This is an optimization exercise on Yosys and OpenROAD, whose aim is small area, a short achievable clock period and few clock cycles per item, not a production implementation.
RTL that was checked went through simulation tests only; none was proved equivalent to the original.
The series may have gaps, and a smaller design here may also do less where the tests do not look.
For runs 2 to 9, only the layout was checked, not whether the RTL still works.

[flow/design.v]
`timescale 1ns / 1ps
module MedianFilter(
    input reset,
    input enable,
    input CLK,
	 input Nxt_block_sig,
    input [7:0]height,
    input [7:0]width,
    input [8:0]data,
	 output [8:0]data_out,
    output [15:0]index,
    output [7:0]addr_x0,
    output [7:0]addr_y0,
    output [7:0]gdata,
    output Gvector_sig,
	 output reg swmv
    );
reg [2:0]state;
reg [2:0]next_state;
parameter idle = 3'd0;
parameter cout = 3'd1;
parameter gen = 3'd2;
parameter mfgen = 3'd3;
parameter waiting = 3'd4;
reg cout_fin; 
reg halt;
reg gen_fin; 
reg mfgen_start;
reg mfgen_fin;
assign addr_x0 = center_x;
assign addr_y0 = center_y;
assign gdata = swmv  ? medfilt_data : idata;
assign Gvector_sig = (state == waiting);
always @(posedge CLK or posedge reset)
	begin
		if (reset)
			state <= idle;
		else
			state <= next_state;
	end
always @(*)
	begin
		case (state)
			idle :
				begin
					if (enable == 1'b1) 
						next_state <= cout;
					else	
						next_state <= idle;
				end
			cout :
				begin
					if (cout_fin)
						next_state <= gen;
					else
						next_state <= cout;
				end
			gen :
				if (gen_fin && mfgen_start)
					next_state <= mfgen;
				else if (gen_fin)
					next_state <= waiting;
				else 
					next_state <= gen;
			mfgen :
				if (mfgen_fin)
					next_state <= waiting;
				else
					next_state <= mfgen;
			waiting :
				begin
					if (Nxt_block_sig && halt)
						next_state <= idle;
					else if (Nxt_block_sig)
						next_state <= cout;
					else
						next_state <= waiting;
				end
			default :
				next_state <= idle;
		endcase
	end
reg [7:0]center_x;  
reg [7:0]center_y;
reg [1:0]c0;
always @(posedge CLK)
	begin
		if (state == idle)
			begin
				cout_fin <= 1'b0;
				center_x <= 8'd0;
				center_y <= 8'd1;
				c0 <= 1'd0;
				halt <= 0;
			end
		else if(state == cout) 
			begin
				case (c0)
					2'd0 : 
						begin
							c0 <= 1'd1;
							if(center_x == width)
								begin
									center_x <= 8'd1;
									center_y <= center_y + 8'd1;
								end
							else
								center_x <= center_x + 8'd1;
							cout_fin <= 1'b1;
						end
					2'd1 :
						begin
							c0 <= 2'd0;
							cout_fin <= 1'b0;
							halt <= (center_x == width && center_y == height);
						end
				endcase
			end
	end
reg [8:0]idata;
reg data_fin;
reg [1:0]dataState;
reg rise;
parameter s0 = 2'd0;
parameter s1 = 2'd1;
parameter s2 = 2'd2;
assign index = swmv?(addr_y0-1)*width + addr_x0-1:(addr_row-1)*width + addr_col-1; 
assign data_out = medfilt_data;
always @(posedge CLK or posedge reset)
	begin
		if (reset)
			begin
				idata <= 9'd0;
				data_fin <= 1'b0;
				dataState <= s0;
				swmv <= 1'b0;
			end
		else
			case (dataState)
				s0 :
					begin
						if ( state == gen && data_call )
							begin
								swmv <= 1'b0;
								if (addr_col < 8'b1 
								|| addr_col > width 
								|| addr_row < 8'b1 
								|| addr_row >height ) 
									begin
										idata <= 9'd0;
										data_fin <= 1'b1;
										dataState <= s2;
									end
								else
									begin
										dataState <= s1;
									end
							end
						else if ( mfgen_fin )
							begin
								idata <= medfilt_data;
								dataState <= s1;
								swmv <= 1'b1;
							end
						else
							dataState <= s0;
					end
				s1 :
					begin
						swmv <= 1'b0;
						if( data_call ) 
							begin
								idata <= data;
								data_fin <= 1'b1;
							end
						dataState <= s2;
					end
				s2 :
					begin
						swmv <= 1'b0;
						data_fin <= 1'b0;
						dataState <= s0;
					end
			endcase
	end
reg [4:0]c1;
reg [7:0]addr_col;
reg [7:0]addr_row;
reg data_call;
reg [3:0]nncounter;
reg [8:0]r_data[0:7];
parameter endstate = 5'd10;
always @(posedge CLK)
	begin
		if (state == idle)
			begin
				gen_fin <= 1'b0;
				mfgen_start <= 1'b0;
				c1 <= 5'd0;
				data_call <= 1'b0;
				addr_col <= 8'd0;
				addr_row <= 8'd0;
				nncounter <= 4'd0;
			end
		else if(state == gen)
			begin
				case (c1)
					5'd0 :
						begin
							c1 <= c1 + 5'd1;	
							gen_fin <= 1'b0;
							mfgen_start <= 1'b0;
							addr_col <= center_x;
							addr_row <= center_y;
							data_call <= 1'b1;
							nncounter <= 4'd0;;
						end
					5'd1 :
						if (data_fin)
							begin
								if (idata[8]==1'b1) 
									begin
										c1 <= c1 + 5'd1;
										addr_col <= center_x - 8'd1;
										addr_row <= center_y - 8'd1;
										data_call <= 1'b1;
									end
								else
									begin
										gen_fin <= 1'b1;
										data_call <= 1'b0;
										c1 <= 5'd10;
									end
							end
					5'd2 :
						if (data_fin)
							begin
								c1 <= c1 + 5'd1;
								addr_col <= center_x;
								data_call <= 1'b1;
								if (idata[8]!=1'b1) 
									begin
										r_data[nncounter] <= idata;
										nncounter <= nncounter + 4'd1;
									end
							end
					5'd3 :
						if (data_fin)
							begin
								c1 <= c1 + 5'd1;
								addr_col <= center_x + 8'd1;
								data_call <= 1'b1;
								if (idata[8]!=1'b1) 
									begin
										r_data[nncounter] <= idata;
										nncounter <= nncounter + 4'd1;
									end
							end
					5'd4 :
						if (data_fin)
							begin
								c1 <= c1 + 5'd1;
								addr_col <= center_x - 8'd1;
								addr_row <= center_y;
								data_call <= 1'b1;
								if (idata[8]!=1'b1) 
									begin
										r_data[nncounter] <= idata;
										nncounter <= nncounter + 4'd1;
									end
							end
					5'd5 :
						if (data_fin)
							begin
								c1 <= c1 + 5'd1;
								addr_col <= center_x + 8'd1;
								data_call <= 1'b1;
								if (idata[8]!=1'b1) 
									begin
										r_data[nncounter] <= idata;
										nncounter <= nncounter + 4'd1;
									end
							end
					5'd6 :
						if (data_fin)
							begin
								c1 <= c1 + 5'd1;
								addr_col <= center_x - 8'd1;
								addr_row <= center_y + 8'd1;
								data_call <= 1'b1;
								if (idata[8]!=1'b1) 
									begin
										r_data[nncounter] <= idata;
										nncounter <= nncounter + 4'd1;
									end
							end
					5'd7 :
						if (data_fin)
							begin
								c1 <= c1 + 5'd1;
								addr_col <= center_x;
								data_call <= 1'b1;
								if (idata[8]!=1'b1) 
									begin
										r_data[nncounter] <= idata;
										nncounter <= nncounter + 4'd1;
									end
							end
					5'd8 :
						if (data_fin)
							begin
								c1 <= c1 + 5'd1;
								addr_col <= center_x + 8'd1;
								data_call <= 1'b1;
								if (idata[8]!=1'b1) 
									begin
										r_data[nncounter] <= idata;
										nncounter <= nncounter + 4'd1;
									end
							end
					5'd9 :
						if (data_fin)
							begin
								gen_fin <= 1'b1; 
								mfgen_start <= 1'b1;
								c1 <= c1 + 5'd1;
								data_call <= 1'b0;
								if (idata[8]!=1'b1) 
									begin
										r_data[nncounter] <= idata;
										nncounter <= nncounter + 4'd1;
									end
							end
					5'd10 :
						begin
							c1 <= 5'd0;
							gen_fin <= 1'b0;
							mfgen_start <= 1'b0;
						end
				endcase
			end
	end
reg [8:0]tmp_data[0:8];
reg [3:0]c2;
reg [8:0]medfilt_data;
always @(posedge CLK)
	begin
		if (state == idle)
			begin
				c2 <= 4'd0;
				mfgen_fin <= 1'b0;
			end
		else if(state == mfgen)
			case (c2)
				4'd0 :
					begin
						mfgen_fin <= 1'b0;
						c2 <= c2 + 4'd1;
						tmp_data[0] <= (nncounter>0)?r_data[0]:9'd0;
						tmp_data[1] <= (nncounter>1)?r_data[1]:9'b011111111;
						tmp_data[2] <= (nncounter>2)?r_data[2]:9'd0;
						tmp_data[3] <= (nncounter>3)?r_data[3]:9'b011111111;
						tmp_data[4] <= (nncounter>4)?r_data[4]:9'd0;
						tmp_data[5] <= (nncounter>5)?r_data[5]:9'b011111111;
						tmp_data[6] <= (nncounter>6)?r_data[6]:9'd0;
						tmp_data[7] <= (nncounter>7)?r_data[7]:9'b011111111;
						tmp_data[8] <= 9'd0;
					end
				4'd1 :
					begin
						c2 <= c2 + 4'd1;
						tmp_data[0] <= max(tmp_data[0], tmp_data[1], tmp_data[2]); 
						tmp_data[1] <= max(tmp_data[3], tmp_data[4], tmp_data[5]); 
						tmp_data[2] <= max(tmp_data[6], tmp_data[7], tmp_data[8]);
						tmp_data[3] <= med(tmp_data[0], tmp_data[1], tmp_data[2]); 
						tmp_data[4] <= med(tmp_data[3], tmp_data[4], tmp_data[5]);
						tmp_data[5] <= med(tmp_data[6], tmp_data[7], tmp_data[8]);
						tmp_data[6] <= min(tmp_data[0], tmp_data[1], tmp_data[2]); 
						tmp_data[7] <= min(tmp_data[3], tmp_data[4], tmp_data[5]);
						tmp_data[8] <= min(tmp_data[6], tmp_data[7], tmp_data[8]);
					end
				4'd2 :
					begin
						c2 <= c2 + 4'd1;
						tmp_data[0] <= min(tmp_data[0], tmp_data[1], tmp_data[2]); 
						tmp_data[1] <= med(tmp_data[3], tmp_data[4], tmp_data[5]); 
						tmp_data[2] <= max(tmp_data[6], tmp_data[7], tmp_data[8]);
					end
				4'd3 :
					begin
						c2 <= c2 + 4'd1;
						mfgen_fin <= 1'b1;
						medfilt_data <= med(tmp_data[0], tmp_data[1], tmp_data[2]); 
					end
				4'd4 :
					begin
						c2 <= 4'd0;
						mfgen_fin <= 1'b0;
					end
			endcase
	end
function [7:0] max; 
  input [7:0] a, b, c;
  begin
    max = (((a >= b) ? a : b) >= c ) ?  ((a >= b) ? a : b) : c;
  end
endfunction
function [7:0] med;
  input [7:0] a, b, c;
  begin
     med = a < b ? (b < c ? b : a < c ? c : a) : (b > c ? b : a > c ? c : a);
  end
endfunction
function [7:0] min;
  input [7:0] a, b, c;
  begin
     min= (((a <= b) ? a : b) <= c ) ?  ((a <= b) ? a : b) : c;
  end
endfunction
endmodule
[flow/run.sh]
#!/bin/bash
# synth_recipe.tcl (not shown) runs the flow's synth.tcl, then flattens the netlist and writes it again
# the make line also repeats each setting of config.mk as NAME=value (left out here)
make -C /OpenROAD-flow-scripts/flow DESIGN_CONFIG=/design/flow/config.mk WORK_HOME=/design/flow/orfs CLKGATE_MAP_FILE= SYNTH_SCRIPT=/design/flow/synth_recipe.tcl finish
[flow/config.mk]
export PLATFORM = sky130hd
export DESIGN_NAME = MedianFilter
export DESIGN_NICKNAME = MedianFilter
export VERILOG_FILES = /design/flow/design.v
export SDC_FILE = /design/flow/constraint.sdc
export NUM_CORES = 4
export LEC_CHECK = 0
export CAP_MARGIN = 20
export CORE_MARGIN = 2
export CORE_UTILIZATION = 40
export PLACE_DENSITY = 0.6
export SLEW_MARGIN = 20
[flow/constraint.sdc]
create_clock -name core_clock -period 11.0 [get_ports {CLK}]
set_input_delay 2.2000 -clock core_clock [delete_from_list [all_inputs] [get_ports {CLK}]]
set_output_delay 2.2000 -clock core_clock [all_outputs]
set_load 0.01 [all_outputs]
==> impl_metrics.py, run 1 <==
metrics = {
    "synth": {
        "yosysMostFrequentCell": "inv_1",
        "ys_warn_count": 2,
        "synthAdderAreaFrac": 0.274,
        "synth_top_family_by_area": "adder cells",
        "synth_edf_count": 144,
        "synth_ff_type": "edfxtp_1",
        "synthArstFlopShare": 0.0758,
        "yosysTopAreaCellShare": 0.210,
        "netlist_instances": 2201,
        "synth_area_leaders": "edfxtp_1 21%, ha_1 14%, fa_1 13%",
        "synth-compound-area-share": 0.141,
        "synth-xor-area-share": 0.0345,
        "ys_ff_latch": 211,
        "syn_area_per_cell_um2": 9.33,
        "muxShareOfSynthArea": 0.0632,
        "synth-seq-area-share": 0.280,
        "yosys-top-cells-count": "288 x inv_1, 238 x ha_1, 192 x nand2_1",
        "synthDistinctLibCells": 77,
        "yosysTopAreaCell": "edfxtp_1",
        "syn_area_um2": 20500,
        "syn_nets": 2600,
        "yosys.area_share.simple": 0.141,
    },
    "global_routing": {
        "overflow": 0,
        "grt_use_met2": 0.397,
        "top_usage_layer": "met2",
        "grt_pass1_wl_um": 90800,
        "grt_pass1_vias": 16700,
        "grt_usage": 0.214,
        "grt_util_met1": 0.266,
        "use_met3": 0.0205,
        "antenna_found_initial": 0,
        "grt_max_degree": 43,
    },
    "clock_tree": {
        "worstSkewPairLatency_ns": 0.53,
        "cts_root_buffer": "clkbuf_16",
        "hold_buffers": 0,
        "cts_buffer_depth": 3,
        "clk_pin_slew_ns": 0.05,
        "cts_sinks": 211,
        "postCtsSetupRepairBufs": 0,
        "cts_tree": "done",
        "htree_levels": 1,
        "numCtsBuffers": 24,
        "ctsResizeCount": 0,
    },
    "placed_design": {
        "place_inst": 2907,
        "place_area_um2": 22100,
        "dp_hpwl_um": 44700,
        "port_buffers": 78,
        "place_congestion": 0.887,
        "dp_slack_ns": 0.287,
    },
    "timing": {
        "final_max_slew_viol_count": 0,
        "setup_viol": 0,
        "max_clock_freq_mhz": 94.6,
        "slew_headroom": 0.296,
        "min_period_ns": 10.58,
        "whs_ns": 0.510,
        "worst_pin_slew_ns": 1.06,
        "finalSetupTns_ns": 0,
        "period_share": 0.961,
        "hold_violations": 0,
        "fin_worst_skew_ns": 0.0263,
        "worst_slack_ns": 0.425,
        "rsz0062_at_grt": "false",
    },
    "critical_path": {
        "arrival_ns": 8.38,
        "crit_required_ns": 8.80,
        "setup.worst_path.start_class": "input port",
        "slowest_delay_ns": 0.68,
        "crit_path_top_delay_cell": "clkdlybuf4s50_1",
        "timing.rr.start": "tmp_data[3][5]",
        "cp.depth": 20,
        "critical_path_class": "in -> out",
        "endpoint_kind": "primary output",
        "worstPathMaxFanout": 10,
        "crit_top_cell": "fa_1",
        "rr_worst_depth": 15,
        "endpoint": "index[15]",
        "reg2reg_slack_ns": 6.10,
        "critPathBufInv": 6,
        "critPathTopFamily": "adder cells",
        "cp_cell_sequence": "clkdlybuf4s50_1 -> buf_4 -> nand2_1 -> fa_1 -> inv_1 -> fa_1 -> fa_1 -> fa_1 -> inv_1 -> fa_1 -> inv_1 -> ha_1 -> or3_1 -> o21ai_0 -> o31ai_1 -> o41ai_1 -> o21ai_0 -> xnor2_1 -> mux2i_1 -> clkdlybuf4s50_1",
        "startpoint": "width[1]",
        "worstReg2RegEnd": "tmp_data[1][6]",
    },
    "layout": {
        "largest-register": "tmp_data",
        "reg.largest.list": "tmp_data: 72 flops, r_data: 64 flops, idata: 9 flops",
        "area.growth.synth_to_final_pct": 11.3,
        "n_antenna_cell": 0,
        "layout.nets": 2652,
        "final_cells": 2951,
        "largest_register_ffs": 72,
        "fin_util": 0.448,
        "final_area_um2": 22900,
        "final_layout_size_suffix_gt1_frac": 0.0661,
    },
    "drt": {
        "met3WireLength_um": 2310,
        "vias_per_cell": 5.52,
        "wire_per_inst_um": 19.1,
        "highest_layer": "met4",
        "vias": 16300,
        "wl_met2_um": 28700,
        "drtAntennaViolNets": 0,
        "first_iter_violations": 1103,
        "first_pass_iters": 5,
        "met1_length_um": 24100,
        "drc": 0,
    },
    "worst_hold_path": {
        "hold_depth": 2,
        "min_to": "halt",
        "hold_path.class": "reg -> reg",
        "hold_start": "halt",
    },
    "run": {
        "drv_cap": 0,
    },
    "die": {
        "core_area_um2": 51100,
        "start_util": 0.402,
        "io-pin-count": 80,
        "die-area_um2": 53200,
    },
    "status": {
        "outcome": "no timing/DRC/antenna violations",
    },
}
Testbench counts for the RTL of run 1, summed over its fixed seeds: cycles 75,321, blocks 5,411.
## run 1: area by class of cell
class / count / area (um^2)
Multi-Input combinational cell: 1627 / 13500
Clock inverter: 13 / 149
Sequential cell: 211 / 5750
Timing Repair Buffer: 100 / 948
Clock buffer: 31 / 627
Fill cell: 4910 / 28200
Inverter: 289 / 1080
Tap cell: 680 / 851
## run 1: cells in the final DEF, fill, tap and decap left out, types with 13 or more instances in the layout
cell type / count
inv_1: 288
ha_1: 238
nand2_1: 192
nor2_1: 173
edfxtp_1: 144
fa_1: 132
o21ai_0: 103
a21oi_1: 97
clkdlybuf4s50_1: 77
mux2_2: 69
and2_1: 56
mux2i_1: 52
xnor2_1: 52
dfxtp_1: 51
a21o_1: 40
nand4_1: 32
nor3_1: 32
nand3_1: 31
nand2b_1: 29
xor2_1: 29
o21a_1: 26
clkbuf_16: 24
buf_4: 22
nor2b_1: 20
o211ai_1: 19
o221ai_1: 16
dfrtp_1: 16
a211oi_1: 13
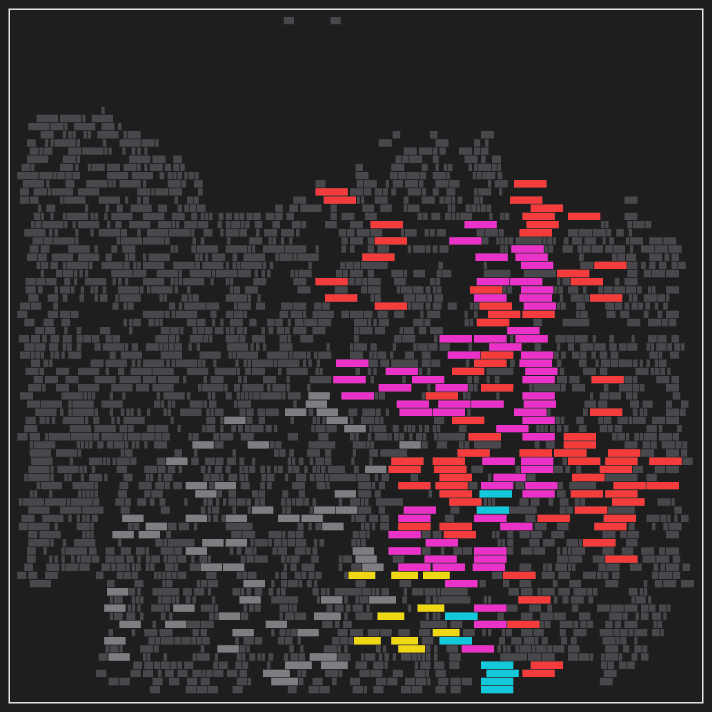
(run_1/flops_by_reg.png)
(3 px per um) Other sequential cells in the stronger gray, the rest of the logic in the fainter gray.
`idata` -> yellow  # flops 9, where south
`r_data` -> magenta  # flops 64
`medfilt_data` -> cyan  # flops 8
`tmp_data` -> red  # flops 72
not colored = 58

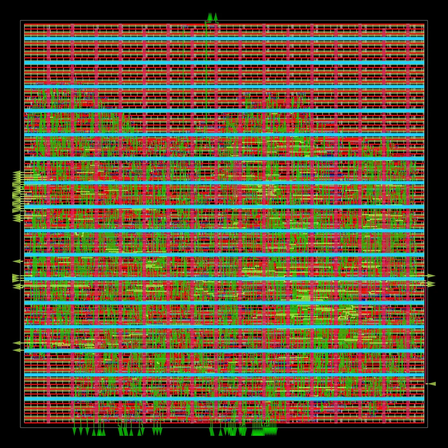
(run_1/layout.png)
row cnt: 83
Die Span X: 231 um
total routed wirelength: 56500 um

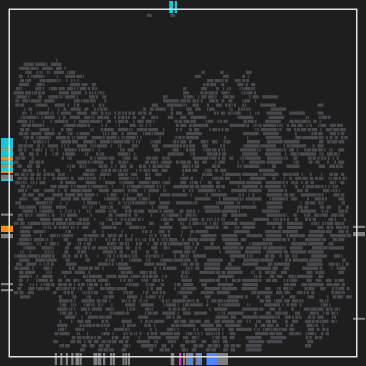
(run_1/io_placement.png)
(1.5 px per um) Pins as bars across the die edge, other pins in gray.
`index` -> cyan  # pins 16, direction output, edge 13 west, 3 north
`enable` -> magenta  # pins 1, direction input, edge south
`width` -> orange  # pins 8, direction input, edge west
`data` -> blue  # pins 9, direction input, edge south

==> run_1/placement_by_type.png <==
(1.5 px per um) Fill, decap, tap and diode cells in gray.
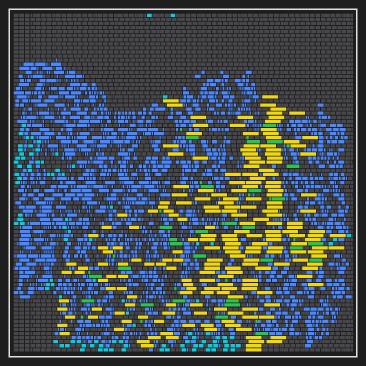

## Run 2: files that changed since run 1, shown whole
removed: flow/run.sh
==> flow/design.v <==
`timescale 1ns / 1ps
module MedianFilter(
    input reset,
    input enable,
    input CLK,
    input Nxt_block_sig,
    input [7:0]height,
    input [7:0]width,
    input [8:0]data,
    output [8:0]data_out,
    output [15:0]index,
    output [7:0]addr_x0,
    output [7:0]addr_y0,
    output [7:0]gdata,
    output Gvector_sig,
    output reg swmv
    );
localparam IDLE = 2'd0, PEND = 2'd1, NUL = 2'd2, PRES = 2'd3;
localparam MA = 3'd0, MB = 3'd1, MC = 3'd2, MP = 3'd3, MX = 3'd4;
localparam SU = 4'd0, SUL = 4'd1, SUR = 4'd2, SD = 4'd3, SDL = 4'd4,
           SDR = 4'd5, SXR = 4'd6, SPF1 = 4'd7, SPF2 = 4'd8, SFIN = 4'd9;
reg [1:0]  st;
reg        Gv;
reg [2:0]  md;
reg [1:0]  pc;          
reg [3:0]  nsq;         
reg [7:0]  ox, oy;      
reg        xf, xl, yf, yl;    
reg [15:0] na;          
reg [15:0] ix;
reg [7:0]  gd;
reg [8:0]  dreg;
reg        t1, td, t2;  
reg        f1, f2;      
reg        needx;       
reg [7:0]  s0, s1, s2, s3;
reg [3:0]  m;
reg [7:0]  wr, hr, wm1;
assign index       = ix;
assign addr_x0     = ox;
assign addr_y0     = oy;
assign gdata       = gd;
assign data_out    = {1'b0, gd};
assign Gvector_sig = Gv;
wire ack = Nxt_block_sig;           
wire [7:0] oxi = ox + 8'd1;
wire [15:0] nai = na + 16'd1;
wire [7:0] oyi = oy + 8'd1;
wire xf_a = xl;
wire xl_a = xl ? (wr == 8'd1) : (oxi == wr);
wire yf_a = xl ? 1'b0 : yf;
wire yl_a = xl ? (oyi == hr) : yl;
wire pres = (st == PRES);
wire hxf = pres ? xf_a : xf;
wire hxl = pres ? xl_a : xl;
wire hyf = pres ? yf_a : yf;
wire hyl = pres ? yl_a : yl;
wire hnx = pres & (md == MC);
function [3:0] next_slot;
  input [3:0] s;
  input fxf, fxl, fyf, fyl, fnx;
  reg [6:0] v;
  begin
    v[0] = ~fyf;
    v[1] = ~fyf & ~fxf;
    v[2] = ~fyf & ~fxl;
    v[3] = ~fyl;
    v[4] = ~fyl & ~fxf;
    v[5] = ~fyl & ~fxl;
    v[6] = fnx & ~fxl;
    if      (s == SPF1) next_slot = SPF2;
    else if (s == SPF2) next_slot = SFIN;
    else if (s < SUL && v[1]) next_slot = SUL;
    else if (s < SUR && v[2]) next_slot = SUR;
    else if (s < SD  && v[3]) next_slot = SD;
    else if (s < SDL && v[4]) next_slot = SDL;
    else if (s < SDR && v[5]) next_slot = SDR;
    else if (s < SXR && v[6]) next_slot = SXR;
    else next_slot = SPF1;
  end
endfunction
wire [3:0] first = hyf ? SD : SU;
wire [3:0] nsq_e = next_slot(first, hxf, hxl, hyf, hyl, hnx);
wire [3:0] nsq_n = next_slot(nsq, xf, xl, yf, yl, needx);
reg  [2:0] bsel;
reg        cin;
reg [15:0] bop;
always @(*) begin
  case (bsel)
    3'd0: bop = 16'd0;
    3'd1: bop = 16'd1;
    3'd2: bop = 16'd2;
    3'd3: bop = {8'hFF, ~wr};       
    3'd4: bop = {8'hFF, ~wm1};      
    3'd5: bop = {8'h00, wm1};       
    3'd6: bop = {8'h00, wr};        
    default: bop = 16'd0;
  endcase
end
wire [15:0] asum = na + bop + {15'd0, cin};
always @(*) begin
  bsel = 3'd0; cin = 1'b0;
  if (st == NUL)
    case (nsq)
      SU:   begin bsel = 3'd3; cin = 1'b1; end
      SUL:  begin bsel = 3'd3; cin = 1'b0; end
      SUR:  begin bsel = 3'd4; cin = 1'b1; end
      SD:   begin bsel = 3'd6; cin = 1'b0; end
      SDL:  begin bsel = 3'd5; cin = 1'b0; end
      SDR:  begin bsel = 3'd6; cin = 1'b1; end
      SPF2: begin bsel = 3'd1; cin = 1'b1; end
      SFIN: begin bsel = 3'd0; cin = 1'b0; end
      default: begin bsel = 3'd0; cin = 1'b1; end    
    endcase
  else if (st == PEND && pc == 2'd0) begin bsel = 3'd0; cin = 1'b1; end
  else if (st == PEND && pc == 2'd1) begin bsel = 3'd1; cin = 1'b1; end
  else if (st == PRES && md == MB)   begin bsel = 3'd1; cin = 1'b1; end
  else if (dreg[8]) begin
    if (hyf) begin bsel = 3'd6; cin = 1'b0; end
    else     begin bsel = 3'd3; cin = 1'b1; end
  end
  else if (st == PEND || md == MA) begin bsel = 3'd2; cin = 1'b1; end
  else begin bsel = 3'd1; cin = 1'b1; end
end
reg  [3:0] zh;    
always @(*)
  case ({hyf, hyl})
    2'b11:   zh = 4'd6 + {3'd0, hxf} + {3'd0, hxl};
    2'b10,
    2'b01:   zh = 4'd3 + {2'd0, hxf, 1'b0} + {2'd0, hxl, 1'b0} - {3'd0, hxf & hxl};
    default: zh = {2'd0, hxf, hxf} + {2'd0, hxl, hxl} - {3'd0, hxf & hxl};
  endcase
wire [7:0] iv  = f2 ? gd : dreg[7:0];
wire       ivp = f1 ? (~xl & ~needx & ~dreg[8]) :
                 f2 ? ~xf : (t2 & ~dreg[8]);
wire lt0 = ivp & (iv < s0);
wire lt1 = ivp & (iv < s1);
wire lt2 = ivp & (iv < s2);
wire lt3 = ivp & (iv < s3);
wire [7:0] n0 = lt0 ? iv : s0;
wire [7:0] n1 = lt1 ? (lt0 ? s0 : iv) : s1;
wire [7:0] n2 = lt2 ? (lt1 ? s1 : iv) : s2;
wire [7:0] n3 = lt3 ? (lt2 ? s2 : iv) : s3;
wire [3:0] nm = m + {3'd0, ivp};
wire [3:0] jm = nm - 4'd1;
reg  [7:0] med;
always @(*) begin
  if (nm == 4'd0) med = 8'd0;
  else
    case (jm[2:1])
      2'd0: med = n0;
      2'd1: med = n1;
      2'd2: med = n2;
      default: med = n3;
    endcase
end
wire fin = (st == NUL) && (nsq == SFIN);
always @(posedge CLK or posedge reset) begin
  if (reset) begin
    st <= IDLE; Gv <= 1'b0; swmv <= 1'b0;
  end else begin
    case (st)
      IDLE: begin
        Gv <= 1'b0; swmv <= 1'b0;
        if (enable) st <= PEND;
      end
      PEND:
        if (pc == 2'd2) begin
          if (!dreg[8]) begin st <= PRES; Gv <= 1'b1; end
          else st <= NUL;
        end
      NUL:
        if (fin) begin st <= PRES; Gv <= 1'b1; swmv <= 1'b1; end
      PRES: begin
        swmv <= 1'b0;
        if (ack) begin
          if (xl && yl) begin st <= IDLE; Gv <= 1'b0; end
          else if (md == MB || md == MX) begin st <= PEND; Gv <= 1'b0; end
          else if (dreg[8]) begin st <= NUL; Gv <= 1'b0; end
        end
      end
    endcase
  end
end
always @(posedge CLK) begin
  dreg <= data;
  wm1  <= wr - 8'd1;
  td   <= t1;
  t2   <= td;
  t1   <= 1'b0;
  f1   <= 1'b0;
  f2   <= 1'b0;
  if (st == NUL) begin
    s0 <= n0; s1 <= n1; s2 <= n2; s3 <= n3; m <= nm;
  end else begin
    s0 <= (zh > 4'd0) ? 8'h00 : 8'hFF;
    s1 <= (zh > 4'd1) ? 8'h00 : 8'hFF;
    s2 <= (zh > 4'd2) ? 8'h00 : 8'hFF;
    s3 <= (zh > 4'd3) ? 8'h00 : 8'hFF;
    m  <= zh;
  end
  case (st)
    IDLE: begin
      ox <= 8'd1; oy <= 8'd1; na <= 16'd0;
      xf <= 1'b1; yf <= 1'b1;
      xl <= (width == 8'd1); yl <= (height == 8'd1);
      wr <= width; hr <= height;
      if (enable && !reset) begin
        pc <= 2'd1; ix <= 16'd1;
      end else
        ix <= 16'd0;
    end
    PEND: begin
      ix <= asum;
      case (pc)
        2'd0: pc <= 2'd1;
        2'd1: pc <= 2'd2;
        default:
          if (!dreg[8]) begin
            md <= MA; gd <= dreg[7:0];
            na <= nai;
          end else begin
            needx <= 1'b0; f1 <= 1'b1;
            nsq <= nsq_e;
            t1 <= ~hyf | ~hyl;
          end
      endcase
    end
    NUL: begin
      f2 <= f1;
      ix <= asum;
      nsq <= nsq_n;
      t1 <= (nsq < SPF1);
      if (fin) begin
        md <= MP; gd <= med; na <= nai;
      end
    end
    PRES: begin
      if (ack) begin
        if (xl && yl) begin
          ix <= 16'd0;
        end else begin
          ox <= xl ? 8'd1 : oxi;
          if (xl) oy <= oyi;
          xf <= xf_a; xl <= xl_a; yf <= yf_a; yl <= yl_a;
          case (md)
            MB: begin pc <= 2'd2; ix <= asum; end
            MX: pc <= 2'd0;
            default: begin    
              ix <= asum;
              if (!dreg[8]) begin
                gd <= dreg[7:0]; na <= nai;
                md <= (md == MA) ? MA : (md == MC) ? MB : MC;
              end else begin
                f1 <= 1'b1;
                needx <= hnx;
                nsq <= nsq_e;
                t1 <= ~hyf | ~hyl;
              end
            end
          endcase
        end
      end else begin
        md <= MX; ix <= na;
      end
    end
  endcase
end
endmodule
==> flow/flow/run.sh <==
#!/bin/bash
set -euo pipefail
bash standard.sh "BUFFER_PORTS_ARGS=-buffer_cell sky130_fd_sc_hd__buf_4" finish > standard_flow.log 2>&1
==> flow/standard.sh <==
#!/bin/bash
# synth_recipe.tcl (not shown) runs the flow's synth.tcl, then flattens the netlist and writes it again
# the make line also repeats each setting of config.mk as NAME=value (left out here)
make -C /OpenROAD-flow-scripts/flow DESIGN_CONFIG=/design/flow/config.mk WORK_HOME=/design/flow/orfs CLKGATE_MAP_FILE= SYNTH_SCRIPT=/design/flow/synth_recipe.tcl "${@:-finish}"
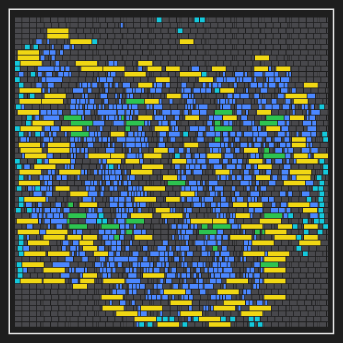
(run_2/placement_by_type.png)
(2 px per um) Fill, decap, tap and diode cells in gray.
flops -> yellow  # cells 152, share of their area 36%
other buffers and delay cells -> cyan  # cells 86, share of their area 5.9%
combinational and other logic -> blue  # cells 842, share of their area 53%
clock drivers and dummy loads -> green  # cells 32, share of their area 5.3%

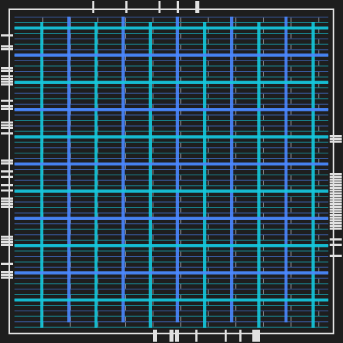
(run_2/power_grid.png)
(2 px per um) Pins as bars on the die edge. Tap cells in gray.
VSS -> cyan
VDD -> blue
tap cells = 324
met5 straps = 11
met1 rails = 58
met4 straps = 11
rows = 57

==> run 2 against run 1 <==
Net effect: critical path type is now reg -> reg; routed wire length fell by 56%; utilization increased by 1.7 points; hold slack worse by 0.18 ns; highest routed layer unchanged.
==> impl_metrics.py, run 2 <==
metrics = {
    "layout": {
        "buf_share": 0.0572,
        "multi_input_area_um2": 5470,
        "seq_share": 0.348,
        "n_antenna_cell": 0,
        "final_cell_mix": "86 x edfxtp_1, 86 x buf_4, 82 x nor2_1",
        "top_area_cell_class": "multi-input gates",
        "reg.largest.list": "ix: 16 flops, na: 16 flops, dreg: 9 flops",
        "nNonClkInverters": 70,
        "layout.nets": 1190,
        "area.growth.synth_to_final_pct": 14.0,
        "fin_util": 0.464,
        "final_layout_size_suffix_gt1_frac": 0.147,
        "fillCellCount": 2295,
        "seq_cells": 152,
        "multi_input_area_share": 0.485,
        "n_clock_buffer": 19,
        "non_clock_buffer_count": 86,
        "ff_latch_area_um2": 3920,
        "multi_input_gates": 772,
        "clock_area_frac": 0.0511,
    },
    "die": {
        "nWellTaps": 324,
        "io-pin-count": 80,
        "die_h_um": 161,
        "core_area_um2": 24300,
        "start_util": 0.407,
        "num_rows": 57,
        "die-area_um2": 26000,
        "dieWidth_um": 161,
    },
    "global_routing": {
        "grt_pass1_vias": 7529,
        "grt_pass1_wl_um": 40500,
        "grt_max_degree": 58,
        "grt_usage": 0.196,
        "grt_use_met2": 0.305,
        "grt_util_met1": 0.275,
        "antenna_found_initial": 0,
        "overflow": 0,
        "top_usage_layer": "met2",
        "use_met3": 0.0413,
    },
    "synth": {
        "yosysTopAreaCellShare": 0.261,
        "yosys-top-cells-count": "86 x edfxtp_1, 82 x nor2_1, 78 x nand2_1",
        "syn_area_per_cell_um2": 9.45,
        "synthArstFlopShare": 0.0263,
        "syn_nets": 1139,
        "netlist_instances": 1048,
        "yosysTopAreaCell": "edfxtp_1",
        "synth_area_leaders": "edfxtp_1 26%, dfxtp_1 13%, ha_1 7.6%",
        "synthDistinctLibCells": 82,
        "yosysMostFrequentCell": "edfxtp_1",
        "ys_ff_latch": 152,
        "synth-seq-area-share": 0.396,
        "synth_ff_type": "edfxtp_1",
        "synth_edf_count": 86,
        "ys_warn_count": 1,
        "syn_area_um2": 9900,
    },
    "timing": {
        "whs_ns": 0.329,
        "max_clock_freq_mhz": 181,
        "worst_pin_slew_ns": 0.982,
        "fin_worst_skew_ns": 0.0110,
        "setup_viol": 0,
        "final_max_slew_viol_count": 0,
        "period_share": 0.502,
        "min_period_ns": 5.52,
        "slew_headroom": 0.343,
        "rsz0062_at_grt": "false",
        "finalSetupTns_ns": 0,
        "hold_violations": 0,
    },
    "clock_tree": {
        "postCtsSetupRepairBufs": 0,
        "cts_sinks": 152,
        "worstSkewPairLatency_ns": 0.42,
        "cts_buffer_depth": 2,
        "cts_root_buffer": "clkbuf_16",
        "clk_pin_slew_ns": 0.06,
        "cts_tree": "done",
        "numCtsBuffers": 17,
        "hold_buffers": 0,
        "htree_levels": 4,
        "ctsResizeCount": 0,
    },
    "critical_path": {
        "critPathTopFamily": "compound AO/OA/AOI/OAI gates",
        "worstPathMaxFanout": 20,
        "cp.depth": 20,
        "crit_required_ns": 11.17,
        "critPathBufInv": 1,
        "endpoint_kind": "flop",
        "crit_path_top_delay_cell": "a22oi_1",
        "cp_cell_sequence": "ha_1 -> nor3b_1 -> o32ai_1 -> a22oi_1 -> a21oi_1 -> nor2_1 -> a21oi_1 -> o31ai_1 -> fa_1 -> inv_1 -> fa_1 -> a21o_1 -> a21oi_1 -> o21bai_1 -> a211oi_1 -> nor3_1 -> or3_1 -> a41oi_1 -> nor4_1 -> nand3b_1",
        "crit_top_cell": "a21oi_1",
        "setup.worst_path.start_class": "flop",
        "rr_worst_depth": 20,
        "slowest_delay_ns": 0.66,
        "arrival_ns": 5.69,
        "critical_path_class": "reg -> reg",
    },
    "placed_design": {
        "port_buffers": 78,
        "dp_hpwl_um": 18100,
        "place_congestion": 0.881,
    },
    "status": {
        "outcome": "no timing/DRC/antenna violations",
    },
    "drt": {
        "vias_per_cell": 5.56,
        "vias": 7978,
        "drtAntennaViolNets": 0,
        "wl_met2_um": 11300,
        "first_iter_violations": 612,
        "highest_layer": "met4",
        "met3WireLength_um": 1320,
        "drc": 0,
        "met1_length_um": 12000,
        "first_pass_iters": 5,
        "routed_wl_um": 25100,
        "wire_per_inst_um": 17.5,
    },
    "run": {
        "drv_cap": 0,
    },
    "worst_hold_path": {
        "hold_path.class": "reg -> reg",
        "hold_depth": 0,
    },
}
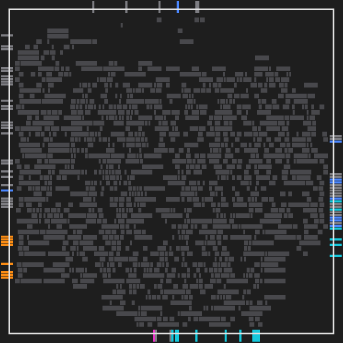
(run_2/io_placement.png)
(2 px per um) Pins as bars across the die edge, other pins in gray.
`data` -> blue  # pins 9, direction input, edge 7 east, 1 north, 1 west
`enable` -> magenta  # pins 1, direction input, edge south
`width` -> orange  # pins 8, direction input, edge west
`index` -> cyan  # pins 16, direction output, edge 10 south, 6 east

==> run 2: per-stage QoR <==
stage          cells  worst slack (ns)  cell area (um^2)
2_1_floorplan   1048              6.34              9900
6_report        1436              5.48             11300
3_5_place_dp    1404              5.61             10700
5_1_grt         1436              5.08             11300
3_3_place_gp    1404              5.70             10700
4_1_cts         1436              5.54             11300
==> run 2: path summary, 6_finish.rpt <==
| kind | startpoint | end | slack (ns) |
|---|---|---|---|
| hold / removal | t1 | td | 0.33 |
| setup / recovery | st[0] | ix[14] | 5.48 |
| max in group asynchronous | reset | st[0] | 9.09 |
| min in group asynchronous | reset | swmv | 1.71 |
| hold reg to reg | t1 | td | 0.33 |
| setup reg to reg | st[0] | ix[14] | 5.48 |
==> run 2: kinds of logic (layout without fill, tap and decap cells) <==
| logic type | after synthesis | after routing | synth area share |
|---|---|---|---|
| compound gates | 307 | 307 | 0.216 |
| fa+ha+maj | 63 | 63 | 0.0809 |
| simple gates | 299 | 299 | 0.150 |
| buf+inv | 124 | 188 | 0.0531 |
| other cells | 1 | 1 | 0.000379 |
| flops | 152 | 152 | 0.396 |
| xor+xnor | 62 | 62 | 0.0604 |
| mux | 40 | 40 | 0.0426 |
==> run_2/io_fan.png <==
(4 px per um)
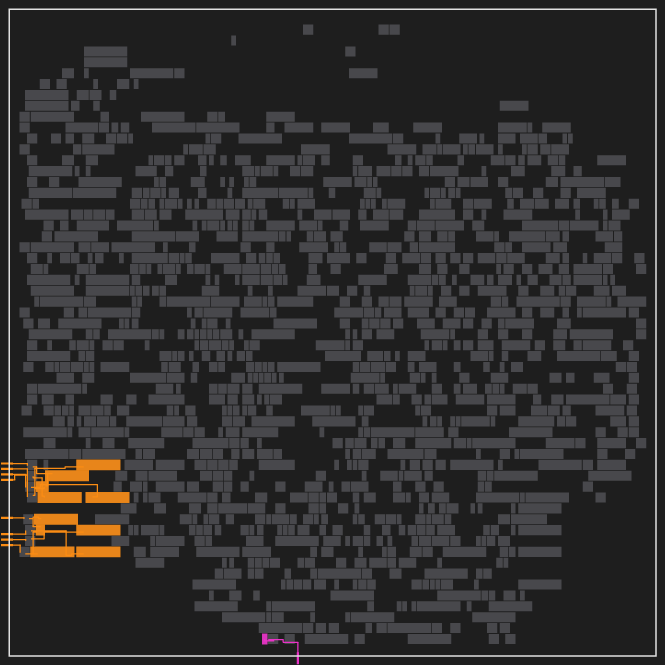

==> run 3, diff against run 2 <==
==> flow/flow/run.sh (replaced) <==
#!/bin/bash
set -euo pipefail
bash standard.sh "BUFFER_PORTS_ARGS=-buffer_cell sky130_fd_sc_hd__buf_4" SETUP_SLACK_MARGIN=7 finish > standard_flow.log 2>&1
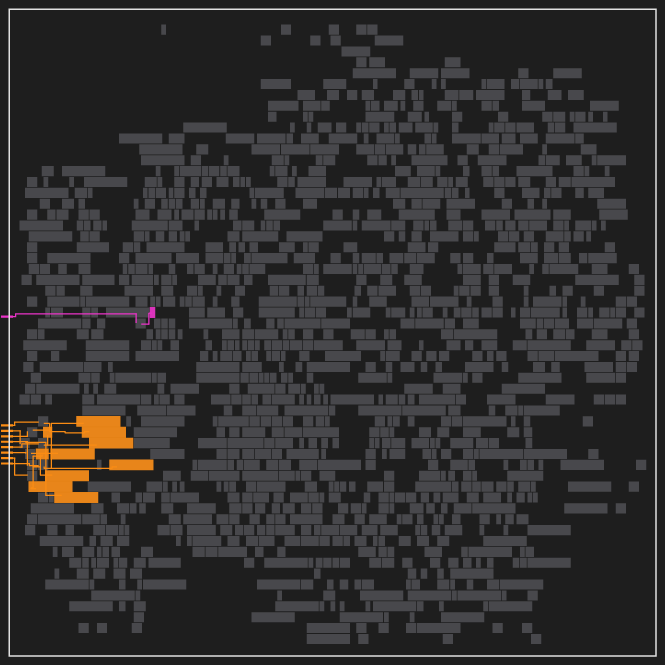
(run_3/io_fan.png)
(4 px per um)
`width` -> orange  # bits 8, direction input, edge west, end cells 10, buffers 8, wire 177 um
`enable` -> magenta  # bits 1, direction input, edge west, end cells 1, buffers 1, wire 39.1 um

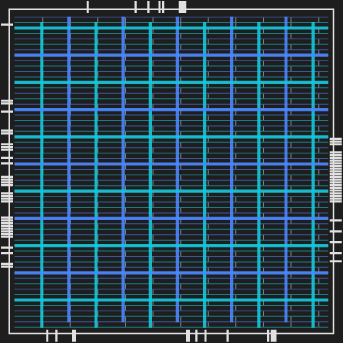
(run_3/power_grid.png)
(2 px per um) Pins as bars on the die edge. Tap cells in gray.
VSS -> cyan
VDD -> blue
met4 straps = 11
signal pins = 80
rows = 57
met5 straps = 11
tap cells = 324

==> run 3 against run 2 <==
Net effect: count of clock-buffer cells in the layout decreased by 2; die area unchanged; critical endpoint is now ix[12]; critical path type unchanged; synthesized cell count unchanged; largest cell class unchanged.
==> impl_metrics.py, run 3 <==
metrics = {
    "synth": {
        "yosysTopAreaCell": "edfxtp_1",
        "synth-seq-area-share": 0.396,
        "synthDistinctLibCells": 82,
        "synthArstFlopShare": 0.0263,
        "yosysMostFrequentCell": "edfxtp_1",
        "yosys-top-cells-count": "86 x edfxtp_1, 82 x nor2_1, 78 x nand2_1",
        "yosysTopAreaCellShare": 0.261,
        "synth_area_leaders": "edfxtp_1 26%, dfxtp_1 13%, ha_1 7.6%",
        "syn_area_per_cell_um2": 9.45,
        "syn_area_um2": 9900,
        "synth_edf_count": 86,
    },
    "layout": {
        "final_cell_mix": "121 x buf_4, 86 x edfxtp_1, 77 x nor2_1",
        "area.growth.synth_to_final_pct": 20.0,
        "fillCellCount": 2295,
        "nNonClkInverters": 70,
        "ff_latch_area_um2": 3930,
        "non_clock_buffer_count": 127,
        "final_cells": 1477,
        "multi_input_area_um2": 5740,
        "top_area_cell_class": "multi-input gates",
        "buf_share": 0.0836,
        "final_layout_size_suffix_gt1_frac": 0.222,
    },
    "die": {
        "core_area_um2": 24300,
        "nWellTaps": 324,
        "start_util": 0.407,
    },
    "timing": {
        "period_share": 0.385,
        "hold_violations": 0,
        "finalSetupTns_ns": 0,
        "rsz0062_at_grt": "true",
        "min_period_ns": 4.24,
        "fin_worst_skew_ns": 0.0122,
    },
    "placed_design": {
        "place_congestion": 0.866,
        "place_area_um2": 10800,
        "place_inst": 1405,
        "dp_hpwl_um": 17900,
        "port_buffers": 78,
        "dp_slack_ns": 6.15,
    },
    "critical_path": {
        "critical_path_class": "reg -> reg",
        "slowest_delay_ns": 0.45,
        "critPathBufInv": 2,
        "critPathTopFamily": "compound AO/OA/AOI/OAI gates",
        "arrival_ns": 4.42,
        "cp_cell_sequence": "ha_4 -> nor3b_4 -> o32ai_2 -> buf_4 -> a22oi_2 -> a21oi_4 -> nor2_4 -> a21oi_2 -> o31ai_4 -> fa_2 -> inv_2 -> fa_2 -> a21o_1 -> a21oi_2 -> o21bai_2 -> a211oi_2 -> nor3_2 -> or3_4 -> a21o_1 -> a32oi_1 -> nor2_1",
        "crit_required_ns": 11.18,
    },
    "drt": {
        "wire_per_inst_um": 17.5,
        "vias": 8233,
        "drc": 0,
        "vias_per_cell": 5.57,
        "drtAntennaViolNets": 0,
    },
    "clock_tree": {
        "htree_levels": 4,
        "cts_root_buffer": "clkbuf_16",
        "cts_sinks": 152,
        "clk_pin_slew_ns": 0.06,
        "ctsResizeCount": 38,
        "numCtsBuffers": 17,
    },
    "global_routing": {
        "grt_pass1_vias": 7766,
        "use_met3": 0.0334,
        "grt_use_met2": 0.324,
        "grt_max_degree": 43,
    },
    "status": {
        "outcome": "no timing/DRC/antenna violations",
    },
    "run": {
        "drv_cap": 0,
    },
}
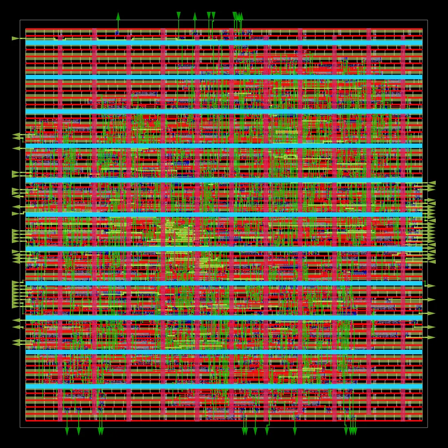
(run_3/layout.png)
die area: 26000 um^2
die height: 161 um
design area: 11900 um^2
Ports: 80
Die Span X: 161 um

==> run 3: routing by layer <==
layer | routed length (um) | up-vias | share of wire
li1 | - | 4011 | -
met1 | 11800 | 3929 | 0.46
met2 | 12100 | 244 | 0.47
met3 | 1400 | 49 | 0.054
met4 | 582 | 0 | 0.022
met5 | 0 | - | 0
==> run 3: worst paths after layout <==
check                           startpoint  endpoint  slack, ns  cells past startpoint
worst max-delay path                 st[0]    ix[12]       6.76                     21
worst min-delay path                    t1        td       0.33                      0
worst max register to register       st[0]    ix[12]       6.76                     21
worst min register to register          t1        td       0.33                      0
max in group asynchronous            reset     st[0]       9.16                      2
min in group asynchronous            reset      swmv       1.67                      2
==> run 3: cells by family after synthesis <==
| logic type | count (synthesis) | share of synthesized area |
|---|---|---|
| AND/OR/NAND/NOR | 299 | 0.150 |
| AO/OA/AOI/OAI | 307 | 0.216 |
| adder cells (fa/ha/maj) | 63 | 0.0809 |
| multiplexers | 40 | 0.0426 |
| other | 1 | 0.000379 |
| flip-flops | 152 | 0.396 |
| XOR/XNOR | 62 | 0.0604 |
| buffers and inverters | 124 | 0.0531 |
==> run_3/placement_by_type.png <==
(2 px per um) Fill, decap, tap and diode cells in gray.
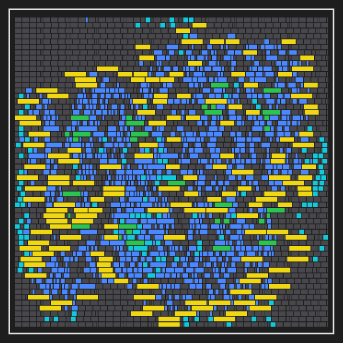

--- run 4 (changed files replaced; the others as in run 3) ---
==> flow/design.v <==
`timescale 1ns / 1ps
module MedianFilter(
    input reset,
    input enable,
    input CLK,
    input Nxt_block_sig,
    input [7:0]height,
    input [7:0]width,
    input [8:0]data,
    output [8:0]data_out,
    output [15:0]index,
    output [7:0]addr_x0,
    output [7:0]addr_y0,
    output [7:0]gdata,
    output Gvector_sig,
    output reg swmv
    );
localparam IDLE = 2'd0, PEND = 2'd1, NUL = 2'd2, PRES = 2'd3;
localparam MA = 3'd0, MB = 3'd1, MC = 3'd2, MP = 3'd3, MX = 3'd4;
localparam SU = 4'd0, SUL = 4'd1, SUR = 4'd2, SD = 4'd3, SDL = 4'd4,
           SDR = 4'd5, SXR = 4'd6, SPF1 = 4'd7, SPF2 = 4'd8, SFIN = 4'd9;
reg [1:0]  st;
reg        Gv;
reg [2:0]  md;
reg [1:0]  pc;          
reg [3:0]  nsq;         
reg [7:0]  ox, oy;      
reg        xf, xl, yf, yl;    
reg [15:0] na;          
reg [15:0] ix;
reg [7:0]  gd;
reg [8:0]  dreg;
reg        t1, td, t2;  
reg        f1, f2;      
reg        needx;       
reg [7:0]  s0, s1, s2, s3;
reg [3:0]  m;
reg [7:0]  wr, hr, wm1;
assign index       = ix;
assign addr_x0     = ox;
assign addr_y0     = oy;
assign gdata       = gd;
assign data_out    = {1'b0, gd};
assign Gvector_sig = Gv;
wire [7:0] oxi = ox + 8'd1;
wire [7:0] oyi = oy + 8'd1;
wire xl_a = xl ? (wr == 8'd1) : (oxi == wr);
wire yf_a = xl ? 1'b0 : yf;
wire yl_a = xl ? (oyi == hr) : yl;
wire pres = (st == PRES);
wire hxf = pres ? xl   : xf;
wire hxl = pres ? xl_a : xl;
wire hyf = pres ? yf_a : yf;
wire hyl = pres ? yl_a : yl;
wire hnx = pres & (md == MC);
function [3:0] next_slot;
  input [3:0] s;
  input fxf, fxl, fyf, fyl, fnx;
  reg [6:0] v;
  begin
    v[0] = ~fyf;
    v[1] = ~fyf & ~fxf;
    v[2] = ~fyf & ~fxl;
    v[3] = ~fyl;
    v[4] = ~fyl & ~fxf;
    v[5] = ~fyl & ~fxl;
    v[6] = fnx & ~fxl;
    if      (s == SPF1) next_slot = SPF2;
    else if (s == SPF2) next_slot = SFIN;
    else if (s < SUL && v[1]) next_slot = SUL;
    else if (s < SUR && v[2]) next_slot = SUR;
    else if (s < SD  && v[3]) next_slot = SD;
    else if (s < SDL && v[4]) next_slot = SDL;
    else if (s < SDR && v[5]) next_slot = SDR;
    else if (s < SXR && v[6]) next_slot = SXR;
    else next_slot = SPF1;
  end
endfunction
wire [3:0] first = hyf ? SD : SU;
wire [3:0] nsq_e = next_slot(first, hxf, hxl, hyf, hyl, hnx);
wire [3:0] nsq_n = next_slot(nsq, xf, xl, yf, yl, needx);
wire [7:0] nhi  = na[15:8];
wire [7:0] nhii = nhi + 8'd1;
wire [7:0] nhid = nhi - 8'd1;
reg  [7:0] blo;
reg        bneg, cin;
always @(*) begin
  bneg = 1'b0; blo = 8'd0; cin = 1'b0;
  if (st == NUL)
    case (nsq)
      SU:   begin bneg = 1'b1; blo = ~wr;  cin = 1'b1; end    
      SUL:  begin bneg = 1'b1; blo = ~wr;  cin = 1'b0; end    
      SUR:  begin bneg = 1'b1; blo = ~wm1; cin = 1'b1; end    
      SD:   begin blo = wr;  cin = 1'b0; end                  
      SDL:  begin blo = wm1; cin = 1'b0; end                  
      SDR:  begin blo = wr;  cin = 1'b1; end                  
      SPF2: begin blo = 8'd1; cin = 1'b1; end                 
      SFIN: begin blo = 8'd0; cin = 1'b0; end                 
      default: begin blo = 8'd0; cin = 1'b1; end              
    endcase
  else if (hyf) begin blo = wr; cin = 1'b0; end               
  else begin bneg = 1'b1; blo = ~wr; cin = 1'b1; end          
end
wire [8:0]  mlo  = {1'b0, na[7:0]} + {1'b0, blo} + {8'd0, cin};
wire [7:0]  mhi  = bneg ? (mlo[8] ? nhi : nhid) : (mlo[8] ? nhii : nhi);
wire [15:0] amain = {mhi, mlo[7:0]};
reg [1:0] sk;
always @(*) begin
  if (st == PEND) sk = (pc == 2'd0) ? 2'd1 : (pc == 2'd1) ? 2'd2 : 2'd3;
  else if (md == MA) sk = 2'd3;
  else if (md == MX) sk = 2'd0;
  else sk = 2'd2;
end
wire [8:0]  slo = {1'b0, na[7:0]} + {7'd0, sk};
wire [15:0] astr = {slo[8] ? nhii : nhi, slo[7:0]};
wire [8:0]  ilo = {1'b0, na[7:0]} + 9'd1;
wire [15:0] nai = {ilo[8] ? nhii : nhi, ilo[7:0]};
wire usemain = (st == NUL) | (dreg[8] & ((st == PEND && pc == 2'd2) | (st == PRES && md != MB && md != MX)));
wire [15:0] anext = usemain ? amain : astr;
reg  [3:0] zh;    
always @(*)
  case ({hyf, hyl})
    2'b11:   zh = 4'd6 + {3'd0, hxf} + {3'd0, hxl};
    2'b10,
    2'b01:   zh = 4'd3 + {2'd0, hxf, 1'b0} + {2'd0, hxl, 1'b0} - {3'd0, hxf & hxl};
    default: zh = {2'd0, hxf, hxf} + {2'd0, hxl, hxl} - {3'd0, hxf & hxl};
  endcase
wire [7:0] iv  = f2 ? gd : dreg[7:0];
wire       ivp = f1 ? (~xl & ~needx & ~dreg[8]) :
                 f2 ? ~xf : (t2 & ~dreg[8]);
wire lt0 = ivp & (iv < s0);
wire lt1 = ivp & (iv < s1);
wire lt2 = ivp & (iv < s2);
wire lt3 = ivp & (iv < s3);
wire [7:0] n0 = lt0 ? iv : s0;
wire [7:0] n1 = lt1 ? (lt0 ? s0 : iv) : s1;
wire [7:0] n2 = lt2 ? (lt1 ? s1 : iv) : s2;
wire [7:0] n3 = lt3 ? (lt2 ? s2 : iv) : s3;
wire [3:0] nm = m + {3'd0, ivp};
wire [3:0] mm1 = m - 4'd1;
wire [1:0] j0  = mm1[2:1];
wire [1:0] j1  = m[2:1];
wire [1:0] jj  = ivp ? j1 : j0;
wire       mz  = ~ivp & (m == 4'd0);
reg  [7:0] med;
always @(*) begin
  if (mz) med = 8'd0;
  else
    case (jj)
      2'd0: med = n0;
      2'd1: med = n1;
      2'd2: med = n2;
      default: med = n3;
    endcase
end
wire fin  = (st == NUL) && (nsq == SFIN);
wire last = xl & yl;
always @(posedge CLK or posedge reset) begin
  if (reset) begin
    st <= IDLE; Gv <= 1'b0; swmv <= 1'b0;
  end else begin
    case (st)
      IDLE: begin
        Gv <= 1'b0; swmv <= 1'b0;
        if (enable) st <= PEND;
      end
      PEND:
        if (pc == 2'd2) begin
          if (!dreg[8]) begin st <= PRES; Gv <= 1'b1; end
          else st <= NUL;
        end
      NUL:
        if (fin) begin st <= PRES; Gv <= 1'b1; swmv <= 1'b1; end
      PRES: begin
        swmv <= 1'b0;
        if (Nxt_block_sig) begin
          if (last) begin st <= IDLE; Gv <= 1'b0; end
          else if (md == MB || md == MX) begin st <= PEND; Gv <= 1'b0; end
          else if (dreg[8]) begin st <= NUL; Gv <= 1'b0; end
        end
      end
    endcase
  end
end
always @(posedge CLK) begin
  dreg <= data;
  wm1  <= wr - 8'd1;
  td   <= t1;
  t2   <= td;
  t1   <= 1'b0;
  f1   <= 1'b0;
  f2   <= 1'b0;
  if (st == NUL) begin
    s0 <= n0; s1 <= n1; s2 <= n2; s3 <= n3; m <= nm;
  end else begin
    s0 <= (zh > 4'd0) ? 8'h00 : 8'hFF;
    s1 <= (zh > 4'd1) ? 8'h00 : 8'hFF;
    s2 <= (zh > 4'd2) ? 8'h00 : 8'hFF;
    s3 <= (zh > 4'd3) ? 8'h00 : 8'hFF;
    m  <= zh;
  end
  case (st)
    IDLE: begin
      ox <= 8'd1; oy <= 8'd1; na <= 16'd0;
      xf <= 1'b1; yf <= 1'b1;
      xl <= (width == 8'd1); yl <= (height == 8'd1);
      wr <= width; hr <= height;
      if (enable && !reset) begin
        pc <= 2'd1; ix <= 16'd1;
      end else
        ix <= 16'd0;
    end
    PEND: begin
      ix <= anext;
      case (pc)
        2'd0: pc <= 2'd1;
        2'd1: pc <= 2'd2;
        default:
          if (!dreg[8]) begin
            md <= MA; gd <= dreg[7:0];
            na <= nai;
          end else begin
            needx <= 1'b0; f1 <= 1'b1;
            nsq <= nsq_e;
            t1 <= ~hyf | ~hyl;
          end
      endcase
    end
    NUL: begin
      f2 <= f1;
      ix <= anext;
      nsq <= nsq_n;
      t1 <= (nsq < SPF1);
      if (fin) begin
        md <= MP; gd <= med; na <= nai;
      end
    end
    PRES: begin
      if (Nxt_block_sig) begin
        if (last) begin
          ix <= 16'd0;
        end else begin
          ox <= xl ? 8'd1 : oxi;
          if (xl) oy <= oyi;
          xf <= xl; xl <= xl_a; yf <= yf_a; yl <= yl_a;
          ix <= anext;
          case (md)
            MB: pc <= 2'd2;
            MX: pc <= 2'd0;
            default:    
              if (!dreg[8]) begin
                gd <= dreg[7:0]; na <= nai;
                md <= (md == MA) ? MA : (md == MC) ? MB : MC;
              end else begin
                f1 <= 1'b1;
                needx <= hnx;
                nsq <= nsq_e;
                t1 <= ~hyf | ~hyl;
              end
          endcase
        end
      end else begin
        md <= MX; ix <= na;
      end
    end
  endcase
end
endmodule
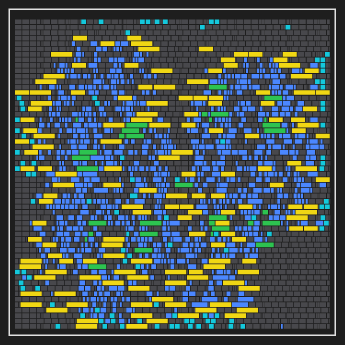
(run_4/placement_by_type.png)
(2 px per um) Fill, decap, tap and diode cells in gray.
other buffers and delay cells -> cyan  # cells 98, share of their area 6.6%
combinational and other logic -> blue  # cells 922, share of their area 55%
flops -> yellow  # cells 148, share of their area 33%
clock drivers and dummy loads -> green  # cells 32, share of their area 5.6%

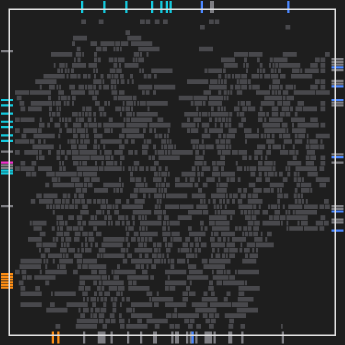
(run_4/io_placement.png)
(2 px per um) Pins as bars across the die edge, other pins in gray.
`width` -> orange  # pins 8, direction input, edge 6 west, 2 south
`enable` -> magenta  # pins 1, direction input, edge west
`index` -> cyan  # pins 16, direction output, edge 9 west, 7 north
`data` -> blue  # pins 9, direction input, edge 6 east, 2 north, 1 south
all pins by edge = 28 south, 21 west, 20 east, 11 north

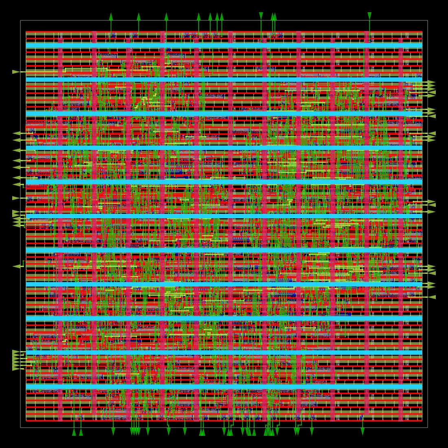
(run_4/layout.png)
die area: 26300 um^2
Die Span X: 162 um
row cnt: 57
Final Util: 0.470
total routed wirelength: 26700 um

==> run 4 against run 3 <==
Net effect: still clean on timing, DRC and antenna; utilization down 1.8 points; cell count rose by 3.2%; hold slack got worse by 0.0012 ns; cell area down 3.2%; worst setup slack better by 0.47 ns; critical path depth shrank 5; clock skew increased by 0.0026 ns; critical endpoint is now ix[13]; largest cell class unchanged.
==> impl_metrics.py, run 4 <==
metrics = {
    "die": {
        "io-pin-count": 80,
    },
    "synth": {
        "syn_nets": 1236,
        "synthArstFlopShare": 0.0270,
        "ys_ff_latch": 148,
        "yosysTopAreaCell": "edfxtp_1",
        "synth_edf_count": 70,
        "netlist_instances": 1145,
        "synth-seq-area-share": 0.367,
        "synthDistinctLibCells": 86,
        "synthAdderAreaFrac": 0.0796,
        "synth_ff_type": "dfxtp_1",
        "ys_warn_count": 1,
        "synth-compound-area-share": 0.214,
        "yosys-top-cells-count": "100 x nand2_1, 98 x o21ai_0, 97 x nor2_1",
        "yosysMostFrequentCell": "nand2_1",
    },
    "worst_hold_path": {
        "hold_path.class": "reg -> reg",
        "hold_start": "t1",
    },
    "layout": {
        "final_layout_size_suffix_gt1_frac": 0.150,
        "final_area_um2": 11500,
        "layout.nets": 1278,
        "final_cell_mix": "98 x nand2_1, 96 x o21ai_0, 96 x buf_4",
        "final_cells": 1524,
        "n_antenna_cell": 0,
        "layout_commonest_cell": "nand2_1",
    },
    "clock_tree": {
        "cts_buffer_depth": 2,
        "cts_root_buffer": "clkbuf_16",
        "clk_pin_slew_ns": 0.06,
        "cts_sinks": 148,
        "numCtsBuffers": 17,
    },
    "timing": {
        "period_share": 0.342,
        "slew_headroom": 0.274,
        "worst_slack_ns": 7.23,
        "min_period_ns": 3.77,
        "worst_pin_slew_ns": 1.09,
        "max_clock_freq_mhz": 266,
        "rsz0062_at_grt": "false",
        "setup_viol": 0,
    },
    "drt": {
        "wire_per_inst_um": 17.5,
        "vias": 8583,
        "vias_per_cell": 5.63,
        "drc": 0,
        "first_pass_iters": 5,
        "drtAntennaViolNets": 0,
    },
    "critical_path": {
        "endpoint": "ix[13]",
        "critPathBufInv": 3,
        "worstReg2RegEnd": "ix[13]",
        "critical_path_class": "reg -> reg",
        "critPathTopFamily": "compound AO/OA/AOI/OAI gates",
        "timing.rr.start": "st[1]",
        "startpoint": "st[1]",
        "cp_cell_sequence": "ha_1 -> nand2_2 -> nand2_2 -> clkinvlp_4 -> buf_4 -> o21ai_0 -> fa_1 -> fa_1 -> a21o_1 -> a21oi_2 -> o21ai_1 -> a21oi_2 -> buf_4 -> a22oi_1 -> a2111o_1 -> o211ai_1",
        "setup.worst_path.start_class": "flop",
        "endpoint_kind": "flop",
    },
    "global_routing": {
        "grt_pass1_wl_um": 43300,
        "grt_usage": 0.206,
        "grt_max_degree": 40,
        "antenna_found_initial": 0,
    },
    "placed_design": {
        "dp_slack_ns": 6.55,
        "dp_hpwl_um": 18800,
        "port_buffers": 78,
    },
    "run": {
        "drv_cap": 0,
    },
    "status": {
        "outcome": "no timing/DRC/antenna violations",
    },
}
[run 4: through the flow]
stage | utilization | hold slack (ns)
3_5_place_dp | 0.439 | 0.312
2_1_floorplan | - | 0.310
3_3_place_gp | 0.439 | 0.313
4_1_cts | 0.468 | 0.327
6_report | 0.470 | 0.327
5_1_grt | 0.470 | 0.335
[run 4: final cells by class]
type | instances | area [um^2]
clock buffer | 21 | 440
clock inverter | 11 | 176
fill | 2337 | 13000
inverter | 76 | 289
multi-input combinational | 846 | 5760
sequential | 148 | 3690
tap | 324 | 405
timing repair buffer | 98 | 737
[run 4: metal layers]
metal  global-route usage  vias up  share of wire
met5                    0        -              0
met4               0.0623        0          0.017
met3               0.0296       37          0.048
met2                0.341      251           0.47
met1                0.281     4068           0.46
li1                     -     4227              -
[run 4: worst min-delay path by stage]
stage | to | slack, ns | cells past startpoint
finish | td | 0.33 | 0
global route | td | 0.34 | 0
CTS | td | 0.33 | 0
detailed placement | td | 0.31 | 0
global placement | td | 0.31 | 0
floorplan | t2 | 0.31 | 0
[run 4: timing repair]
action                     4_1_cts  5_1_grt
setup buffers                    9        2
gates resized for setup          3       16
pin swaps                        3        0
setup endpoints to repair       28       46
gates cloned                     0        0
==> run_4/power_grid.png <==
(2 px per um) Pins as bars on the die edge. Tap cells in gray.
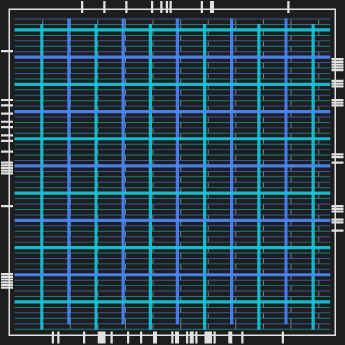

==> run 5, diff against run 4 <==
==> flow/flow/run.sh (replaced) <==
#!/bin/bash
set -euo pipefail
bash standard.sh "BUFFER_PORTS_ARGS=-buffer_cell sky130_fd_sc_hd__buf_4" SETUP_SLACK_MARGIN=8 finish > standard_flow.log 2>&1
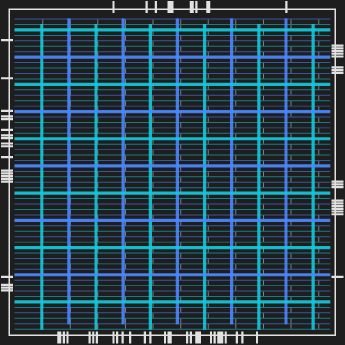
(run_5/power_grid.png)
(2 px per um) Pins as bars on the die edge. Tap cells in gray.
VSS -> cyan
VDD -> blue
rows = 57
met5 straps = 11
tap cells = 324
met4 straps = 11

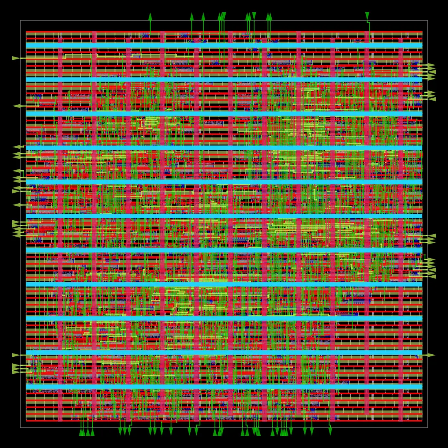
(run_5/layout.png)
design area: 14000 um^2
Final Util: 0.573

==> run 5 against run 4 <==
Net effect: cell area increased by 22%; critical path depth unchanged; highest routed layer unchanged.
==> impl_metrics.py, run 5 <==
metrics = {
    "status": {
        "outcome": "no timing/DRC/antenna violations",
    },
    "timing": {
        "hold_violations": 0,
        "final_max_slew_viol_count": 0,
        "max_clock_freq_mhz": 297,
        "period_share": 0.306,
        "min_period_ns": 3.36,
        "worst_pin_slew_ns": 0.782,
        "setup_viol": 0,
        "worst_slack_ns": 7.64,
        "rsz0062_at_grt": "true",
        "whs_ns": 0.335,
        "finalSetupTns_ns": 0,
        "fin_worst_skew_ns": 0.0179,
    },
    "critical_path": {
        "endpoint_kind": "flop",
        "cp.depth": 16,
        "critical_path_class": "reg -> reg",
        "reg2reg_slack_ns": 7.64,
        "endpoint": "ix[13]",
        "slowest_delay_ns": 0.42,
        "critPathTopFamily": "compound AO/OA/AOI/OAI gates",
        "critPathBufInv": 1,
        "arrival_ns": 3.72,
        "timing.rr.start": "st[1]",
        "cp_cell_sequence": "ha_4 -> nand2_4 -> nand2_4 -> clkinvlp_4 -> xnor2_2 -> nor2_2 -> a31oi_2 -> fa_2 -> fa_2 -> a21o_1 -> a21oi_4 -> o21ai_4 -> a21oi_4 -> a22oi_2 -> a2111o_1 -> o211ai_1",
        "crit_required_ns": 11.36,
        "crit_path_top_delay_cell": "a2111o_1",
        "startpoint": "st[1]",
        "rr_worst_depth": 16,
        "worstPathMaxFanout": 7,
    },
    "layout": {
        "layout.nets": 1408,
        "fillCellCount": 2031,
        "reg.largest.list": "ix: 16 flops, na: 16 flops, dreg: 9 flops",
        "n_antenna_cell": 0,
        "area.growth.synth_to_final_pct": 39.8,
        "final_cells": 1654,
        "layout_commonest_cell": "buf_4",
        "final_cell_mix": "145 x buf_4, 88 x nand2_1, 85 x nor2_1",
        "final_layout_size_suffix_gt1_frac": 0.360,
    },
    "clock_tree": {
        "cts_root_buffer": "clkbuf_16",
        "numCtsBuffers": 17,
        "cts_buffer_depth": 2,
        "hold_buffers": 0,
        "postCtsSetupRepairBufs": 100,
        "htree_levels": 4,
        "cts_tree": "done",
        "cts_sinks": 148,
        "worstSkewPairLatency_ns": 0.44,
        "ctsResizeCount": 182,
    },
    "placed_design": {
        "place_congestion": 0.898,
        "port_buffers": 78,
        "place_area_um2": 10800,
        "dp_slack_ns": 6.86,
        "place_inst": 1477,
        "dp_hpwl_um": 19100,
    },
    "synth": {
        "yosysTopAreaCell": "edfxtp_1",
        "syn_area_per_cell_um2": 8.75,
        "synth_ff_type": "dfxtp_1",
        "yosysTopAreaCellShare": 0.210,
        "synth-seq-area-share": 0.367,
        "synth_area_leaders": "edfxtp_1 21%, dfxtp_1 15%, ha_1 7.4%",
        "syn_nets": 1236,
        "netlist_instances": 1145,
        "yosys-top-cells-count": "100 x nand2_1, 98 x o21ai_0, 97 x nor2_1",
        "synthArstFlopShare": 0.0270,
        "yosysMostFrequentCell": "nand2_1",
        "ys_ff_latch": 148,
        "synthDistinctLibCells": 86,
        "synth_edf_count": 70,
    },
    "drt": {
        "routed_wl_um": 32100,
        "wl_met2_um": 15500,
        "drtAntennaViolNets": 0,
        "first_iter_violations": 889,
        "wire_per_inst_um": 19.4,
        "vias": 9687,
        "drc": 0,
        "met3WireLength_um": 2200,
        "met1_length_um": 13600,
        "first_pass_iters": 5,
        "highest_layer": "met4",
        "vias_per_cell": 5.86,
    },
    "global_routing": {
        "top_usage_layer": "met2",
        "antenna_found_initial": 0,
        "grt_max_degree": 40,
        "grt_pass1_vias": 9052,
        "use_met3": 0.0396,
        "grt_util_met1": 0.308,
        "overflow": 0,
        "grt_use_met2": 0.372,
        "grt_pass1_wl_um": 48000,
    },
    "worst_hold_path": {
        "hold_start": "td",
        "hold_depth": 0,
        "hold_path.class": "reg -> reg",
        "min_to": "t2",
    },
    "die": {
        "num_rows": 57,
        "io-pin-count": 80,
        "dieWidth_um": 162,
        "die-area_um2": 26300,
        "core_area_um2": 24500,
        "start_util": 0.410,
    },
    "run": {
        "drv_cap": 0,
    },
}
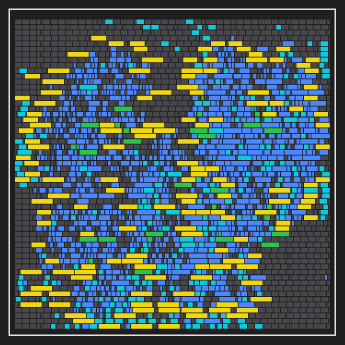
(run_5/placement_by_type.png)
(2 px per um) Fill, decap, tap and diode cells in gray.
flops -> yellow  # cells 148, share of their area 27%
combinational and other logic -> blue  # cells 925, share of their area 54%
other buffers and delay cells -> cyan  # cells 225, share of their area 15%
clock drivers and dummy loads -> green  # cells 32, share of their area 3.8%

## run 5: cell types whose count changed in the layout (fill, tap and decap cells not counted), sizes merged
cell | previous run | this run
buf | 98 | 224
clkinvlp | 2 | 10
bufinv | 4 | 0
clkinv | 5 | 3
and3 | 9 | 10
inv | 76 | 75
nor2 | 98 | 99
or2 | 5 | 6
## run 5: final cells by class
| type | count | area (um^2) | area share |
|---|---|---|---|
| clock buffer | 20 | 437 | 0.0312 |
| multi-input combinational | 849 | 6990 | 0.499 |
| timing repair buffer | 225 | 2090 | 0.149 |
| tap | 324 | 405 | 0.0289 |
| clock inverter | 12 | 85.1 | 0.00607 |
| inverter | 76 | 293 | 0.0209 |
| sequential | 148 | 3710 | 0.265 |
## run 5: logic make-up after synthesis
kind of cell | count (synthesis) | share of synthesized area
AOI/OAI and AO/OA | 328 | 0.214
DFF | 148 | 0.367
buffers and inverters | 151 | 0.0619
and+or+nand+nor | 345 | 0.165
muxes | 42 | 0.0453
xor gates and xnor gates | 68 | 0.0663
adders and majority gates | 62 | 0.0796
other | 1 | 0.000374
==> run_5/io_placement.png <==
(2 px per um) Pins as bars across the die edge, other pins in gray.
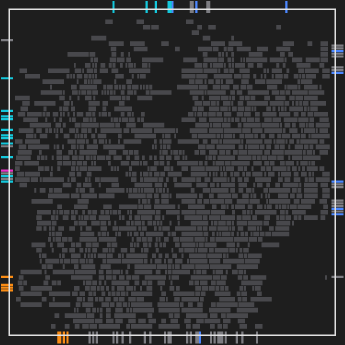

--- run 6 (changed files replaced; the others as in run 5) ---
==> flow/design.v <==
`timescale 1ns / 1ps
module MedianFilter(
    input reset,
    input enable,
    input CLK,
    input Nxt_block_sig,
    input [7:0]height,
    input [7:0]width,
    input [8:0]data,
    output [8:0]data_out,
    output [15:0]index,
    output [7:0]addr_x0,
    output [7:0]addr_y0,
    output [7:0]gdata,
    output Gvector_sig,
    output reg swmv
    );
localparam IDLE = 2'd0, PEND = 2'd1, NUL = 2'd2, PRES = 2'd3;
localparam MA = 3'd0, MB = 3'd1, MC = 3'd2, MP = 3'd3, MX = 3'd4;
localparam SU = 4'd0, SUL = 4'd1, SUR = 4'd2, SD = 4'd3, SDL = 4'd4,
           SDR = 4'd5, SXR = 4'd6, SPF1 = 4'd7, SPF2 = 4'd8, SFIN = 4'd9;
reg [1:0]  st;
reg        Gv;
reg [2:0]  md;
reg [1:0]  pc;          
reg [3:0]  nsq;         
reg [7:0]  ox, oy;      
reg        xf, xl, yf, yl;    
reg [15:0] na;          
reg [15:0] ix;
reg [7:0]  gd;
reg [8:0]  dreg;
reg        dv;          
reg        t1, td;      
reg        f1;          
reg        needx;       
reg [7:0]  s0, s1, s2, s3;
reg [3:0]  m;
reg [7:0]  wr, wm1, hm1;    
assign index       = ix;
assign addr_x0     = ox;
assign addr_y0     = oy;
assign gdata       = gd;
assign data_out    = {1'b0, gd};
assign Gvector_sig = Gv;
function [8:0] add8;
  input [7:0] a, b;
  input       c;
  reg [7:0] g, p, gg, pp, g2, p2;
  reg [8:0] cc;
  integer i;
  begin
    g = a & b; p = a ^ b;
    gg = g; pp = p;
    for (i = 1; i < 8; i = i + 1) begin g2[i] = gg[i] | (pp[i] & gg[i-1]); p2[i] = pp[i] & pp[i-1]; end
    g2[0] = gg[0]; p2[0] = pp[0]; gg = g2; pp = p2;
    for (i = 2; i < 8; i = i + 1) begin g2[i] = gg[i] | (pp[i] & gg[i-2]); p2[i] = pp[i] & pp[i-2]; end
    gg = g2; pp = p2;
    for (i = 4; i < 8; i = i + 1) begin g2[i] = gg[i] | (pp[i] & gg[i-4]); p2[i] = pp[i] & pp[i-4]; end
    gg = g2; pp = p2;
    cc[0] = c;
    for (i = 0; i < 8; i = i + 1) cc[i+1] = gg[i] | (pp[i] & c);
    add8 = {cc[8], p ^ cc[7:0]};
  end
endfunction
function [7:0] inc8;
  input [7:0] a;
  integer i;
  reg [7:0] c;
  begin
    c[0] = 1'b1;
    for (i = 1; i < 8; i = i + 1) c[i] = &(a | ~((8'd1 << i) - 8'd1));
    inc8 = a ^ c;
  end
endfunction
function [7:0] dec8;
  input [7:0] a;
  integer i;
  reg [7:0] c;
  begin
    c[0] = 1'b1;
    for (i = 1; i < 8; i = i + 1) c[i] = ~|(a & ((8'd1 << i) - 8'd1));
    dec8 = a ^ c;
  end
endfunction
wire [7:0] oxi = inc8(ox);
wire [7:0] oyi = inc8(oy);
wire xl_a = xl ? (wm1 == 8'd0) : (ox == wm1);
wire yf_a = xl ? 1'b0 : yf;
wire yl_a = xl ? (oy == hm1) : yl;
wire pres = (st == PRES);
wire isnul = (st == NUL);
wire hxf = pres ? xl   : xf;
wire hxl = pres ? xl_a : xl;
wire hyf = pres ? yf_a : yf;
wire hyl = pres ? yl_a : yl;
wire hnx = pres & (md == MC);
function [3:0] next_slot;
  input [3:0] s;
  input fxf, fxl, fyf, fyl, fnx;
  reg [6:0] v;
  begin
    v[0] = ~fyf;
    v[1] = ~fyf & ~fxf;
    v[2] = ~fyf & ~fxl;
    v[3] = ~fyl;
    v[4] = ~fyl & ~fxf;
    v[5] = ~fyl & ~fxl;
    v[6] = fnx & ~fxl;
    if      (s == SPF1) next_slot = SPF2;
    else if (s == SPF2) next_slot = SFIN;
    else if (s < SUL && v[1]) next_slot = SUL;
    else if (s < SUR && v[2]) next_slot = SUR;
    else if (s < SD  && v[3]) next_slot = SD;
    else if (s < SDL && v[4]) next_slot = SDL;
    else if (s < SDR && v[5]) next_slot = SDR;
    else if (s < SXR && v[6]) next_slot = SXR;
    else next_slot = SPF1;
  end
endfunction
wire [3:0] nsq_e = next_slot(SU, hxf, hxl, hyf, hyl, hnx);
wire [3:0] nsq_n = next_slot(nsq, xf, xl, yf, yl, needx);
wire [7:0] nhi  = na[15:8];
wire [7:0] nhii = inc8(nhi);
wire [7:0] nhid = dec8(nhi);
reg bf_neg, bf_w, bf_wm, bf_one, bf_cin;
wire [7:0] blo  = bf_w ? ((bf_wm ? wm1 : wr) ^ {8{bf_neg}}) : {7'd0, bf_one};
wire       bneg = bf_neg;
wire       cin  = bf_cin;
wire [8:0]  mlo  = add8(na[7:0], blo, cin);
wire [7:0]  mhi  = bneg ? (mlo[8] ? nhi : nhid) : (mlo[8] ? nhii : nhi);
wire [15:0] amain = {mhi, mlo[7:0]};
reg [1:0] sk;
always @(*) begin
  if (st == PEND) sk = (pc == 2'd0) ? 2'd1 : (pc == 2'd1) ? 2'd2 : 2'd3;
  else if (md == MA) sk = 2'd3;
  else if (md == MX) sk = 2'd0;
  else sk = 2'd2;
end
wire [8:0]  slo = add8(na[7:0], {6'd0, sk}, 1'b0);
wire [15:0] astr = {slo[8] ? nhii : nhi, slo[7:0]};
wire [7:0]  ilo = inc8(na[7:0]);
wire [15:0] nai = {(&na[7:0]) ? nhii : nhi, ilo};
wire usemain = isnul | (dreg[8] & ((st == PEND && pc == 2'd2) | (pres && md != MB && md != MX)));
wire [15:0] anext = usemain ? amain : astr;
reg  [3:0] zh;    
always @(*)
  case ({hyf, hyl})
    2'b11:   zh = 4'd6 + {3'd0, hxf} + {3'd0, hxl};
    2'b10,
    2'b01:   zh = 4'd3 + {2'd0, hxf, 1'b0} + {2'd0, hxl, 1'b0} - {3'd0, hxf & hxl};
    default: zh = {2'd0, hxf, hxf} + {2'd0, hxl, hxl} - {3'd0, hxf & hxl};
  endcase
wire [7:0] iv  = dreg[7:0];
wire       ivp = dv & ~dreg[8];
wire lt0 = ivp & (iv < s0);
wire lt1 = ivp & (iv < s1);
wire lt2 = ivp & (iv < s2);
wire lt3 = ivp & (iv < s3);
wire [7:0] n0 = lt0 ? iv : s0;
wire [7:0] n1 = lt1 ? (lt0 ? s0 : iv) : s1;
wire [7:0] n2 = lt2 ? (lt1 ? s1 : iv) : s2;
wire [7:0] n3 = lt3 ? (lt2 ? s2 : iv) : s3;
wire [3:0] nm = m + {3'd0, ivp};
wire [3:0] mm1 = m - 4'd1;
wire [1:0] jj  = ivp ? m[2:1] : mm1[2:1];
wire       mz  = ~ivp & (m == 4'd0);
reg  [7:0] med;
always @(*) begin
  if (mz) med = 8'd0;
  else
    case (jj)
      2'd0: med = n0;
      2'd1: med = n1;
      2'd2: med = n2;
      default: med = n3;
    endcase
end
function [4:0] slot_op;
  input [3:0] s;
  case (s)
    SU:   slot_op = 5'b11001;    
    SUL:  slot_op = 5'b11000;    
    SUR:  slot_op = 5'b11101;    
    SD:   slot_op = 5'b01000;    
    SDL:  slot_op = 5'b01100;    
    SDR:  slot_op = 5'b01001;    
    SPF2: slot_op = 5'b00011;    
    SFIN: slot_op = 5'b00000;    
    default: slot_op = 5'b00001;  
  endcase
endfunction
wire fin  = isnul && (nsq == SFIN);
wire last = xl & yl;
wire ent_p = (st == PEND) && (pc == 2'd2) && dreg[8];
wire ent_r = pres && !last && md != MB && md != MX && dreg[8];
always @(posedge CLK or posedge reset) begin
  if (reset) begin
    st <= IDLE; Gv <= 1'b0; swmv <= 1'b0;
  end else begin
    case (st)
      IDLE: begin
        Gv <= 1'b0; swmv <= 1'b0;
        if (enable) st <= PEND;
      end
      PEND:
        if (pc == 2'd2) begin
          if (!dreg[8]) begin st <= PRES; Gv <= 1'b1; end
          else st <= NUL;
        end
      NUL:
        if (fin) begin st <= PRES; Gv <= 1'b1; swmv <= 1'b1; end
      PRES: begin
        swmv <= 1'b0;
        if (Nxt_block_sig) begin
          if (last) begin st <= IDLE; Gv <= 1'b0; end
          else if (md == MB || md == MX) begin st <= PEND; Gv <= 1'b0; end
          else if (dreg[8]) begin st <= NUL; Gv <= 1'b0; end
        end
      end
    endcase
  end
end
wire ent  = ent_p | (ent_r & Nxt_block_sig);
wire [3:0] nsq_x = ent ? nsq_e : nsq_n;
wire [4:0] bf_x  = (ent | (isnul & ~fin)) ? slot_op(nsq_x) : 5'b11001;
always @(posedge CLK) begin
  {bf_neg, bf_w, bf_wm, bf_one, bf_cin} <= bf_x;
  if (f1) begin
    dreg <= {1'b0, gd};
    dv   <= ~xf;
  end else if (ent_p || (ent_r && Nxt_block_sig)) begin
    dreg <= data;
    dv   <= ~hxl & ~hnx;
  end else begin
    dreg <= data;
    dv   <= td;
  end
  td   <= t1;
  t1   <= 1'b0;
  f1   <= 1'b0;
  if (isnul) begin
    s0 <= n0; s1 <= n1; s2 <= n2; s3 <= n3; m <= nm;
  end else begin
    s0 <= (zh > 4'd0) ? 8'h00 : 8'hFF;
    s1 <= (zh > 4'd1) ? 8'h00 : 8'hFF;
    s2 <= (zh > 4'd2) ? 8'h00 : 8'hFF;
    s3 <= (zh > 4'd3) ? 8'h00 : 8'hFF;
    m  <= zh;
  end
  case (st)
    IDLE: begin
      ox <= 8'd1; oy <= 8'd1; na <= 16'd0;
      xf <= 1'b1; yf <= 1'b1;
      xl <= (width == 8'd1); yl <= (height == 8'd1);
      wr <= width; wm1 <= width - 8'd1; hm1 <= height - 8'd1;
      if (enable && !reset) begin
        pc <= 2'd1; ix <= 16'd1;
      end else
        ix <= 16'd0;
    end
    PEND: begin
      ix <= anext;
      case (pc)
        2'd0: pc <= 2'd1;
        2'd1: pc <= 2'd2;
        default:
          if (!dreg[8]) begin
            md <= MA; gd <= dreg[7:0];
            na <= nai;
          end else begin
            needx <= 1'b0; f1 <= 1'b1;
            nsq <= nsq_e;
            t1 <= ~hyf;
          end
      endcase
    end
    NUL: begin
      ix <= anext;
      nsq <= nsq_n;
      t1 <= (nsq < SPF1);
      if (fin) begin
        md <= MP; gd <= med; na <= nai;
      end
    end
    PRES: begin
      if (Nxt_block_sig) begin
        if (last) begin
          ix <= 16'd0;
        end else begin
          ox <= xl ? 8'd1 : oxi;
          if (xl) oy <= oyi;
          xf <= xl; xl <= xl_a; yf <= yf_a; yl <= yl_a;
          ix <= anext;
          case (md)
            MB: pc <= 2'd2;
            MX: pc <= 2'd0;
            default:    
              if (!dreg[8]) begin
                gd <= dreg[7:0]; na <= nai;
                md <= (md == MA) ? MA : (md == MC) ? MB : MC;
              end else begin
                f1 <= 1'b1;
                needx <= hnx;
                nsq <= nsq_e;
                t1 <= ~hyf;
              end
          endcase
        end
      end else begin
        md <= MX; ix <= na;
      end
    end
  endcase
end
endmodule
==> flow/flow/run.sh <==
#!/bin/bash
set -euo pipefail
bash standard.sh "BUFFER_PORTS_ARGS=-buffer_cell sky130_fd_sc_hd__buf_4" SETUP_SLACK_MARGIN=7 finish > standard_flow.log 2>&1
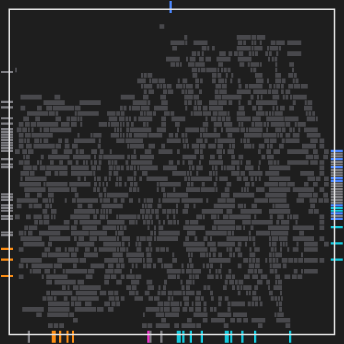
(run_6/io_placement.png)
(2 px per um) Pins as bars across the die edge, other pins in gray.
`width` -> orange  # pins 8, direction input, edge 5 south, 3 west
`enable` -> magenta  # pins 1, direction input, edge south
`index` -> cyan  # pins 16, direction output, edge 11 south, 5 east
`data` -> blue  # pins 9, direction input, edge 8 east, 1 north
all pins by edge = 30 west, 29 east, 20 south, 1 north

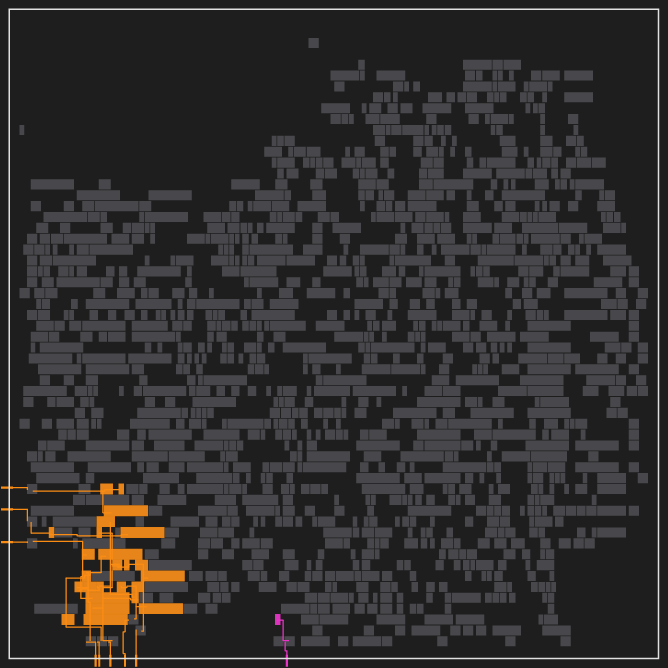
(run_6/io_fan.png)
(4 px per um)
`enable` -> magenta  # bits 1, direction input, edge south, end cells 1, buffers 1, wire 12.0 um
`width` -> orange  # bits 8, direction input, edge 5 south, 3 west, end cells 25, buffers 8, wire 323 um

==> run 6 against run 5 <==
Net effect: still clean on timing, DRC and antenna; cell area down 18%; first-iteration DRC count down 26%; count of clock-buffer cells in the layout down 2; hold slack worse by 0.00066 ns; global-route usage down 3.1 points; register-to-register slack worse by 0.35 ns; cell count down 9.6%; flip-flop and latch count up 4; synthesized cell count down 3.1%; routed wire length down 20%; critical path type unchanged.
==> impl_metrics.py, run 6 <==
metrics = {
    "timing": {
        "worst_pin_slew_ns": 1.04,
        "slew_headroom": 0.288,
        "setup_viol": 0,
        "period_share": 0.338,
        "min_period_ns": 3.71,
        "finalSetupTns_ns": 0,
        "hold_violations": 0,
        "max_clock_freq_mhz": 269,
    },
    "clock_tree": {
        "numCtsBuffers": 17,
        "cts_root_buffer": "clkbuf_16",
        "htree_levels": 4,
        "worstSkewPairLatency_ns": 0.43,
        "clk_pin_slew_ns": 0.07,
        "cts_sinks": 152,
        "cts_buffer_depth": 2,
    },
    "layout": {
        "layout.nets": 1262,
        "final_area_um2": 11400,
        "multi_input_gates": 808,
        "buf_share": 0.0591,
        "multi_input_area_um2": 5540,
        "fillCellCount": 2407,
        "seq_share": 0.336,
        "non_clock_buffer_count": 90,
        "nNonClkInverters": 90,
    },
    "global_routing": {
        "top_usage_layer": "met2",
        "grt_usage": 0.198,
        "grt_use_met2": 0.320,
        "grt_pass1_vias": 7911,
        "overflow": 0,
    },
    "synth": {
        "muxShareOfSynthArea": 0.0429,
        "synthAdderAreaFrac": 0.0943,
        "synth_area_leaders": "edfxtp_1 23%, dfxtp_1 14%, ha_1 9.0%",
        "syn_nets": 1212,
        "yosys-top-cells-count": "111 x nor2_1, 88 x a21oi_1, 87 x inv_1",
        "synth_top_family_by_area": "compound AO/OA/AOI/OAI gates",
        "synth-compound-area-share": 0.197,
        "yosysMostFrequentCell": "nor2_1",
        "synth_edf_count": 78,
        "yosysTopAreaCell": "edfxtp_1",
        "ys_warn_count": 1,
        "synth-seq-area-share": 0.385,
    },
    "die": {
        "core_area_um2": 24400,
        "nWellTaps": 324,
        "io-pin-count": 80,
        "die_h_um": 162,
    },
    "critical_path": {
        "startpoint": "st[0]",
        "endpoint_kind": "flop",
        "arrival_ns": 4.09,
        "rr_worst_depth": 13,
        "timing.rr.start": "st[0]",
        "critical_path_class": "reg -> reg",
        "crit_required_ns": 11.37,
        "worstReg2RegEnd": "s2[2]",
        "worstPathMaxFanout": 26,
    },
    "placed_design": {
        "place_congestion": 0.841,
        "place_inst": 1464,
        "dp_hpwl_um": 18600,
        "place_area_um2": 10800,
        "port_buffers": 78,
    },
    "worst_hold_path": {
        "hold_start": "t1",
        "min_to": "td",
    },
    "drt": {
        "wl_met2_um": 11900,
        "drc": 0,
        "drtAntennaViolNets": 0,
        "vias": 8272,
        "vias_per_cell": 5.53,
        "first_pass_iters": 5,
    },
    "status": {
        "outcome": "no timing/DRC/antenna violations",
    },
    "run": {
        "drv_cap": 0,
    },
}
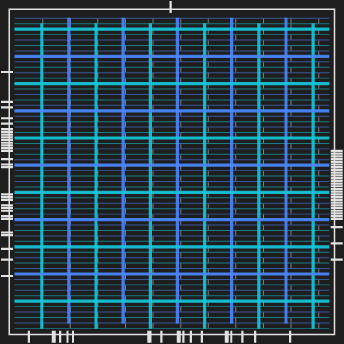
(run_6/power_grid.png)
(2 px per um) Pins as bars on the die edge. Tap cells in gray.
VSS -> cyan
VDD -> blue
met4 straps = 11
met1 rails = 58
rows = 57

## run 6: critical path, stage by stage, from the launching register on
cell and delay [ns]:
dfrtp_1 0.43, ha_4 0.34, inv_2 0.14, nor2_2 0.25, inv_1 0.18, o41ai_4 0.46, a21o_1 0.25, ha_1 0.30
inv_1 0.08, a311oi_1 0.08, nor3_1 0.32, and2_2 0.34, o21a_2 0.34, a21o_1 0.12
## run 6: stage by stage
stage,utilization,setup slack (ns)
global placement,0.442,6.65
floorplan,-,7.34
CTS,0.468,7.08
finish,0.469,7.29
detailed placement,0.442,6.46
global route,0.469,7.01
## run 6: repair_timing
action                     in CTS  in global routing
resized for setup               4                  4
setup endpoints to repair      32                 20
pin swaps                       0                  0
setup buffers                   0                  0
==> run_6/placement_by_type.png <==
(2 px per um) Fill, decap, tap and diode cells in gray.
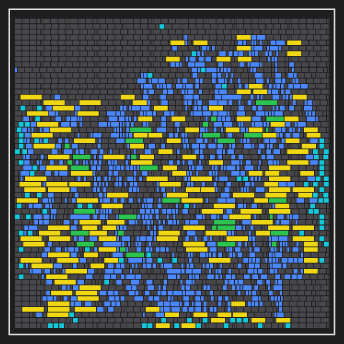

==> run 7, diff against run 6 <==
==> flow/flow/run.sh (replaced) <==
#!/bin/bash
set -euo pipefail
bash standard.sh "BUFFER_PORTS_ARGS=-buffer_cell sky130_fd_sc_hd__buf_4" SETUP_SLACK_MARGIN=0 finish > standard_flow.log 2>&1
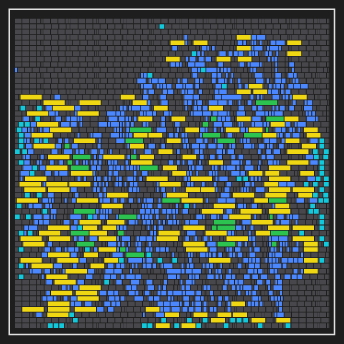
(run_7/placement_by_type.png)
(2 px per um) Fill, decap, tap and diode cells in gray.
flops -> yellow  # cells 152, share of their area 35%
combinational and other logic -> blue  # cells 898, share of their area 53%
clock drivers and dummy loads -> green  # cells 32, share of their area 5.7%
other buffers and delay cells -> cyan  # cells 90, share of their area 6.1%

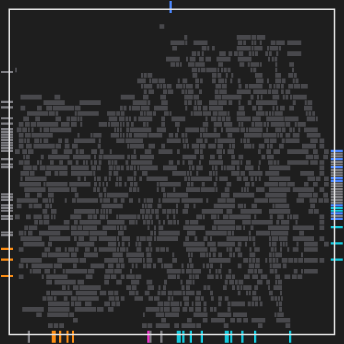
(run_7/io_placement.png)
(2 px per um) Pins as bars across the die edge, other pins in gray.
`data` -> blue  # pins 9, direction input, edge 8 east, 1 north
`width` -> orange  # pins 8, direction input, edge 5 south, 3 west
`enable` -> magenta  # pins 1, direction input, edge south
`index` -> cyan  # pins 16, direction output, edge 11 south, 5 east
all pins by edge = 30 west, 29 east, 20 south, 1 north

==> run 7 against run 6 <==
Net effect: worst setup slack got worse by 0.84 ns; routed wire length rose by 0.15%; sequential share of layout area rose by 0.081 points; area after synthesis did not move; first-iteration DRC count fell by 4.1%; via count barely moved; maximum frequency fell by 18%; critical path type unchanged; highest routed layer unchanged.
==> impl_metrics.py, run 7 <==
metrics = {
    "timing": {
        "worst_slack_ns": 6.45,
        "max_clock_freq_mhz": 220,
        "worst_pin_slew_ns": 1.09,
        "min_period_ns": 4.55,
        "rsz0062_at_grt": "false",
        "fin_worst_skew_ns": 0.0130,
        "whs_ns": 0.336,
        "slew_headroom": 0.255,
        "hold_violations": 0,
        "final_max_slew_viol_count": 0,
    },
    "synth": {
        "synth-seq-area-share": 0.385,
        "synthDistinctLibCells": 82,
        "synthArstFlopShare": 0.0263,
        "ys_ff_latch": 152,
        "yosysTopAreaCell": "edfxtp_1",
        "syn_area_per_cell_um2": 8.99,
        "syn_nets": 1212,
        "ys_warn_count": 1,
        "synth_ff_type": "edfxtp_1",
        "synth_area_leaders": "edfxtp_1 23%, dfxtp_1 14%, ha_1 9.0%",
    },
    "critical_path": {
        "worstPathMaxFanout": 26,
        "cp_cell_sequence": "ha_1 -> inv_2 -> nor2_2 -> inv_1 -> o41ai_2 -> a21o_1 -> ha_1 -> inv_1 -> a311oi_1 -> nor3_1 -> and2_1 -> o21a_1 -> a21o_1",
        "crit_path_top_delay_cell": "ha_1",
        "endpoint_kind": "flop",
        "endpoint": "s2[2]",
        "critPathTopFamily": "compound AO/OA/AOI/OAI gates",
        "startpoint": "st[0]",
        "worstReg2RegEnd": "s2[2]",
        "setup.worst_path.start_class": "flop",
        "rr_worst_depth": 13,
        "arrival_ns": 4.93,
        "critPathBufInv": 3,
        "slowest_delay_ns": 0.76,
    },
    "layout": {
        "reg.largest.list": "ix: 16 flops, na: 16 flops, dreg: 9 flops",
        "final_layout_size_suffix_gt1_frac": 0.139,
        "top_area_cell_class": "multi-input gates",
        "n_clock_buffer": 18,
        "non_clock_buffer_count": 90,
        "layout.nets": 1262,
        "multi_input_area_um2": 5510,
        "final_cell_mix": "111 x nor2_1, 90 x buf_4, 87 x inv_1, 87 x a21oi_1, 78 x edfxtp_1",
        "n_antenna_cell": 0,
        "seq_cells": 152,
        "area.growth.synth_to_final_pct": 14.3,
        "ff_latch_area_um2": 3840,
        "seq_share": 0.337,
        "multi_input_gates": 808,
        "fillCellCount": 2408,
    },
    "clock_tree": {
        "ctsResizeCount": 0,
        "cts_root_buffer": "clkbuf_16",
        "hold_buffers": 0,
        "worstSkewPairLatency_ns": 0.43,
        "postCtsSetupRepairBufs": 0,
        "htree_levels": 4,
        "cts_buffer_depth": 2,
        "cts_tree": "done",
        "clk_pin_slew_ns": 0.07,
    },
    "placed_design": {
        "dp_hpwl_um": 18600,
        "dp_slack_ns": 6.46,
        "port_buffers": 78,
    },
    "global_routing": {
        "antenna_found_initial": 0,
        "grt_use_met2": 0.321,
        "grt_pass1_vias": 7916,
        "grt_usage": 0.198,
        "overflow": 0,
        "grt_pass1_wl_um": 41300,
        "grt_util_met1": 0.267,
        "use_met3": 0.0396,
    },
    "drt": {
        "wire_per_inst_um": 17.2,
        "vias": 8268,
        "first_pass_iters": 5,
        "drtAntennaViolNets": 0,
        "routed_wl_um": 25800,
        "vias_per_cell": 5.53,
    },
    "worst_hold_path": {
        "hold_path.class": "reg -> reg",
        "hold_depth": 0,
        "min_to": "td",
    },
    "die": {
        "nWellTaps": 324,
        "core_area_um2": 24400,
        "die_h_um": 162,
        "die-area_um2": 26200,
    },
    "status": {
        "outcome": "no timing/DRC/antenna violations",
    },
}
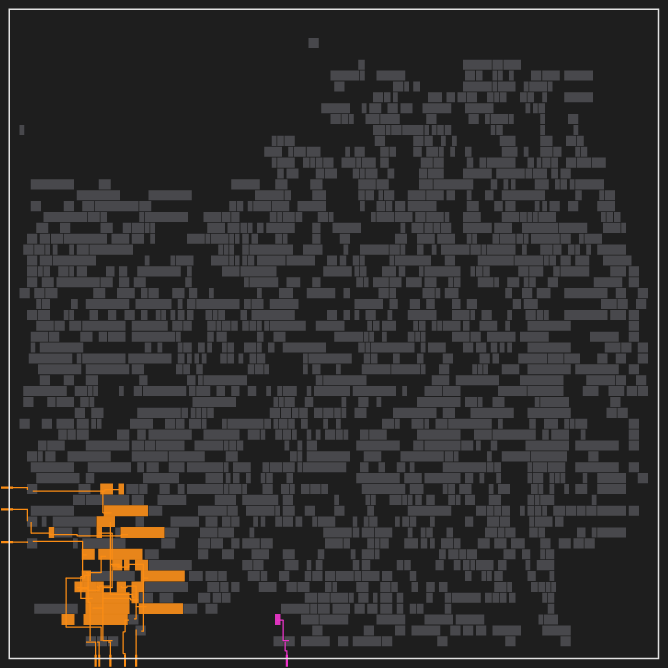
(run_7/io_fan.png)
(4 px per um)
`width` -> orange  # bits 8, direction input, edge 5 south, 3 west, end cells 25, buffers 8, wire 323 um
`enable` -> magenta  # bits 1, direction input, edge south, end cells 1, buffers 1, wire 12.0 um

## run 7: through the flow
stage	cell area, um^2	utilization	instances
after floorplan	9970	-	1109
after global placement	10800	0.442	1464
after CTS	11400	0.468	1496
final	11400	0.468	1496
after detailed placement	10800	0.442	1464
after global routing	11400	0.468	1496
## run 7: cell families (layout without fill, tap and decap cells)
logic type | count (synthesis) | count (layout) | share of synthesized area
AO/OA/AOI/OAI | 299 | 299 | 0.197
XOR/XNOR | 66 | 66 | 0.0580
adder cells (fa/ha/maj) | 74 | 74 | 0.0943
buffers and inverters | 149 | 212 | 0.0635
flip-flops | 152 | 152 | 0.385
multiplexers | 41 | 41 | 0.0429
other | 1 | 1 | 0.000376
AND/OR/NAND/NOR | 327 | 327 | 0.158
## run 7: metal layers
layer	vias to the layer above	wire (um)
met5	-	0
met4	0	523
met3	38	1480
met2	269	11900
met1	3884	11900
li1	4077	-
==> run_7/layout.png <==
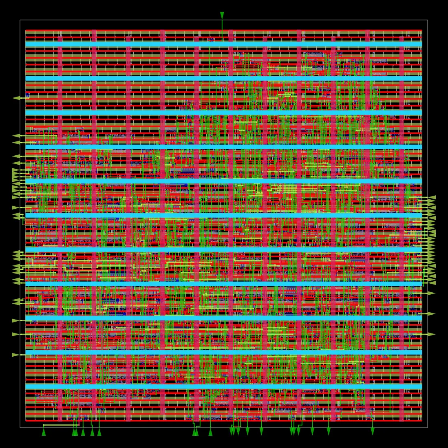

==> run 8: a larger rewrite; changed files in full <==
==> flow/design.v <==
`timescale 1ns / 1ps
module MedianFilter(
    input reset,
    input enable,
    input CLK,
    input Nxt_block_sig,
    input [7:0]height,
    input [7:0]width,
    input [8:0]data,
    output [8:0]data_out,
    output [15:0]index,
    output [7:0]addr_x0,
    output [7:0]addr_y0,
    output [7:0]gdata,
    output Gvector_sig,
    output reg swmv
    );
localparam IDLE = 2'd0, PEND = 2'd1, NUL = 2'd2, PRES = 2'd3;
localparam MA = 3'd0, MB = 3'd1, MC = 3'd2, MP = 3'd3, MX = 3'd4;
localparam SU = 4'd0, SD = 4'd1, SUL = 4'd2, SUR = 4'd3, SDL = 4'd4,
           SDR = 4'd5, SXR = 4'd6, SPF1 = 4'd7, SPF2 = 4'd8, SFIN = 4'd9;
reg [1:0]  st;
reg        Gv;
reg [2:0]  md;
reg [1:0]  pc;          
reg [3:0]  nsq;         
reg [7:0]  ox, oy;      
reg        xf, xl, yf, yl;    
reg [15:0] na;          
reg [15:0] ix;
reg [7:0]  gd;
reg [8:0]  dreg;
reg        dv;          
reg        t1, td;      
reg        eu;          
reg        needx;       
reg [7:0]  s0, s1, s2, s3;
reg [3:0]  m;
reg [7:0]  wr, wm1, hm1;    
reg        bf_neg, bf_w, bf_wm, bf_one, bf_cin;    
assign index       = ix;
assign addr_x0     = ox;
assign addr_y0     = oy;
assign gdata       = gd;
assign data_out    = {1'b0, gd};
assign Gvector_sig = Gv;
function [8:0] add8;
  input [7:0] a, b;
  input       c;
  reg [7:0] g, p, gg, pp, g2, p2;
  reg [8:0] cc;
  integer i;
  begin
    g = a & b; p = a ^ b;
    gg = g; pp = p;
    for (i = 1; i < 8; i = i + 1) begin g2[i] = gg[i] | (pp[i] & gg[i-1]); p2[i] = pp[i] & pp[i-1]; end
    g2[0] = gg[0]; p2[0] = pp[0]; gg = g2; pp = p2;
    for (i = 2; i < 8; i = i + 1) begin g2[i] = gg[i] | (pp[i] & gg[i-2]); p2[i] = pp[i] & pp[i-2]; end
    gg = g2; pp = p2;
    for (i = 4; i < 8; i = i + 1) begin g2[i] = gg[i] | (pp[i] & gg[i-4]); p2[i] = pp[i] & pp[i-4]; end
    gg = g2; pp = p2;
    cc[0] = c;
    for (i = 0; i < 8; i = i + 1) cc[i+1] = gg[i] | (pp[i] & c);
    add8 = {cc[8], p ^ cc[7:0]};
  end
endfunction
function [7:0] inc8;
  input [7:0] a;
  integer i;
  reg [7:0] c;
  begin
    c[0] = 1'b1;
    for (i = 1; i < 8; i = i + 1) c[i] = &(a | ~((8'd1 << i) - 8'd1));
    inc8 = a ^ c;
  end
endfunction
function [7:0] dec8;
  input [7:0] a;
  integer i;
  reg [7:0] c;
  begin
    c[0] = 1'b1;
    for (i = 1; i < 8; i = i + 1) c[i] = ~|(a & ((8'd1 << i) - 8'd1));
    dec8 = a ^ c;
  end
endfunction
wire [7:0] oxi = inc8(ox);
wire [7:0] oyi = inc8(oy);
wire xl_a = xl ? (wm1 == 8'd0) : (ox == wm1);
wire yf_a = xl ? 1'b0 : yf;
wire yl_a = xl ? (oy == hm1) : yl;
wire pres  = (st == PRES);
wire isnul = (st == NUL);
wire hxf = pres ? xl   : xf;
wire hxl = pres ? xl_a : xl;
wire hyf = pres ? yf_a : yf;
wire hyl = pres ? yl_a : yl;
wire hnx = pres & (md == MC);
function [3:0] next_slot;
  input [3:0] s;
  input fxf, fxl, fyf, fyl, fnx;
  reg [6:0] v;
  begin
    v[SU]  = ~fyf;
    v[SD]  = ~fyl;
    v[SUL] = ~fyf & ~fxf;
    v[SUR] = ~fyf & ~fxl;
    v[SDL] = ~fyl & ~fxf;
    v[SDR] = ~fyl & ~fxl;
    v[SXR] = fnx & ~fxl;
    if      (s == SPF1) next_slot = SPF2;
    else if (s == SPF2) next_slot = SFIN;
    else if (s < SD  && v[SD])  next_slot = SD;
    else if (s < SUL && v[SUL]) next_slot = SUL;
    else if (s < SUR && v[SUR]) next_slot = SUR;
    else if (s < SDL && v[SDL]) next_slot = SDL;
    else if (s < SDR && v[SDR]) next_slot = SDR;
    else if (s < SXR && v[SXR]) next_slot = SXR;
    else next_slot = SPF1;
  end
endfunction
localparam [4:0] OP_U = 5'b11001, OP_D = 5'b01000, OP_UP = 5'b11101;
function [4:0] slot_op;
  input [3:0] s;
  case (s)
    SU:   slot_op = OP_U;        
    SD:   slot_op = OP_D;        
    SUL:  slot_op = 5'b11000;    
    SUR:  slot_op = 5'b11101;    
    SDL:  slot_op = 5'b01100;    
    SDR:  slot_op = 5'b01001;    
    SPF2: slot_op = 5'b00011;    
    SFIN: slot_op = 5'b00000;    
    default: slot_op = 5'b00001;  
  endcase
endfunction
wire [3:0] nsq_e = next_slot(eu ? SD : SU, hxf, hxl, hyf, hyl, hnx);
wire [3:0] nsq_n = next_slot(nsq, xf, xl, yf, yl, needx);
wire [7:0] nhi  = na[15:8];
wire [7:0] nhii = inc8(nhi);
wire [7:0] nhid = dec8(nhi);
wire [7:0]  blo   = bf_w ? ((bf_wm ? wm1 : wr) ^ {8{bf_neg}}) : {7'd0, bf_one};
wire [8:0]  mlo   = add8(na[7:0], blo, bf_cin);
wire [7:0]  mhi   = bf_neg ? (mlo[8] ? nhi : nhid) : (mlo[8] ? nhii : nhi);
wire [15:0] amain = {mhi, mlo[7:0]};
reg [1:0] sk;
always @(*) begin
  if (st == PEND) sk = (pc == 2'd0) ? 2'd1 : (pc == 2'd1) ? 2'd2 : 2'd3;
  else if (md == MA) sk = 2'd3;
  else if (md == MX) sk = 2'd0;
  else sk = 2'd2;
end
wire [8:0]  slo  = add8(na[7:0], {6'd0, sk}, 1'b0);
wire [15:0] astr = {slo[8] ? nhii : nhi, slo[7:0]};
wire [7:0]  ilo = inc8(na[7:0]);
wire [15:0] nai = {(&na[7:0]) ? nhii : nhi, ilo};
reg  [3:0] zh;    
always @(*)
  case ({hyf, hyl})
    2'b11:   zh = 4'd6 + {3'd0, hxf} + {3'd0, hxl};
    2'b10,
    2'b01:   zh = 4'd3 + {2'd0, hxf, 1'b0} + {2'd0, hxl, 1'b0} - {3'd0, hxf & hxl};
    default: zh = {2'd0, hxf, hxf} + {2'd0, hxl, hxl} - {3'd0, hxf & hxl};
  endcase
wire hp = ~hxf;   
wire [7:0] iv  = dreg[7:0];
wire       ivp = dv & ~dreg[8];
wire lt0 = ivp & (iv < s0);
wire lt1 = ivp & (iv < s1);
wire lt2 = ivp & (iv < s2);
wire lt3 = ivp & (iv < s3);
wire [7:0] n0 = lt0 ? iv : s0;
wire [7:0] n1 = lt1 ? (lt0 ? s0 : iv) : s1;
wire [7:0] n2 = lt2 ? (lt1 ? s1 : iv) : s2;
wire [7:0] n3 = lt3 ? (lt2 ? s2 : iv) : s3;
wire [3:0] nm = m + {3'd0, ivp};
wire [3:0] mm1 = m - 4'd1;
wire [1:0] jj  = ivp ? m[2:1] : mm1[2:1];
wire       mz  = ~ivp & (m == 4'd0);
reg  [7:0] med;
always @(*) begin
  if (mz) med = 8'd0;
  else
    case (jj)
      2'd0: med = n0;
      2'd1: med = n1;
      2'd2: med = n2;
      default: med = n3;
    endcase
end
wire fin  = isnul && (nsq == SFIN);
wire last = xl & yl;
wire ack  = Nxt_block_sig;
wire mav  = (md == MA) | (md == MP);           
wire ent_p = (st == PEND) && (pc == 2'd2) && dreg[8];
wire ent_r = pres && !last && (mav || md == MC) && dreg[8];
wire ent   = ent_p | (ent_r & ack);
wire erl_r = pres && !last && ((mav && !dreg[8]) || md == MB) && data[8];
wire erl   = ((st == PEND) && (pc == 2'd1) && data[8]) | (erl_r & ack);
wire upl_x = ((st == PEND) && (pc == 2'd2) && !dreg[8]) | fin |
             (pres && ack && !last && md == MA && !dreg[8]);
wire [3:0] nsq_x = ent ? nsq_e : nsq_n;
wire [4:0] bf_x  = (ent | (isnul & ~fin)) ? slot_op(nsq_x) :
                   erl ? OP_D : (upl_x & ~data[8]) ? OP_UP : OP_U;
always @(posedge CLK or posedge reset) begin
  if (reset) begin
    st <= IDLE; Gv <= 1'b0; swmv <= 1'b0;
  end else begin
    case (st)
      IDLE: begin
        Gv <= 1'b0; swmv <= 1'b0;
        if (enable) st <= PEND;
      end
      PEND:
        if (pc == 2'd2) begin
          if (!dreg[8]) begin st <= PRES; Gv <= 1'b1; end
          else st <= NUL;
        end
      NUL:
        if (fin) begin st <= PRES; Gv <= 1'b1; swmv <= 1'b1; end
      PRES: begin
        swmv <= 1'b0;
        if (ack) begin
          if (last) begin st <= IDLE; Gv <= 1'b0; end
          else if (md == MB || md == MX) begin st <= PEND; Gv <= 1'b0; end
          else if (dreg[8]) begin st <= NUL; Gv <= 1'b0; end
        end
      end
    endcase
  end
end
always @(posedge CLK) begin
  {bf_neg, bf_w, bf_wm, bf_one, bf_cin} <= bf_x;
  dreg <= data;
  if (ent) dv <= ~hxl & ~hnx;
  else     dv <= td;
  if (ent & eu) td <= ~hyf;
  else          td <= t1;
  t1 <= 1'b0;
  eu <= 1'b0;
  if (isnul) begin
    s0 <= n0; s1 <= n1; s2 <= n2; s3 <= n3; m <= nm;
  end else begin
    s0 <= (zh > 4'd0) ? 8'h00 : (hp && zh == 4'd0) ? gd : 8'hFF;
    s1 <= (zh > 4'd1) ? 8'h00 : (hp && zh == 4'd1) ? gd : 8'hFF;
    s2 <= (zh > 4'd2) ? 8'h00 : (hp && zh == 4'd2) ? gd : 8'hFF;
    s3 <= (zh > 4'd3) ? 8'h00 : (hp && zh == 4'd3) ? gd : 8'hFF;
    m  <= zh + {3'd0, hp};
  end
  case (st)
    IDLE: begin
      ox <= 8'd1; oy <= 8'd1; na <= 16'd0;
      xf <= 1'b1; yf <= 1'b1;
      xl <= (width == 8'd1); yl <= (height == 8'd1);
      wr <= width; wm1 <= width - 8'd1; hm1 <= height - 8'd1;
      if (enable && !reset) begin
        pc <= 2'd1; ix <= 16'd1;
      end else
        ix <= 16'd0;
    end
    PEND: begin
      ix <= (erl || ent) ? amain : astr;
      if (erl) begin eu <= 1'b1; t1 <= 1'b1; end
      case (pc)
        2'd0: pc <= 2'd1;
        2'd1: pc <= 2'd2;
        default:
          if (!dreg[8]) begin
            md <= MA; gd <= dreg[7:0];
            na <= nai;
          end else begin
            needx <= 1'b0;
            nsq <= nsq_e;
            t1 <= eu ? ~hyl : ~hyf;
          end
      endcase
    end
    NUL: begin
      ix <= amain;
      nsq <= nsq_n;
      t1 <= (nsq < SPF1);
      if (fin) begin
        md <= MP; gd <= med; na <= nai;
      end
    end
    PRES: begin
      if (ack) begin
        if (last) begin
          ix <= 16'd0;
        end else begin
          ox <= xl ? 8'd1 : oxi;
          if (xl) oy <= oyi;
          xf <= xl; xl <= xl_a; yf <= yf_a; yl <= yl_a;
          ix <= (erl_r || ent_r) ? amain : astr;
          if (erl_r) begin eu <= 1'b1; t1 <= 1'b1; end
          case (md)
            MB: pc <= 2'd2;
            MX: pc <= 2'd0;
            default:    
              if (!dreg[8]) begin
                gd <= dreg[7:0]; na <= nai;
                md <= (md == MA) ? MA : (md == MC) ? MB : MC;
              end else begin
                needx <= hnx;
                nsq <= nsq_e;
                t1 <= eu ? ~hyl : ~hyf;
              end
          endcase
        end
      end else begin
        md <= MX; ix <= na;
      end
    end
  endcase
end
endmodule
==> flow/flow/run.sh <==
#!/bin/bash
set -euo pipefail
bash standard.sh "BUFFER_PORTS_ARGS=-buffer_cell sky130_fd_sc_hd__buf_4" SETUP_SLACK_MARGIN=7 finish > standard_flow.log 2>&1
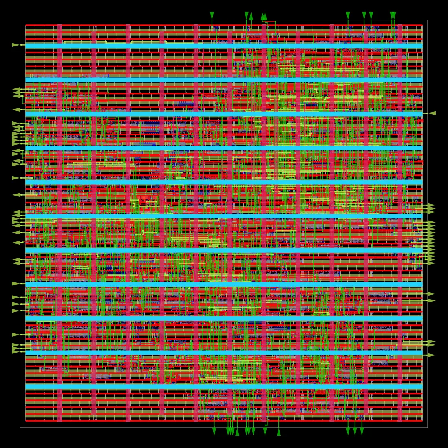
(run_8/layout.png)
design area: 11500 um^2
Die Span X: 163 um

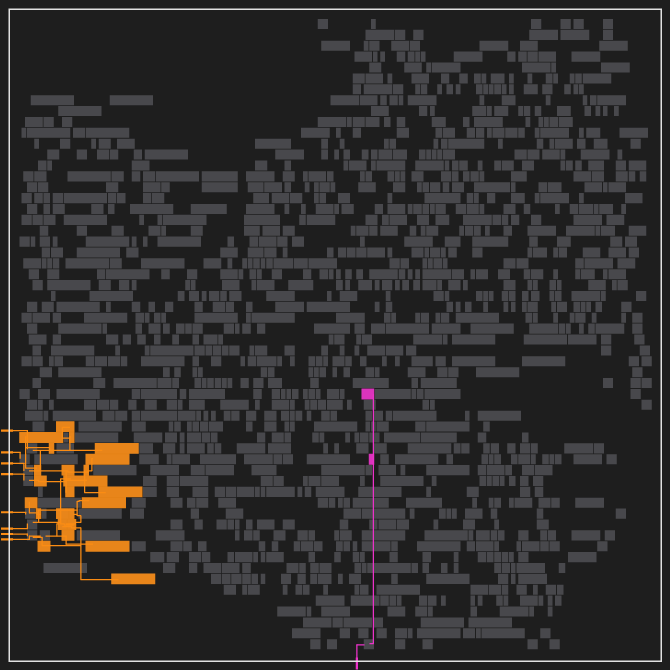
(run_8/io_fan.png)
(4 px per um)
`width` -> orange  # bits 8, direction input, edge west, end cells 24, buffers 8, wire 260 um
`enable` -> magenta  # bits 1, direction input, edge south, end cells 2, buffers 1, wire 68.5 um

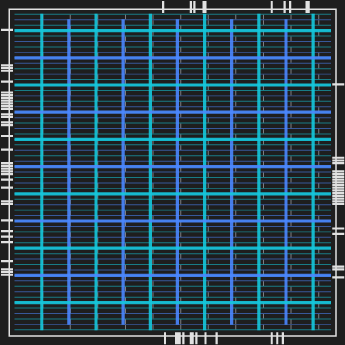
(run_8/power_grid.png)
(2 px per um) Pins as bars on the die edge. Tap cells in gray.
VSS -> cyan
VDD -> blue
signal pins = 80
met1 rails = 59
rows = 58
met5 straps = 11

==> run 8 against run 7 <==
Net effect: non-clock buffer count stayed put; global-route usage is 0.73 points higher; via count is 3.0% higher; cell area is 0.88% higher; die area is 0.89% higher; synthesized cell count is 2.8% higher; flip-flop and latch count stayed put; clock skew is 0.00066 ns lower.
==> impl_metrics.py, run 8 <==
metrics = {
    "critical_path": {
        "worstReg2RegEnd": "s2[0]",
        "crit_top_cell": "nand2_1",
        "reg2reg_slack_ns": 7.27,
        "crit_path_top_delay_cell": "or4_1",
        "cp.depth": 9,
        "setup.worst_path.start_class": "input port",
        "arrival_ns": 4.21,
        "critPathBufInv": 1,
        "slowest_delay_ns": 0.64,
        "endpoint_kind": "flop",
        "timing.rr.start": "st[0]",
        "endpoint": "ix[10]",
        "startpoint": "Nxt_block_sig",
        "critPathTopFamily": "simple AND/OR/NAND/NOR gates",
        "rr_worst_depth": 16,
        "critical_path_class": "in -> reg",
        "cp_cell_sequence": "buf_4 -> nand2_1 -> nor4_2 -> o21a_2 -> or4_1 -> nand2_1 -> nor3_1 -> o21ai_0 -> o211ai_1",
        "worstPathMaxFanout": 10,
        "crit_required_ns": 11.31,
    },
    "die": {
        "io-pin-count": 80,
        "core_area_um2": 25000,
        "num_rows": 58,
        "die-area_um2": 26400,
        "start_util": 0.403,
        "nWellTaps": 330,
    },
    "synth": {
        "syn_area_per_cell_um2": 8.83,
        "syn_area_um2": 10100,
        "synth-compound-area-share": 0.187,
        "ys_ff_latch": 152,
        "synthArstFlopShare": 0.0263,
        "synth_ff_type": "edfxtp_1",
        "synth_top_family_by_area": "compound AO/OA/AOI/OAI gates",
        "muxShareOfSynthArea": 0.0404,
        "syn_nets": 1246,
        "synthDistinctLibCells": 82,
        "synth-xor-area-share": 0.0583,
        "yosysTopAreaCellShare": 0.233,
        "synth_edf_count": 78,
        "ys_warn_count": 1,
        "yosysTopAreaCell": "edfxtp_1",
        "synthAdderAreaFrac": 0.0983,
        "yosys.area_share.simple": 0.173,
        "yosys-top-cells-count": "123 x nor2_1, 96 x nand2_1, 79 x inv_1",
        "synth_area_leaders": "edfxtp_1 23%, dfxtp_1 14%, ha_1 9.3%",
        "synth-seq-area-share": 0.382,
        "yosysMostFrequentCell": "nor2_1",
        "netlist_instances": 1140,
    },
    "clock_tree": {
        "cts_tree": "done",
        "clk_pin_slew_ns": 0.07,
        "ctsResizeCount": 4,
        "worstSkewPairLatency_ns": 0.43,
        "htree_levels": 4,
        "postCtsSetupRepairBufs": 0,
        "cts_root_buffer": "clkbuf_16",
        "cts_buffer_depth": 2,
        "cts_sinks": 152,
        "numCtsBuffers": 17,
        "hold_buffers": 0,
    },
    "drt": {
        "first_pass_iters": 5,
        "met3WireLength_um": 2130,
        "vias_per_cell": 5.56,
        "drtAntennaViolNets": 0,
        "wl_met2_um": 11600,
        "highest_layer": "met4",
        "wire_per_inst_um": 17.3,
        "first_iter_violations": 736,
        "routed_wl_um": 26600,
        "drc": 0,
        "met1_length_um": 12300,
        "vias": 8518,
    },
    "layout": {
        "seq_share": 0.334,
        "fillCellCount": 2483,
        "final_cells": 1532,
        "clock_area_frac": 0.0519,
        "nNonClkInverters": 81,
        "layout.nets": 1295,
        "multi_input_gates": 847,
        "non_clock_buffer_count": 90,
        "final_layout_size_suffix_gt1_frac": 0.133,
        "ff_latch_area_um2": 3840,
        "layout_commonest_cell": "nor2_1",
        "final_cell_mix": "122 x nor2_1, 94 x nand2_1, 90 x buf_4",
        "area.growth.synth_to_final_pct": 14.3,
        "n_clock_buffer": 19,
        "fin_util": 0.461,
        "multi_input_area_share": 0.493,
        "seq_cells": 152,
        "top_area_cell_class": "multi-input gates",
        "reg.largest.list": "ix: 16 flops, na: 16 flops, dreg: 9 flops",
        "multi_input_area_um2": 5670,
        "buf_share": 0.0587,
        "n_antenna_cell": 0,
    },
    "timing": {
        "min_period_ns": 3.90,
        "setup_viol": 0,
        "slew_headroom": 0.343,
        "max_clock_freq_mhz": 256,
        "rsz0062_at_grt": "false",
        "hold_violations": 0,
        "period_share": 0.355,
        "whs_ns": 0.465,
        "finalSetupTns_ns": 0,
        "final_max_slew_viol_count": 0,
        "fin_worst_skew_ns": 0.0123,
        "worst_pin_slew_ns": 0.984,
        "worst_slack_ns": 7.10,
    },
    "placed_design": {
        "dp_slack_ns": 6.60,
        "port_buffers": 78,
        "place_inst": 1498,
        "dp_hpwl_um": 19300,
        "place_area_um2": 10800,
        "place_congestion": 0.885,
    },
    "global_routing": {
        "antenna_found_initial": 0,
        "grt_usage": 0.205,
        "grt_util_met1": 0.289,
        "use_met3": 0.0453,
        "grt_max_degree": 61,
        "top_usage_layer": "met2",
        "overflow": 0,
        "grt_pass1_vias": 7910,
        "grt_use_met2": 0.316,
        "grt_pass1_wl_um": 42800,
    },
    "worst_hold_path": {
        "hold_depth": 2,
        "min_to": "dv",
        "hold_start": "td",
        "hold_path.class": "reg -> reg",
    },
    "status": {
        "outcome": "no timing/DRC/antenna violations",
    },
    "run": {
        "drv_cap": 0,
    },
}
[run 8: changes by cell type after synthesis, moves of 7 or more]
cell	previous run	this run
a221oi_1	1	9
a21o_1	32	8
inv_1	87	79
o21ai_1	2	9
a21oi_1	88	66
nor2_1	111	123
o21ai_0	64	76
nand2_1	72	96
a31oi_1	6	15
o22ai_1	10	25
and3_1	8	16
xor2_1	23	30
[run 8: kinds of logic (layout without fill, tap and decap cells)]
| kind of cell | after synthesis | in the layout |
|---|---|---|
| fa+ha+maj | 78 | 78 |
| mux | 40 | 40 |
| buf+inv | 141 | 203 |
| flops | 152 | 152 |
| simple gates | 369 | 369 |
| xor+xnor | 67 | 67 |
| other cells | 1 | 1 |
| compound gates | 292 | 292 |
==> run_8/placement_by_type.png <==
(2 px per um) Fill, decap, tap and diode cells in gray.
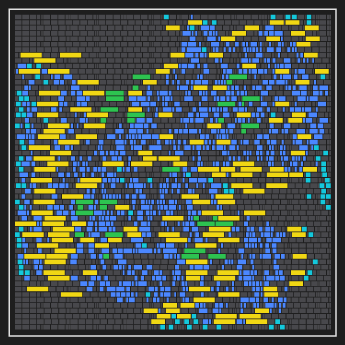

==> run 9, diff against run 8 <==
--- a/flow/design.v
+++ b/flow/design.v
@@ -38,5 +38,7 @@
 reg [3:0]  m;
 reg [7:0]  wr, wm1, hm1;    
-reg        bf_neg, bf_w, bf_wm, bf_one, bf_cin;    
+reg [7:0]  blo;        
+reg        bneg, bcin;  
+reg        xla, yla, w1;    
 assign index       = ix;
 assign addr_x0     = ox;
@@ -87,8 +89,8 @@
 wire [7:0] oxi = inc8(ox);
 wire [7:0] oyi = inc8(oy);
-wire xl_a = xl ? (wm1 == 8'd0) : (ox == wm1);
+wire xl_a = xl ? w1 : xla;
 wire yf_a = xl ? 1'b0 : yf;
-wire yl_a = xl ? (oy == hm1) : yl;
-wire pres  = (st == PRES);
+wire yl_a = xl ? yla : yl;
+wire pres  = Gv;    
 wire isnul = (st == NUL);
 wire hxf = pres ? xl   : xf;
@@ -140,7 +142,6 @@
 wire [7:0] nhii = inc8(nhi);
 wire [7:0] nhid = dec8(nhi);
-wire [7:0]  blo   = bf_w ? ((bf_wm ? wm1 : wr) ^ {8{bf_neg}}) : {7'd0, bf_one};
-wire [8:0]  mlo   = add8(na[7:0], blo, bf_cin);
-wire [7:0]  mhi   = bf_neg ? (mlo[8] ? nhi : nhid) : (mlo[8] ? nhii : nhi);
+wire [8:0]  mlo   = add8(na[7:0], blo, bcin);
+wire [7:0]  mhi   = bneg ? (mlo[8] ? nhi : nhid) : (mlo[8] ? nhii : nhi);
 wire [15:0] amain = {mhi, mlo[7:0]};
 reg [1:0] sk;
@@ -231,5 +232,7 @@
 end
 always @(posedge CLK) begin
-  {bf_neg, bf_w, bf_wm, bf_one, bf_cin} <= bf_x;
+  bneg <= bf_x[4];
+  blo  <= bf_x[3] ? ((bf_x[2] ? wm1 : wr) ^ {8{bf_x[4]}}) : {7'd0, bf_x[1]};
+  bcin <= bf_x[0];
   dreg <= data;
   if (ent) dv <= ~hxl & ~hnx;
@@ -253,4 +256,5 @@
       xf <= 1'b1; yf <= 1'b1;
       xl <= (width == 8'd1); yl <= (height == 8'd1);
+      w1 <= (width == 8'd1); xla <= (width == 8'd2); yla <= (height == 8'd2);
       wr <= width; wm1 <= width - 8'd1; hm1 <= height - 8'd1;
       if (enable && !reset) begin
@@ -291,4 +295,6 @@
           ox <= xl ? 8'd1 : oxi;
           if (xl) oy <= oyi;
+          xla <= xl ? (wm1 == 8'd1) : (oxi == wm1);
+          if (xl) yla <= (oyi == hm1);
           xf <= xl; xl <= xl_a; yf <= yf_a; yl <= yl_a;
           ix <= (erl_r || ent_r) ? amain : astr;
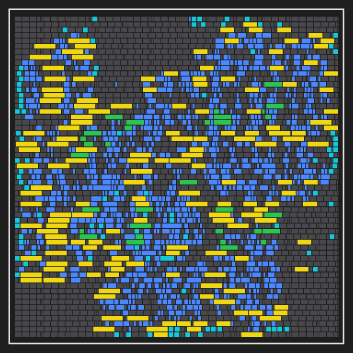
(run_9/placement_by_type.png)
(2 px per um) Fill, decap, tap and diode cells in gray.
clock drivers and dummy loads -> green  # cells 32, share of their area 5.0%
other buffers and delay cells -> cyan  # cells 96, share of their area 6.3%
combinational and other logic -> blue  # cells 940, share of their area 54%
flops -> yellow  # cells 160, share of their area 35%

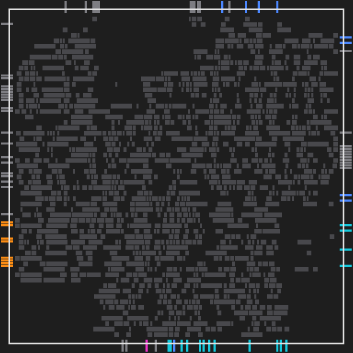
(run_9/io_placement.png)
(2 px per um) Pins as bars across the die edge, other pins in gray.
`width` -> orange  # pins 8, direction input, edge west
`data` -> blue  # pins 9, direction input, edge 4 north, 4 east, 1 south
`index` -> cyan  # pins 16, direction output, edge 12 south, 4 east
`enable` -> magenta  # pins 1, direction input, edge south
all pins by edge = 28 west, 19 east, 17 south, 16 north

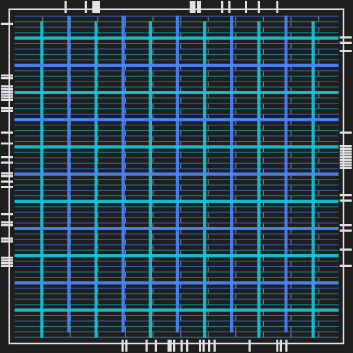
(run_9/power_grid.png)
(2 px per um) Pins as bars on the die edge. Tap cells in gray.
VDD -> blue
VSS -> cyan
met4 straps = 11
met5 straps = 11
signal pins = 80
rows = 59

==> run 9 against run 8 <==
Net effect: still clean; routed wire length increased by 2.9%; utilization increased by 0.33 points; maximum frequency decreased by 0.35%.
==> impl_metrics.py, run 9 <==
metrics = {
    "status": {
        "outcome": "no timing/DRC/antenna violations",
    },
    "synth": {
        "yosys.area_share.simple": 0.171,
        "syn_area_um2": 10500,
        "synthArstFlopShare": 0.0250,
        "netlist_instances": 1165,
        "yosys-top-cells-count": "109 x nor2_1, 86 x inv_1, 81 x edfxtp_1",
        "ys_warn_count": 1,
        "synth-compound-area-share": 0.182,
        "synthDistinctLibCells": 74,
        "synth_edf_count": 81,
        "yosysTopAreaCell": "edfxtp_1",
        "syn_area_per_cell_um2": 9.05,
        "ys_ff_latch": 160,
        "synth-xor-area-share": 0.0540,
        "synth_area_leaders": "edfxtp_1 23%, dfxtp_1 14%, ha_1 9.3%",
        "yosysTopAreaCellShare": 0.231,
        "synth-seq-area-share": 0.383,
        "synth_ff_type": "edfxtp_1",
        "syn_nets": 1274,
        "muxShareOfSynthArea": 0.0540,
        "synth_top_family_by_area": "compound AO/OA/AOI/OAI gates",
    },
    "critical_path": {
        "critPathBufInv": 2,
        "critical_path_class": "in -> reg",
        "setup.worst_path.start_class": "input port",
        "critPathTopFamily": "simple AND/OR/NAND/NOR gates",
        "crit_required_ns": 11.36,
        "slowest_delay_ns": 0.29,
        "endpoint_kind": "flop",
        "crit_path_top_delay_cell": "nor2_4",
        "cp_cell_sequence": "buf_12 -> a41oi_4 -> nor2_4 -> nor2_1 -> a21o_1 -> inv_1 -> ha_4 -> o2111a_1 -> nor4_4 -> nor2_4 -> mux2i_1 -> mux2i_1",
        "worstPathMaxFanout": 7,
        "arrival_ns": 4.27,
    },
    "layout": {
        "area.growth.synth_to_final_pct": 14.4,
        "multi_input_area_um2": 5970,
        "ff_latch_area_um2": 4030,
        "layout_commonest_cell": "nor2_1",
        "final_area_um2": 12100,
        "fillCellCount": 2495,
        "final_cell_mix": "107 x nor2_1, 95 x buf_4, 86 x inv_1",
        "reg.largest.list": "ix: 16 flops, na: 16 flops, dreg: 9 flops",
        "n_antenna_cell": 0,
        "final_layout_size_suffix_gt1_frac": 0.131,
    },
    "drt": {
        "drc": 0,
        "wl_met2_um": 13200,
        "wire_per_inst_um": 17.5,
        "first_iter_violations": 539,
        "met3WireLength_um": 1160,
        "highest_layer": "met4",
        "vias_per_cell": 5.63,
        "drtAntennaViolNets": 0,
        "routed_wl_um": 27400,
        "first_pass_iters": 7,
        "vias": 8796,
        "met1_length_um": 12500,
    },
    "timing": {
        "final_max_slew_viol_count": 0,
        "whs_ns": 0.440,
        "finalSetupTns_ns": 0,
        "period_share": 0.356,
        "worst_pin_slew_ns": 1.07,
        "fin_worst_skew_ns": 0.0118,
        "hold_violations": 0,
        "min_period_ns": 3.92,
        "rsz0062_at_grt": "true",
        "max_clock_freq_mhz": 255,
        "setup_viol": 0,
        "slew_headroom": 0.279,
    },
    "clock_tree": {
        "cts_tree": "done",
        "worstSkewPairLatency_ns": 0.43,
        "numCtsBuffers": 17,
        "ctsResizeCount": 3,
        "hold_buffers": 0,
        "cts_sinks": 160,
        "cts_buffer_depth": 2,
        "clk_pin_slew_ns": 0.07,
        "postCtsSetupRepairBufs": 5,
        "cts_root_buffer": "clkbuf_16",
        "htree_levels": 4,
    },
    "placed_design": {
        "port_buffers": 78,
        "place_area_um2": 11400,
        "dp_hpwl_um": 19700,
    },
    "die": {
        "start_util": 0.406,
        "die-area_um2": 27700,
        "die_h_um": 166,
        "dieWidth_um": 166,
        "num_rows": 59,
        "core_area_um2": 26000,
    },
    "global_routing": {
        "top_usage_layer": "met2",
        "grt_util_met1": 0.258,
        "grt_usage": 0.197,
        "grt_max_degree": 45,
        "grt_pass1_wl_um": 44600,
        "use_met3": 0.0324,
        "grt_pass1_vias": 8656,
    },
    "worst_hold_path": {
        "hold_path.class": "reg -> reg",
    },
}
==> run 9: worst paths after layout <==
path,from,to,slack (ns),cells after the start
setup reg to reg,st[0],blo[5],7.31,10
setup / recovery,Nxt_block_sig,blo[5],7.08,12
hold / removal,td,dv,0.44,1
min in group asynchronous,reset,Gv,1.67,2
hold reg to reg,td,dv,0.44,1
max in group asynchronous,reset,swmv,9.17,2
==> run 9: through the flow <==
step / util / instances / setup slack (ns)
finish: 0.464 / 1563 / 7.08
global route: 0.464 / 1563 / 6.98
CTS: 0.461 / 1557 / 7.06
detailed placement: 0.437 / 1520 / 5.83
global placement: 0.437 / 1520 / 5.92
floorplan: - / 1165 / 6.90
==> run 9: cell families after synthesis <==
group | count (synthesis)
compound gates | 290
fa+ha+maj | 80
mux | 56
buf+inv | 151
simple gates | 362
xor+xnor | 65
other cells | 1
flops | 160
==> run 9: final cells by class <==
type	count	share of cell area
Clock buffer	19	0.0367
Clock inverter	13	0.0119
Inverter	86	0.0268
Multi-Input combinational cell	854	0.495
Sequential cell	160	0.334
Tap cell	335	0.0348
Timing Repair Buffer	96	0.0608

-- what the ideal ports hide --
In the flow no input, the clock included, has a driving cell. The finished layouts below were timed again as built, in two steps.
Step 1 (the two cells are an assumption about what drives the block):
set clk [get_ports {CLK}]
set_driving_cell -lib_cell sky130_fd_sc_hd__clkbuf_16 $clk
set_driving_cell -lib_cell sky130_fd_sc_hd__buf_2 [delete_from_list [all_inputs] $clk]
Step 2 also shifts input and output timing later by t, the mid clock arrival at the registers, as if the neighbouring blocks saw the same clock.
Three values: ideal, step 1, step 2; two values: the first two.
run	t, ns	setup WS [ns]	clock arrival spread, ns	worst register clock-pin slew, ns	worst slew at a driven data input, ns
run 1	0.563	0.425 / 0.403 / 0.403	0.027 / 0.026	0.06 / 0.06	0.04
run 2	0.465	5.476 / 5.476 / 5.476	0.012 / 0.012	0.07 / 0.07	0.04
run 3	0.482	6.765 / 6.765 / 6.702	0.012 / 0.013	0.07 / 0.07	0.05
run 4	0.481	7.234 / 7.234 / 7.044	0.015 / 0.015	0.07 / 0.07	0.04
run 5	0.477	7.636 / 7.636 / 7.541	0.018 / 0.018	0.07 / 0.07	0.06
run 6	0.468	7.286 / 7.286 / 7.064	0.012 / 0.012	0.07 / 0.07	0.05
run 7	0.471	6.449 / 6.449 / 6.449	0.015 / 0.015	0.07 / 0.07	0.05
run 8	0.470	7.095 / 7.078 / 6.608	0.013 / 0.013	0.07 / 0.07	0.08
run 9	0.473	7.082 / 7.038 / 6.565	0.011 / 0.012	0.07 / 0.07	0.09
After both steps every run listed still meets setup and hold. The setup slack of run 9, which loses most, moves by -0.044 ns with the drivers and by -0.517 ns with both steps.
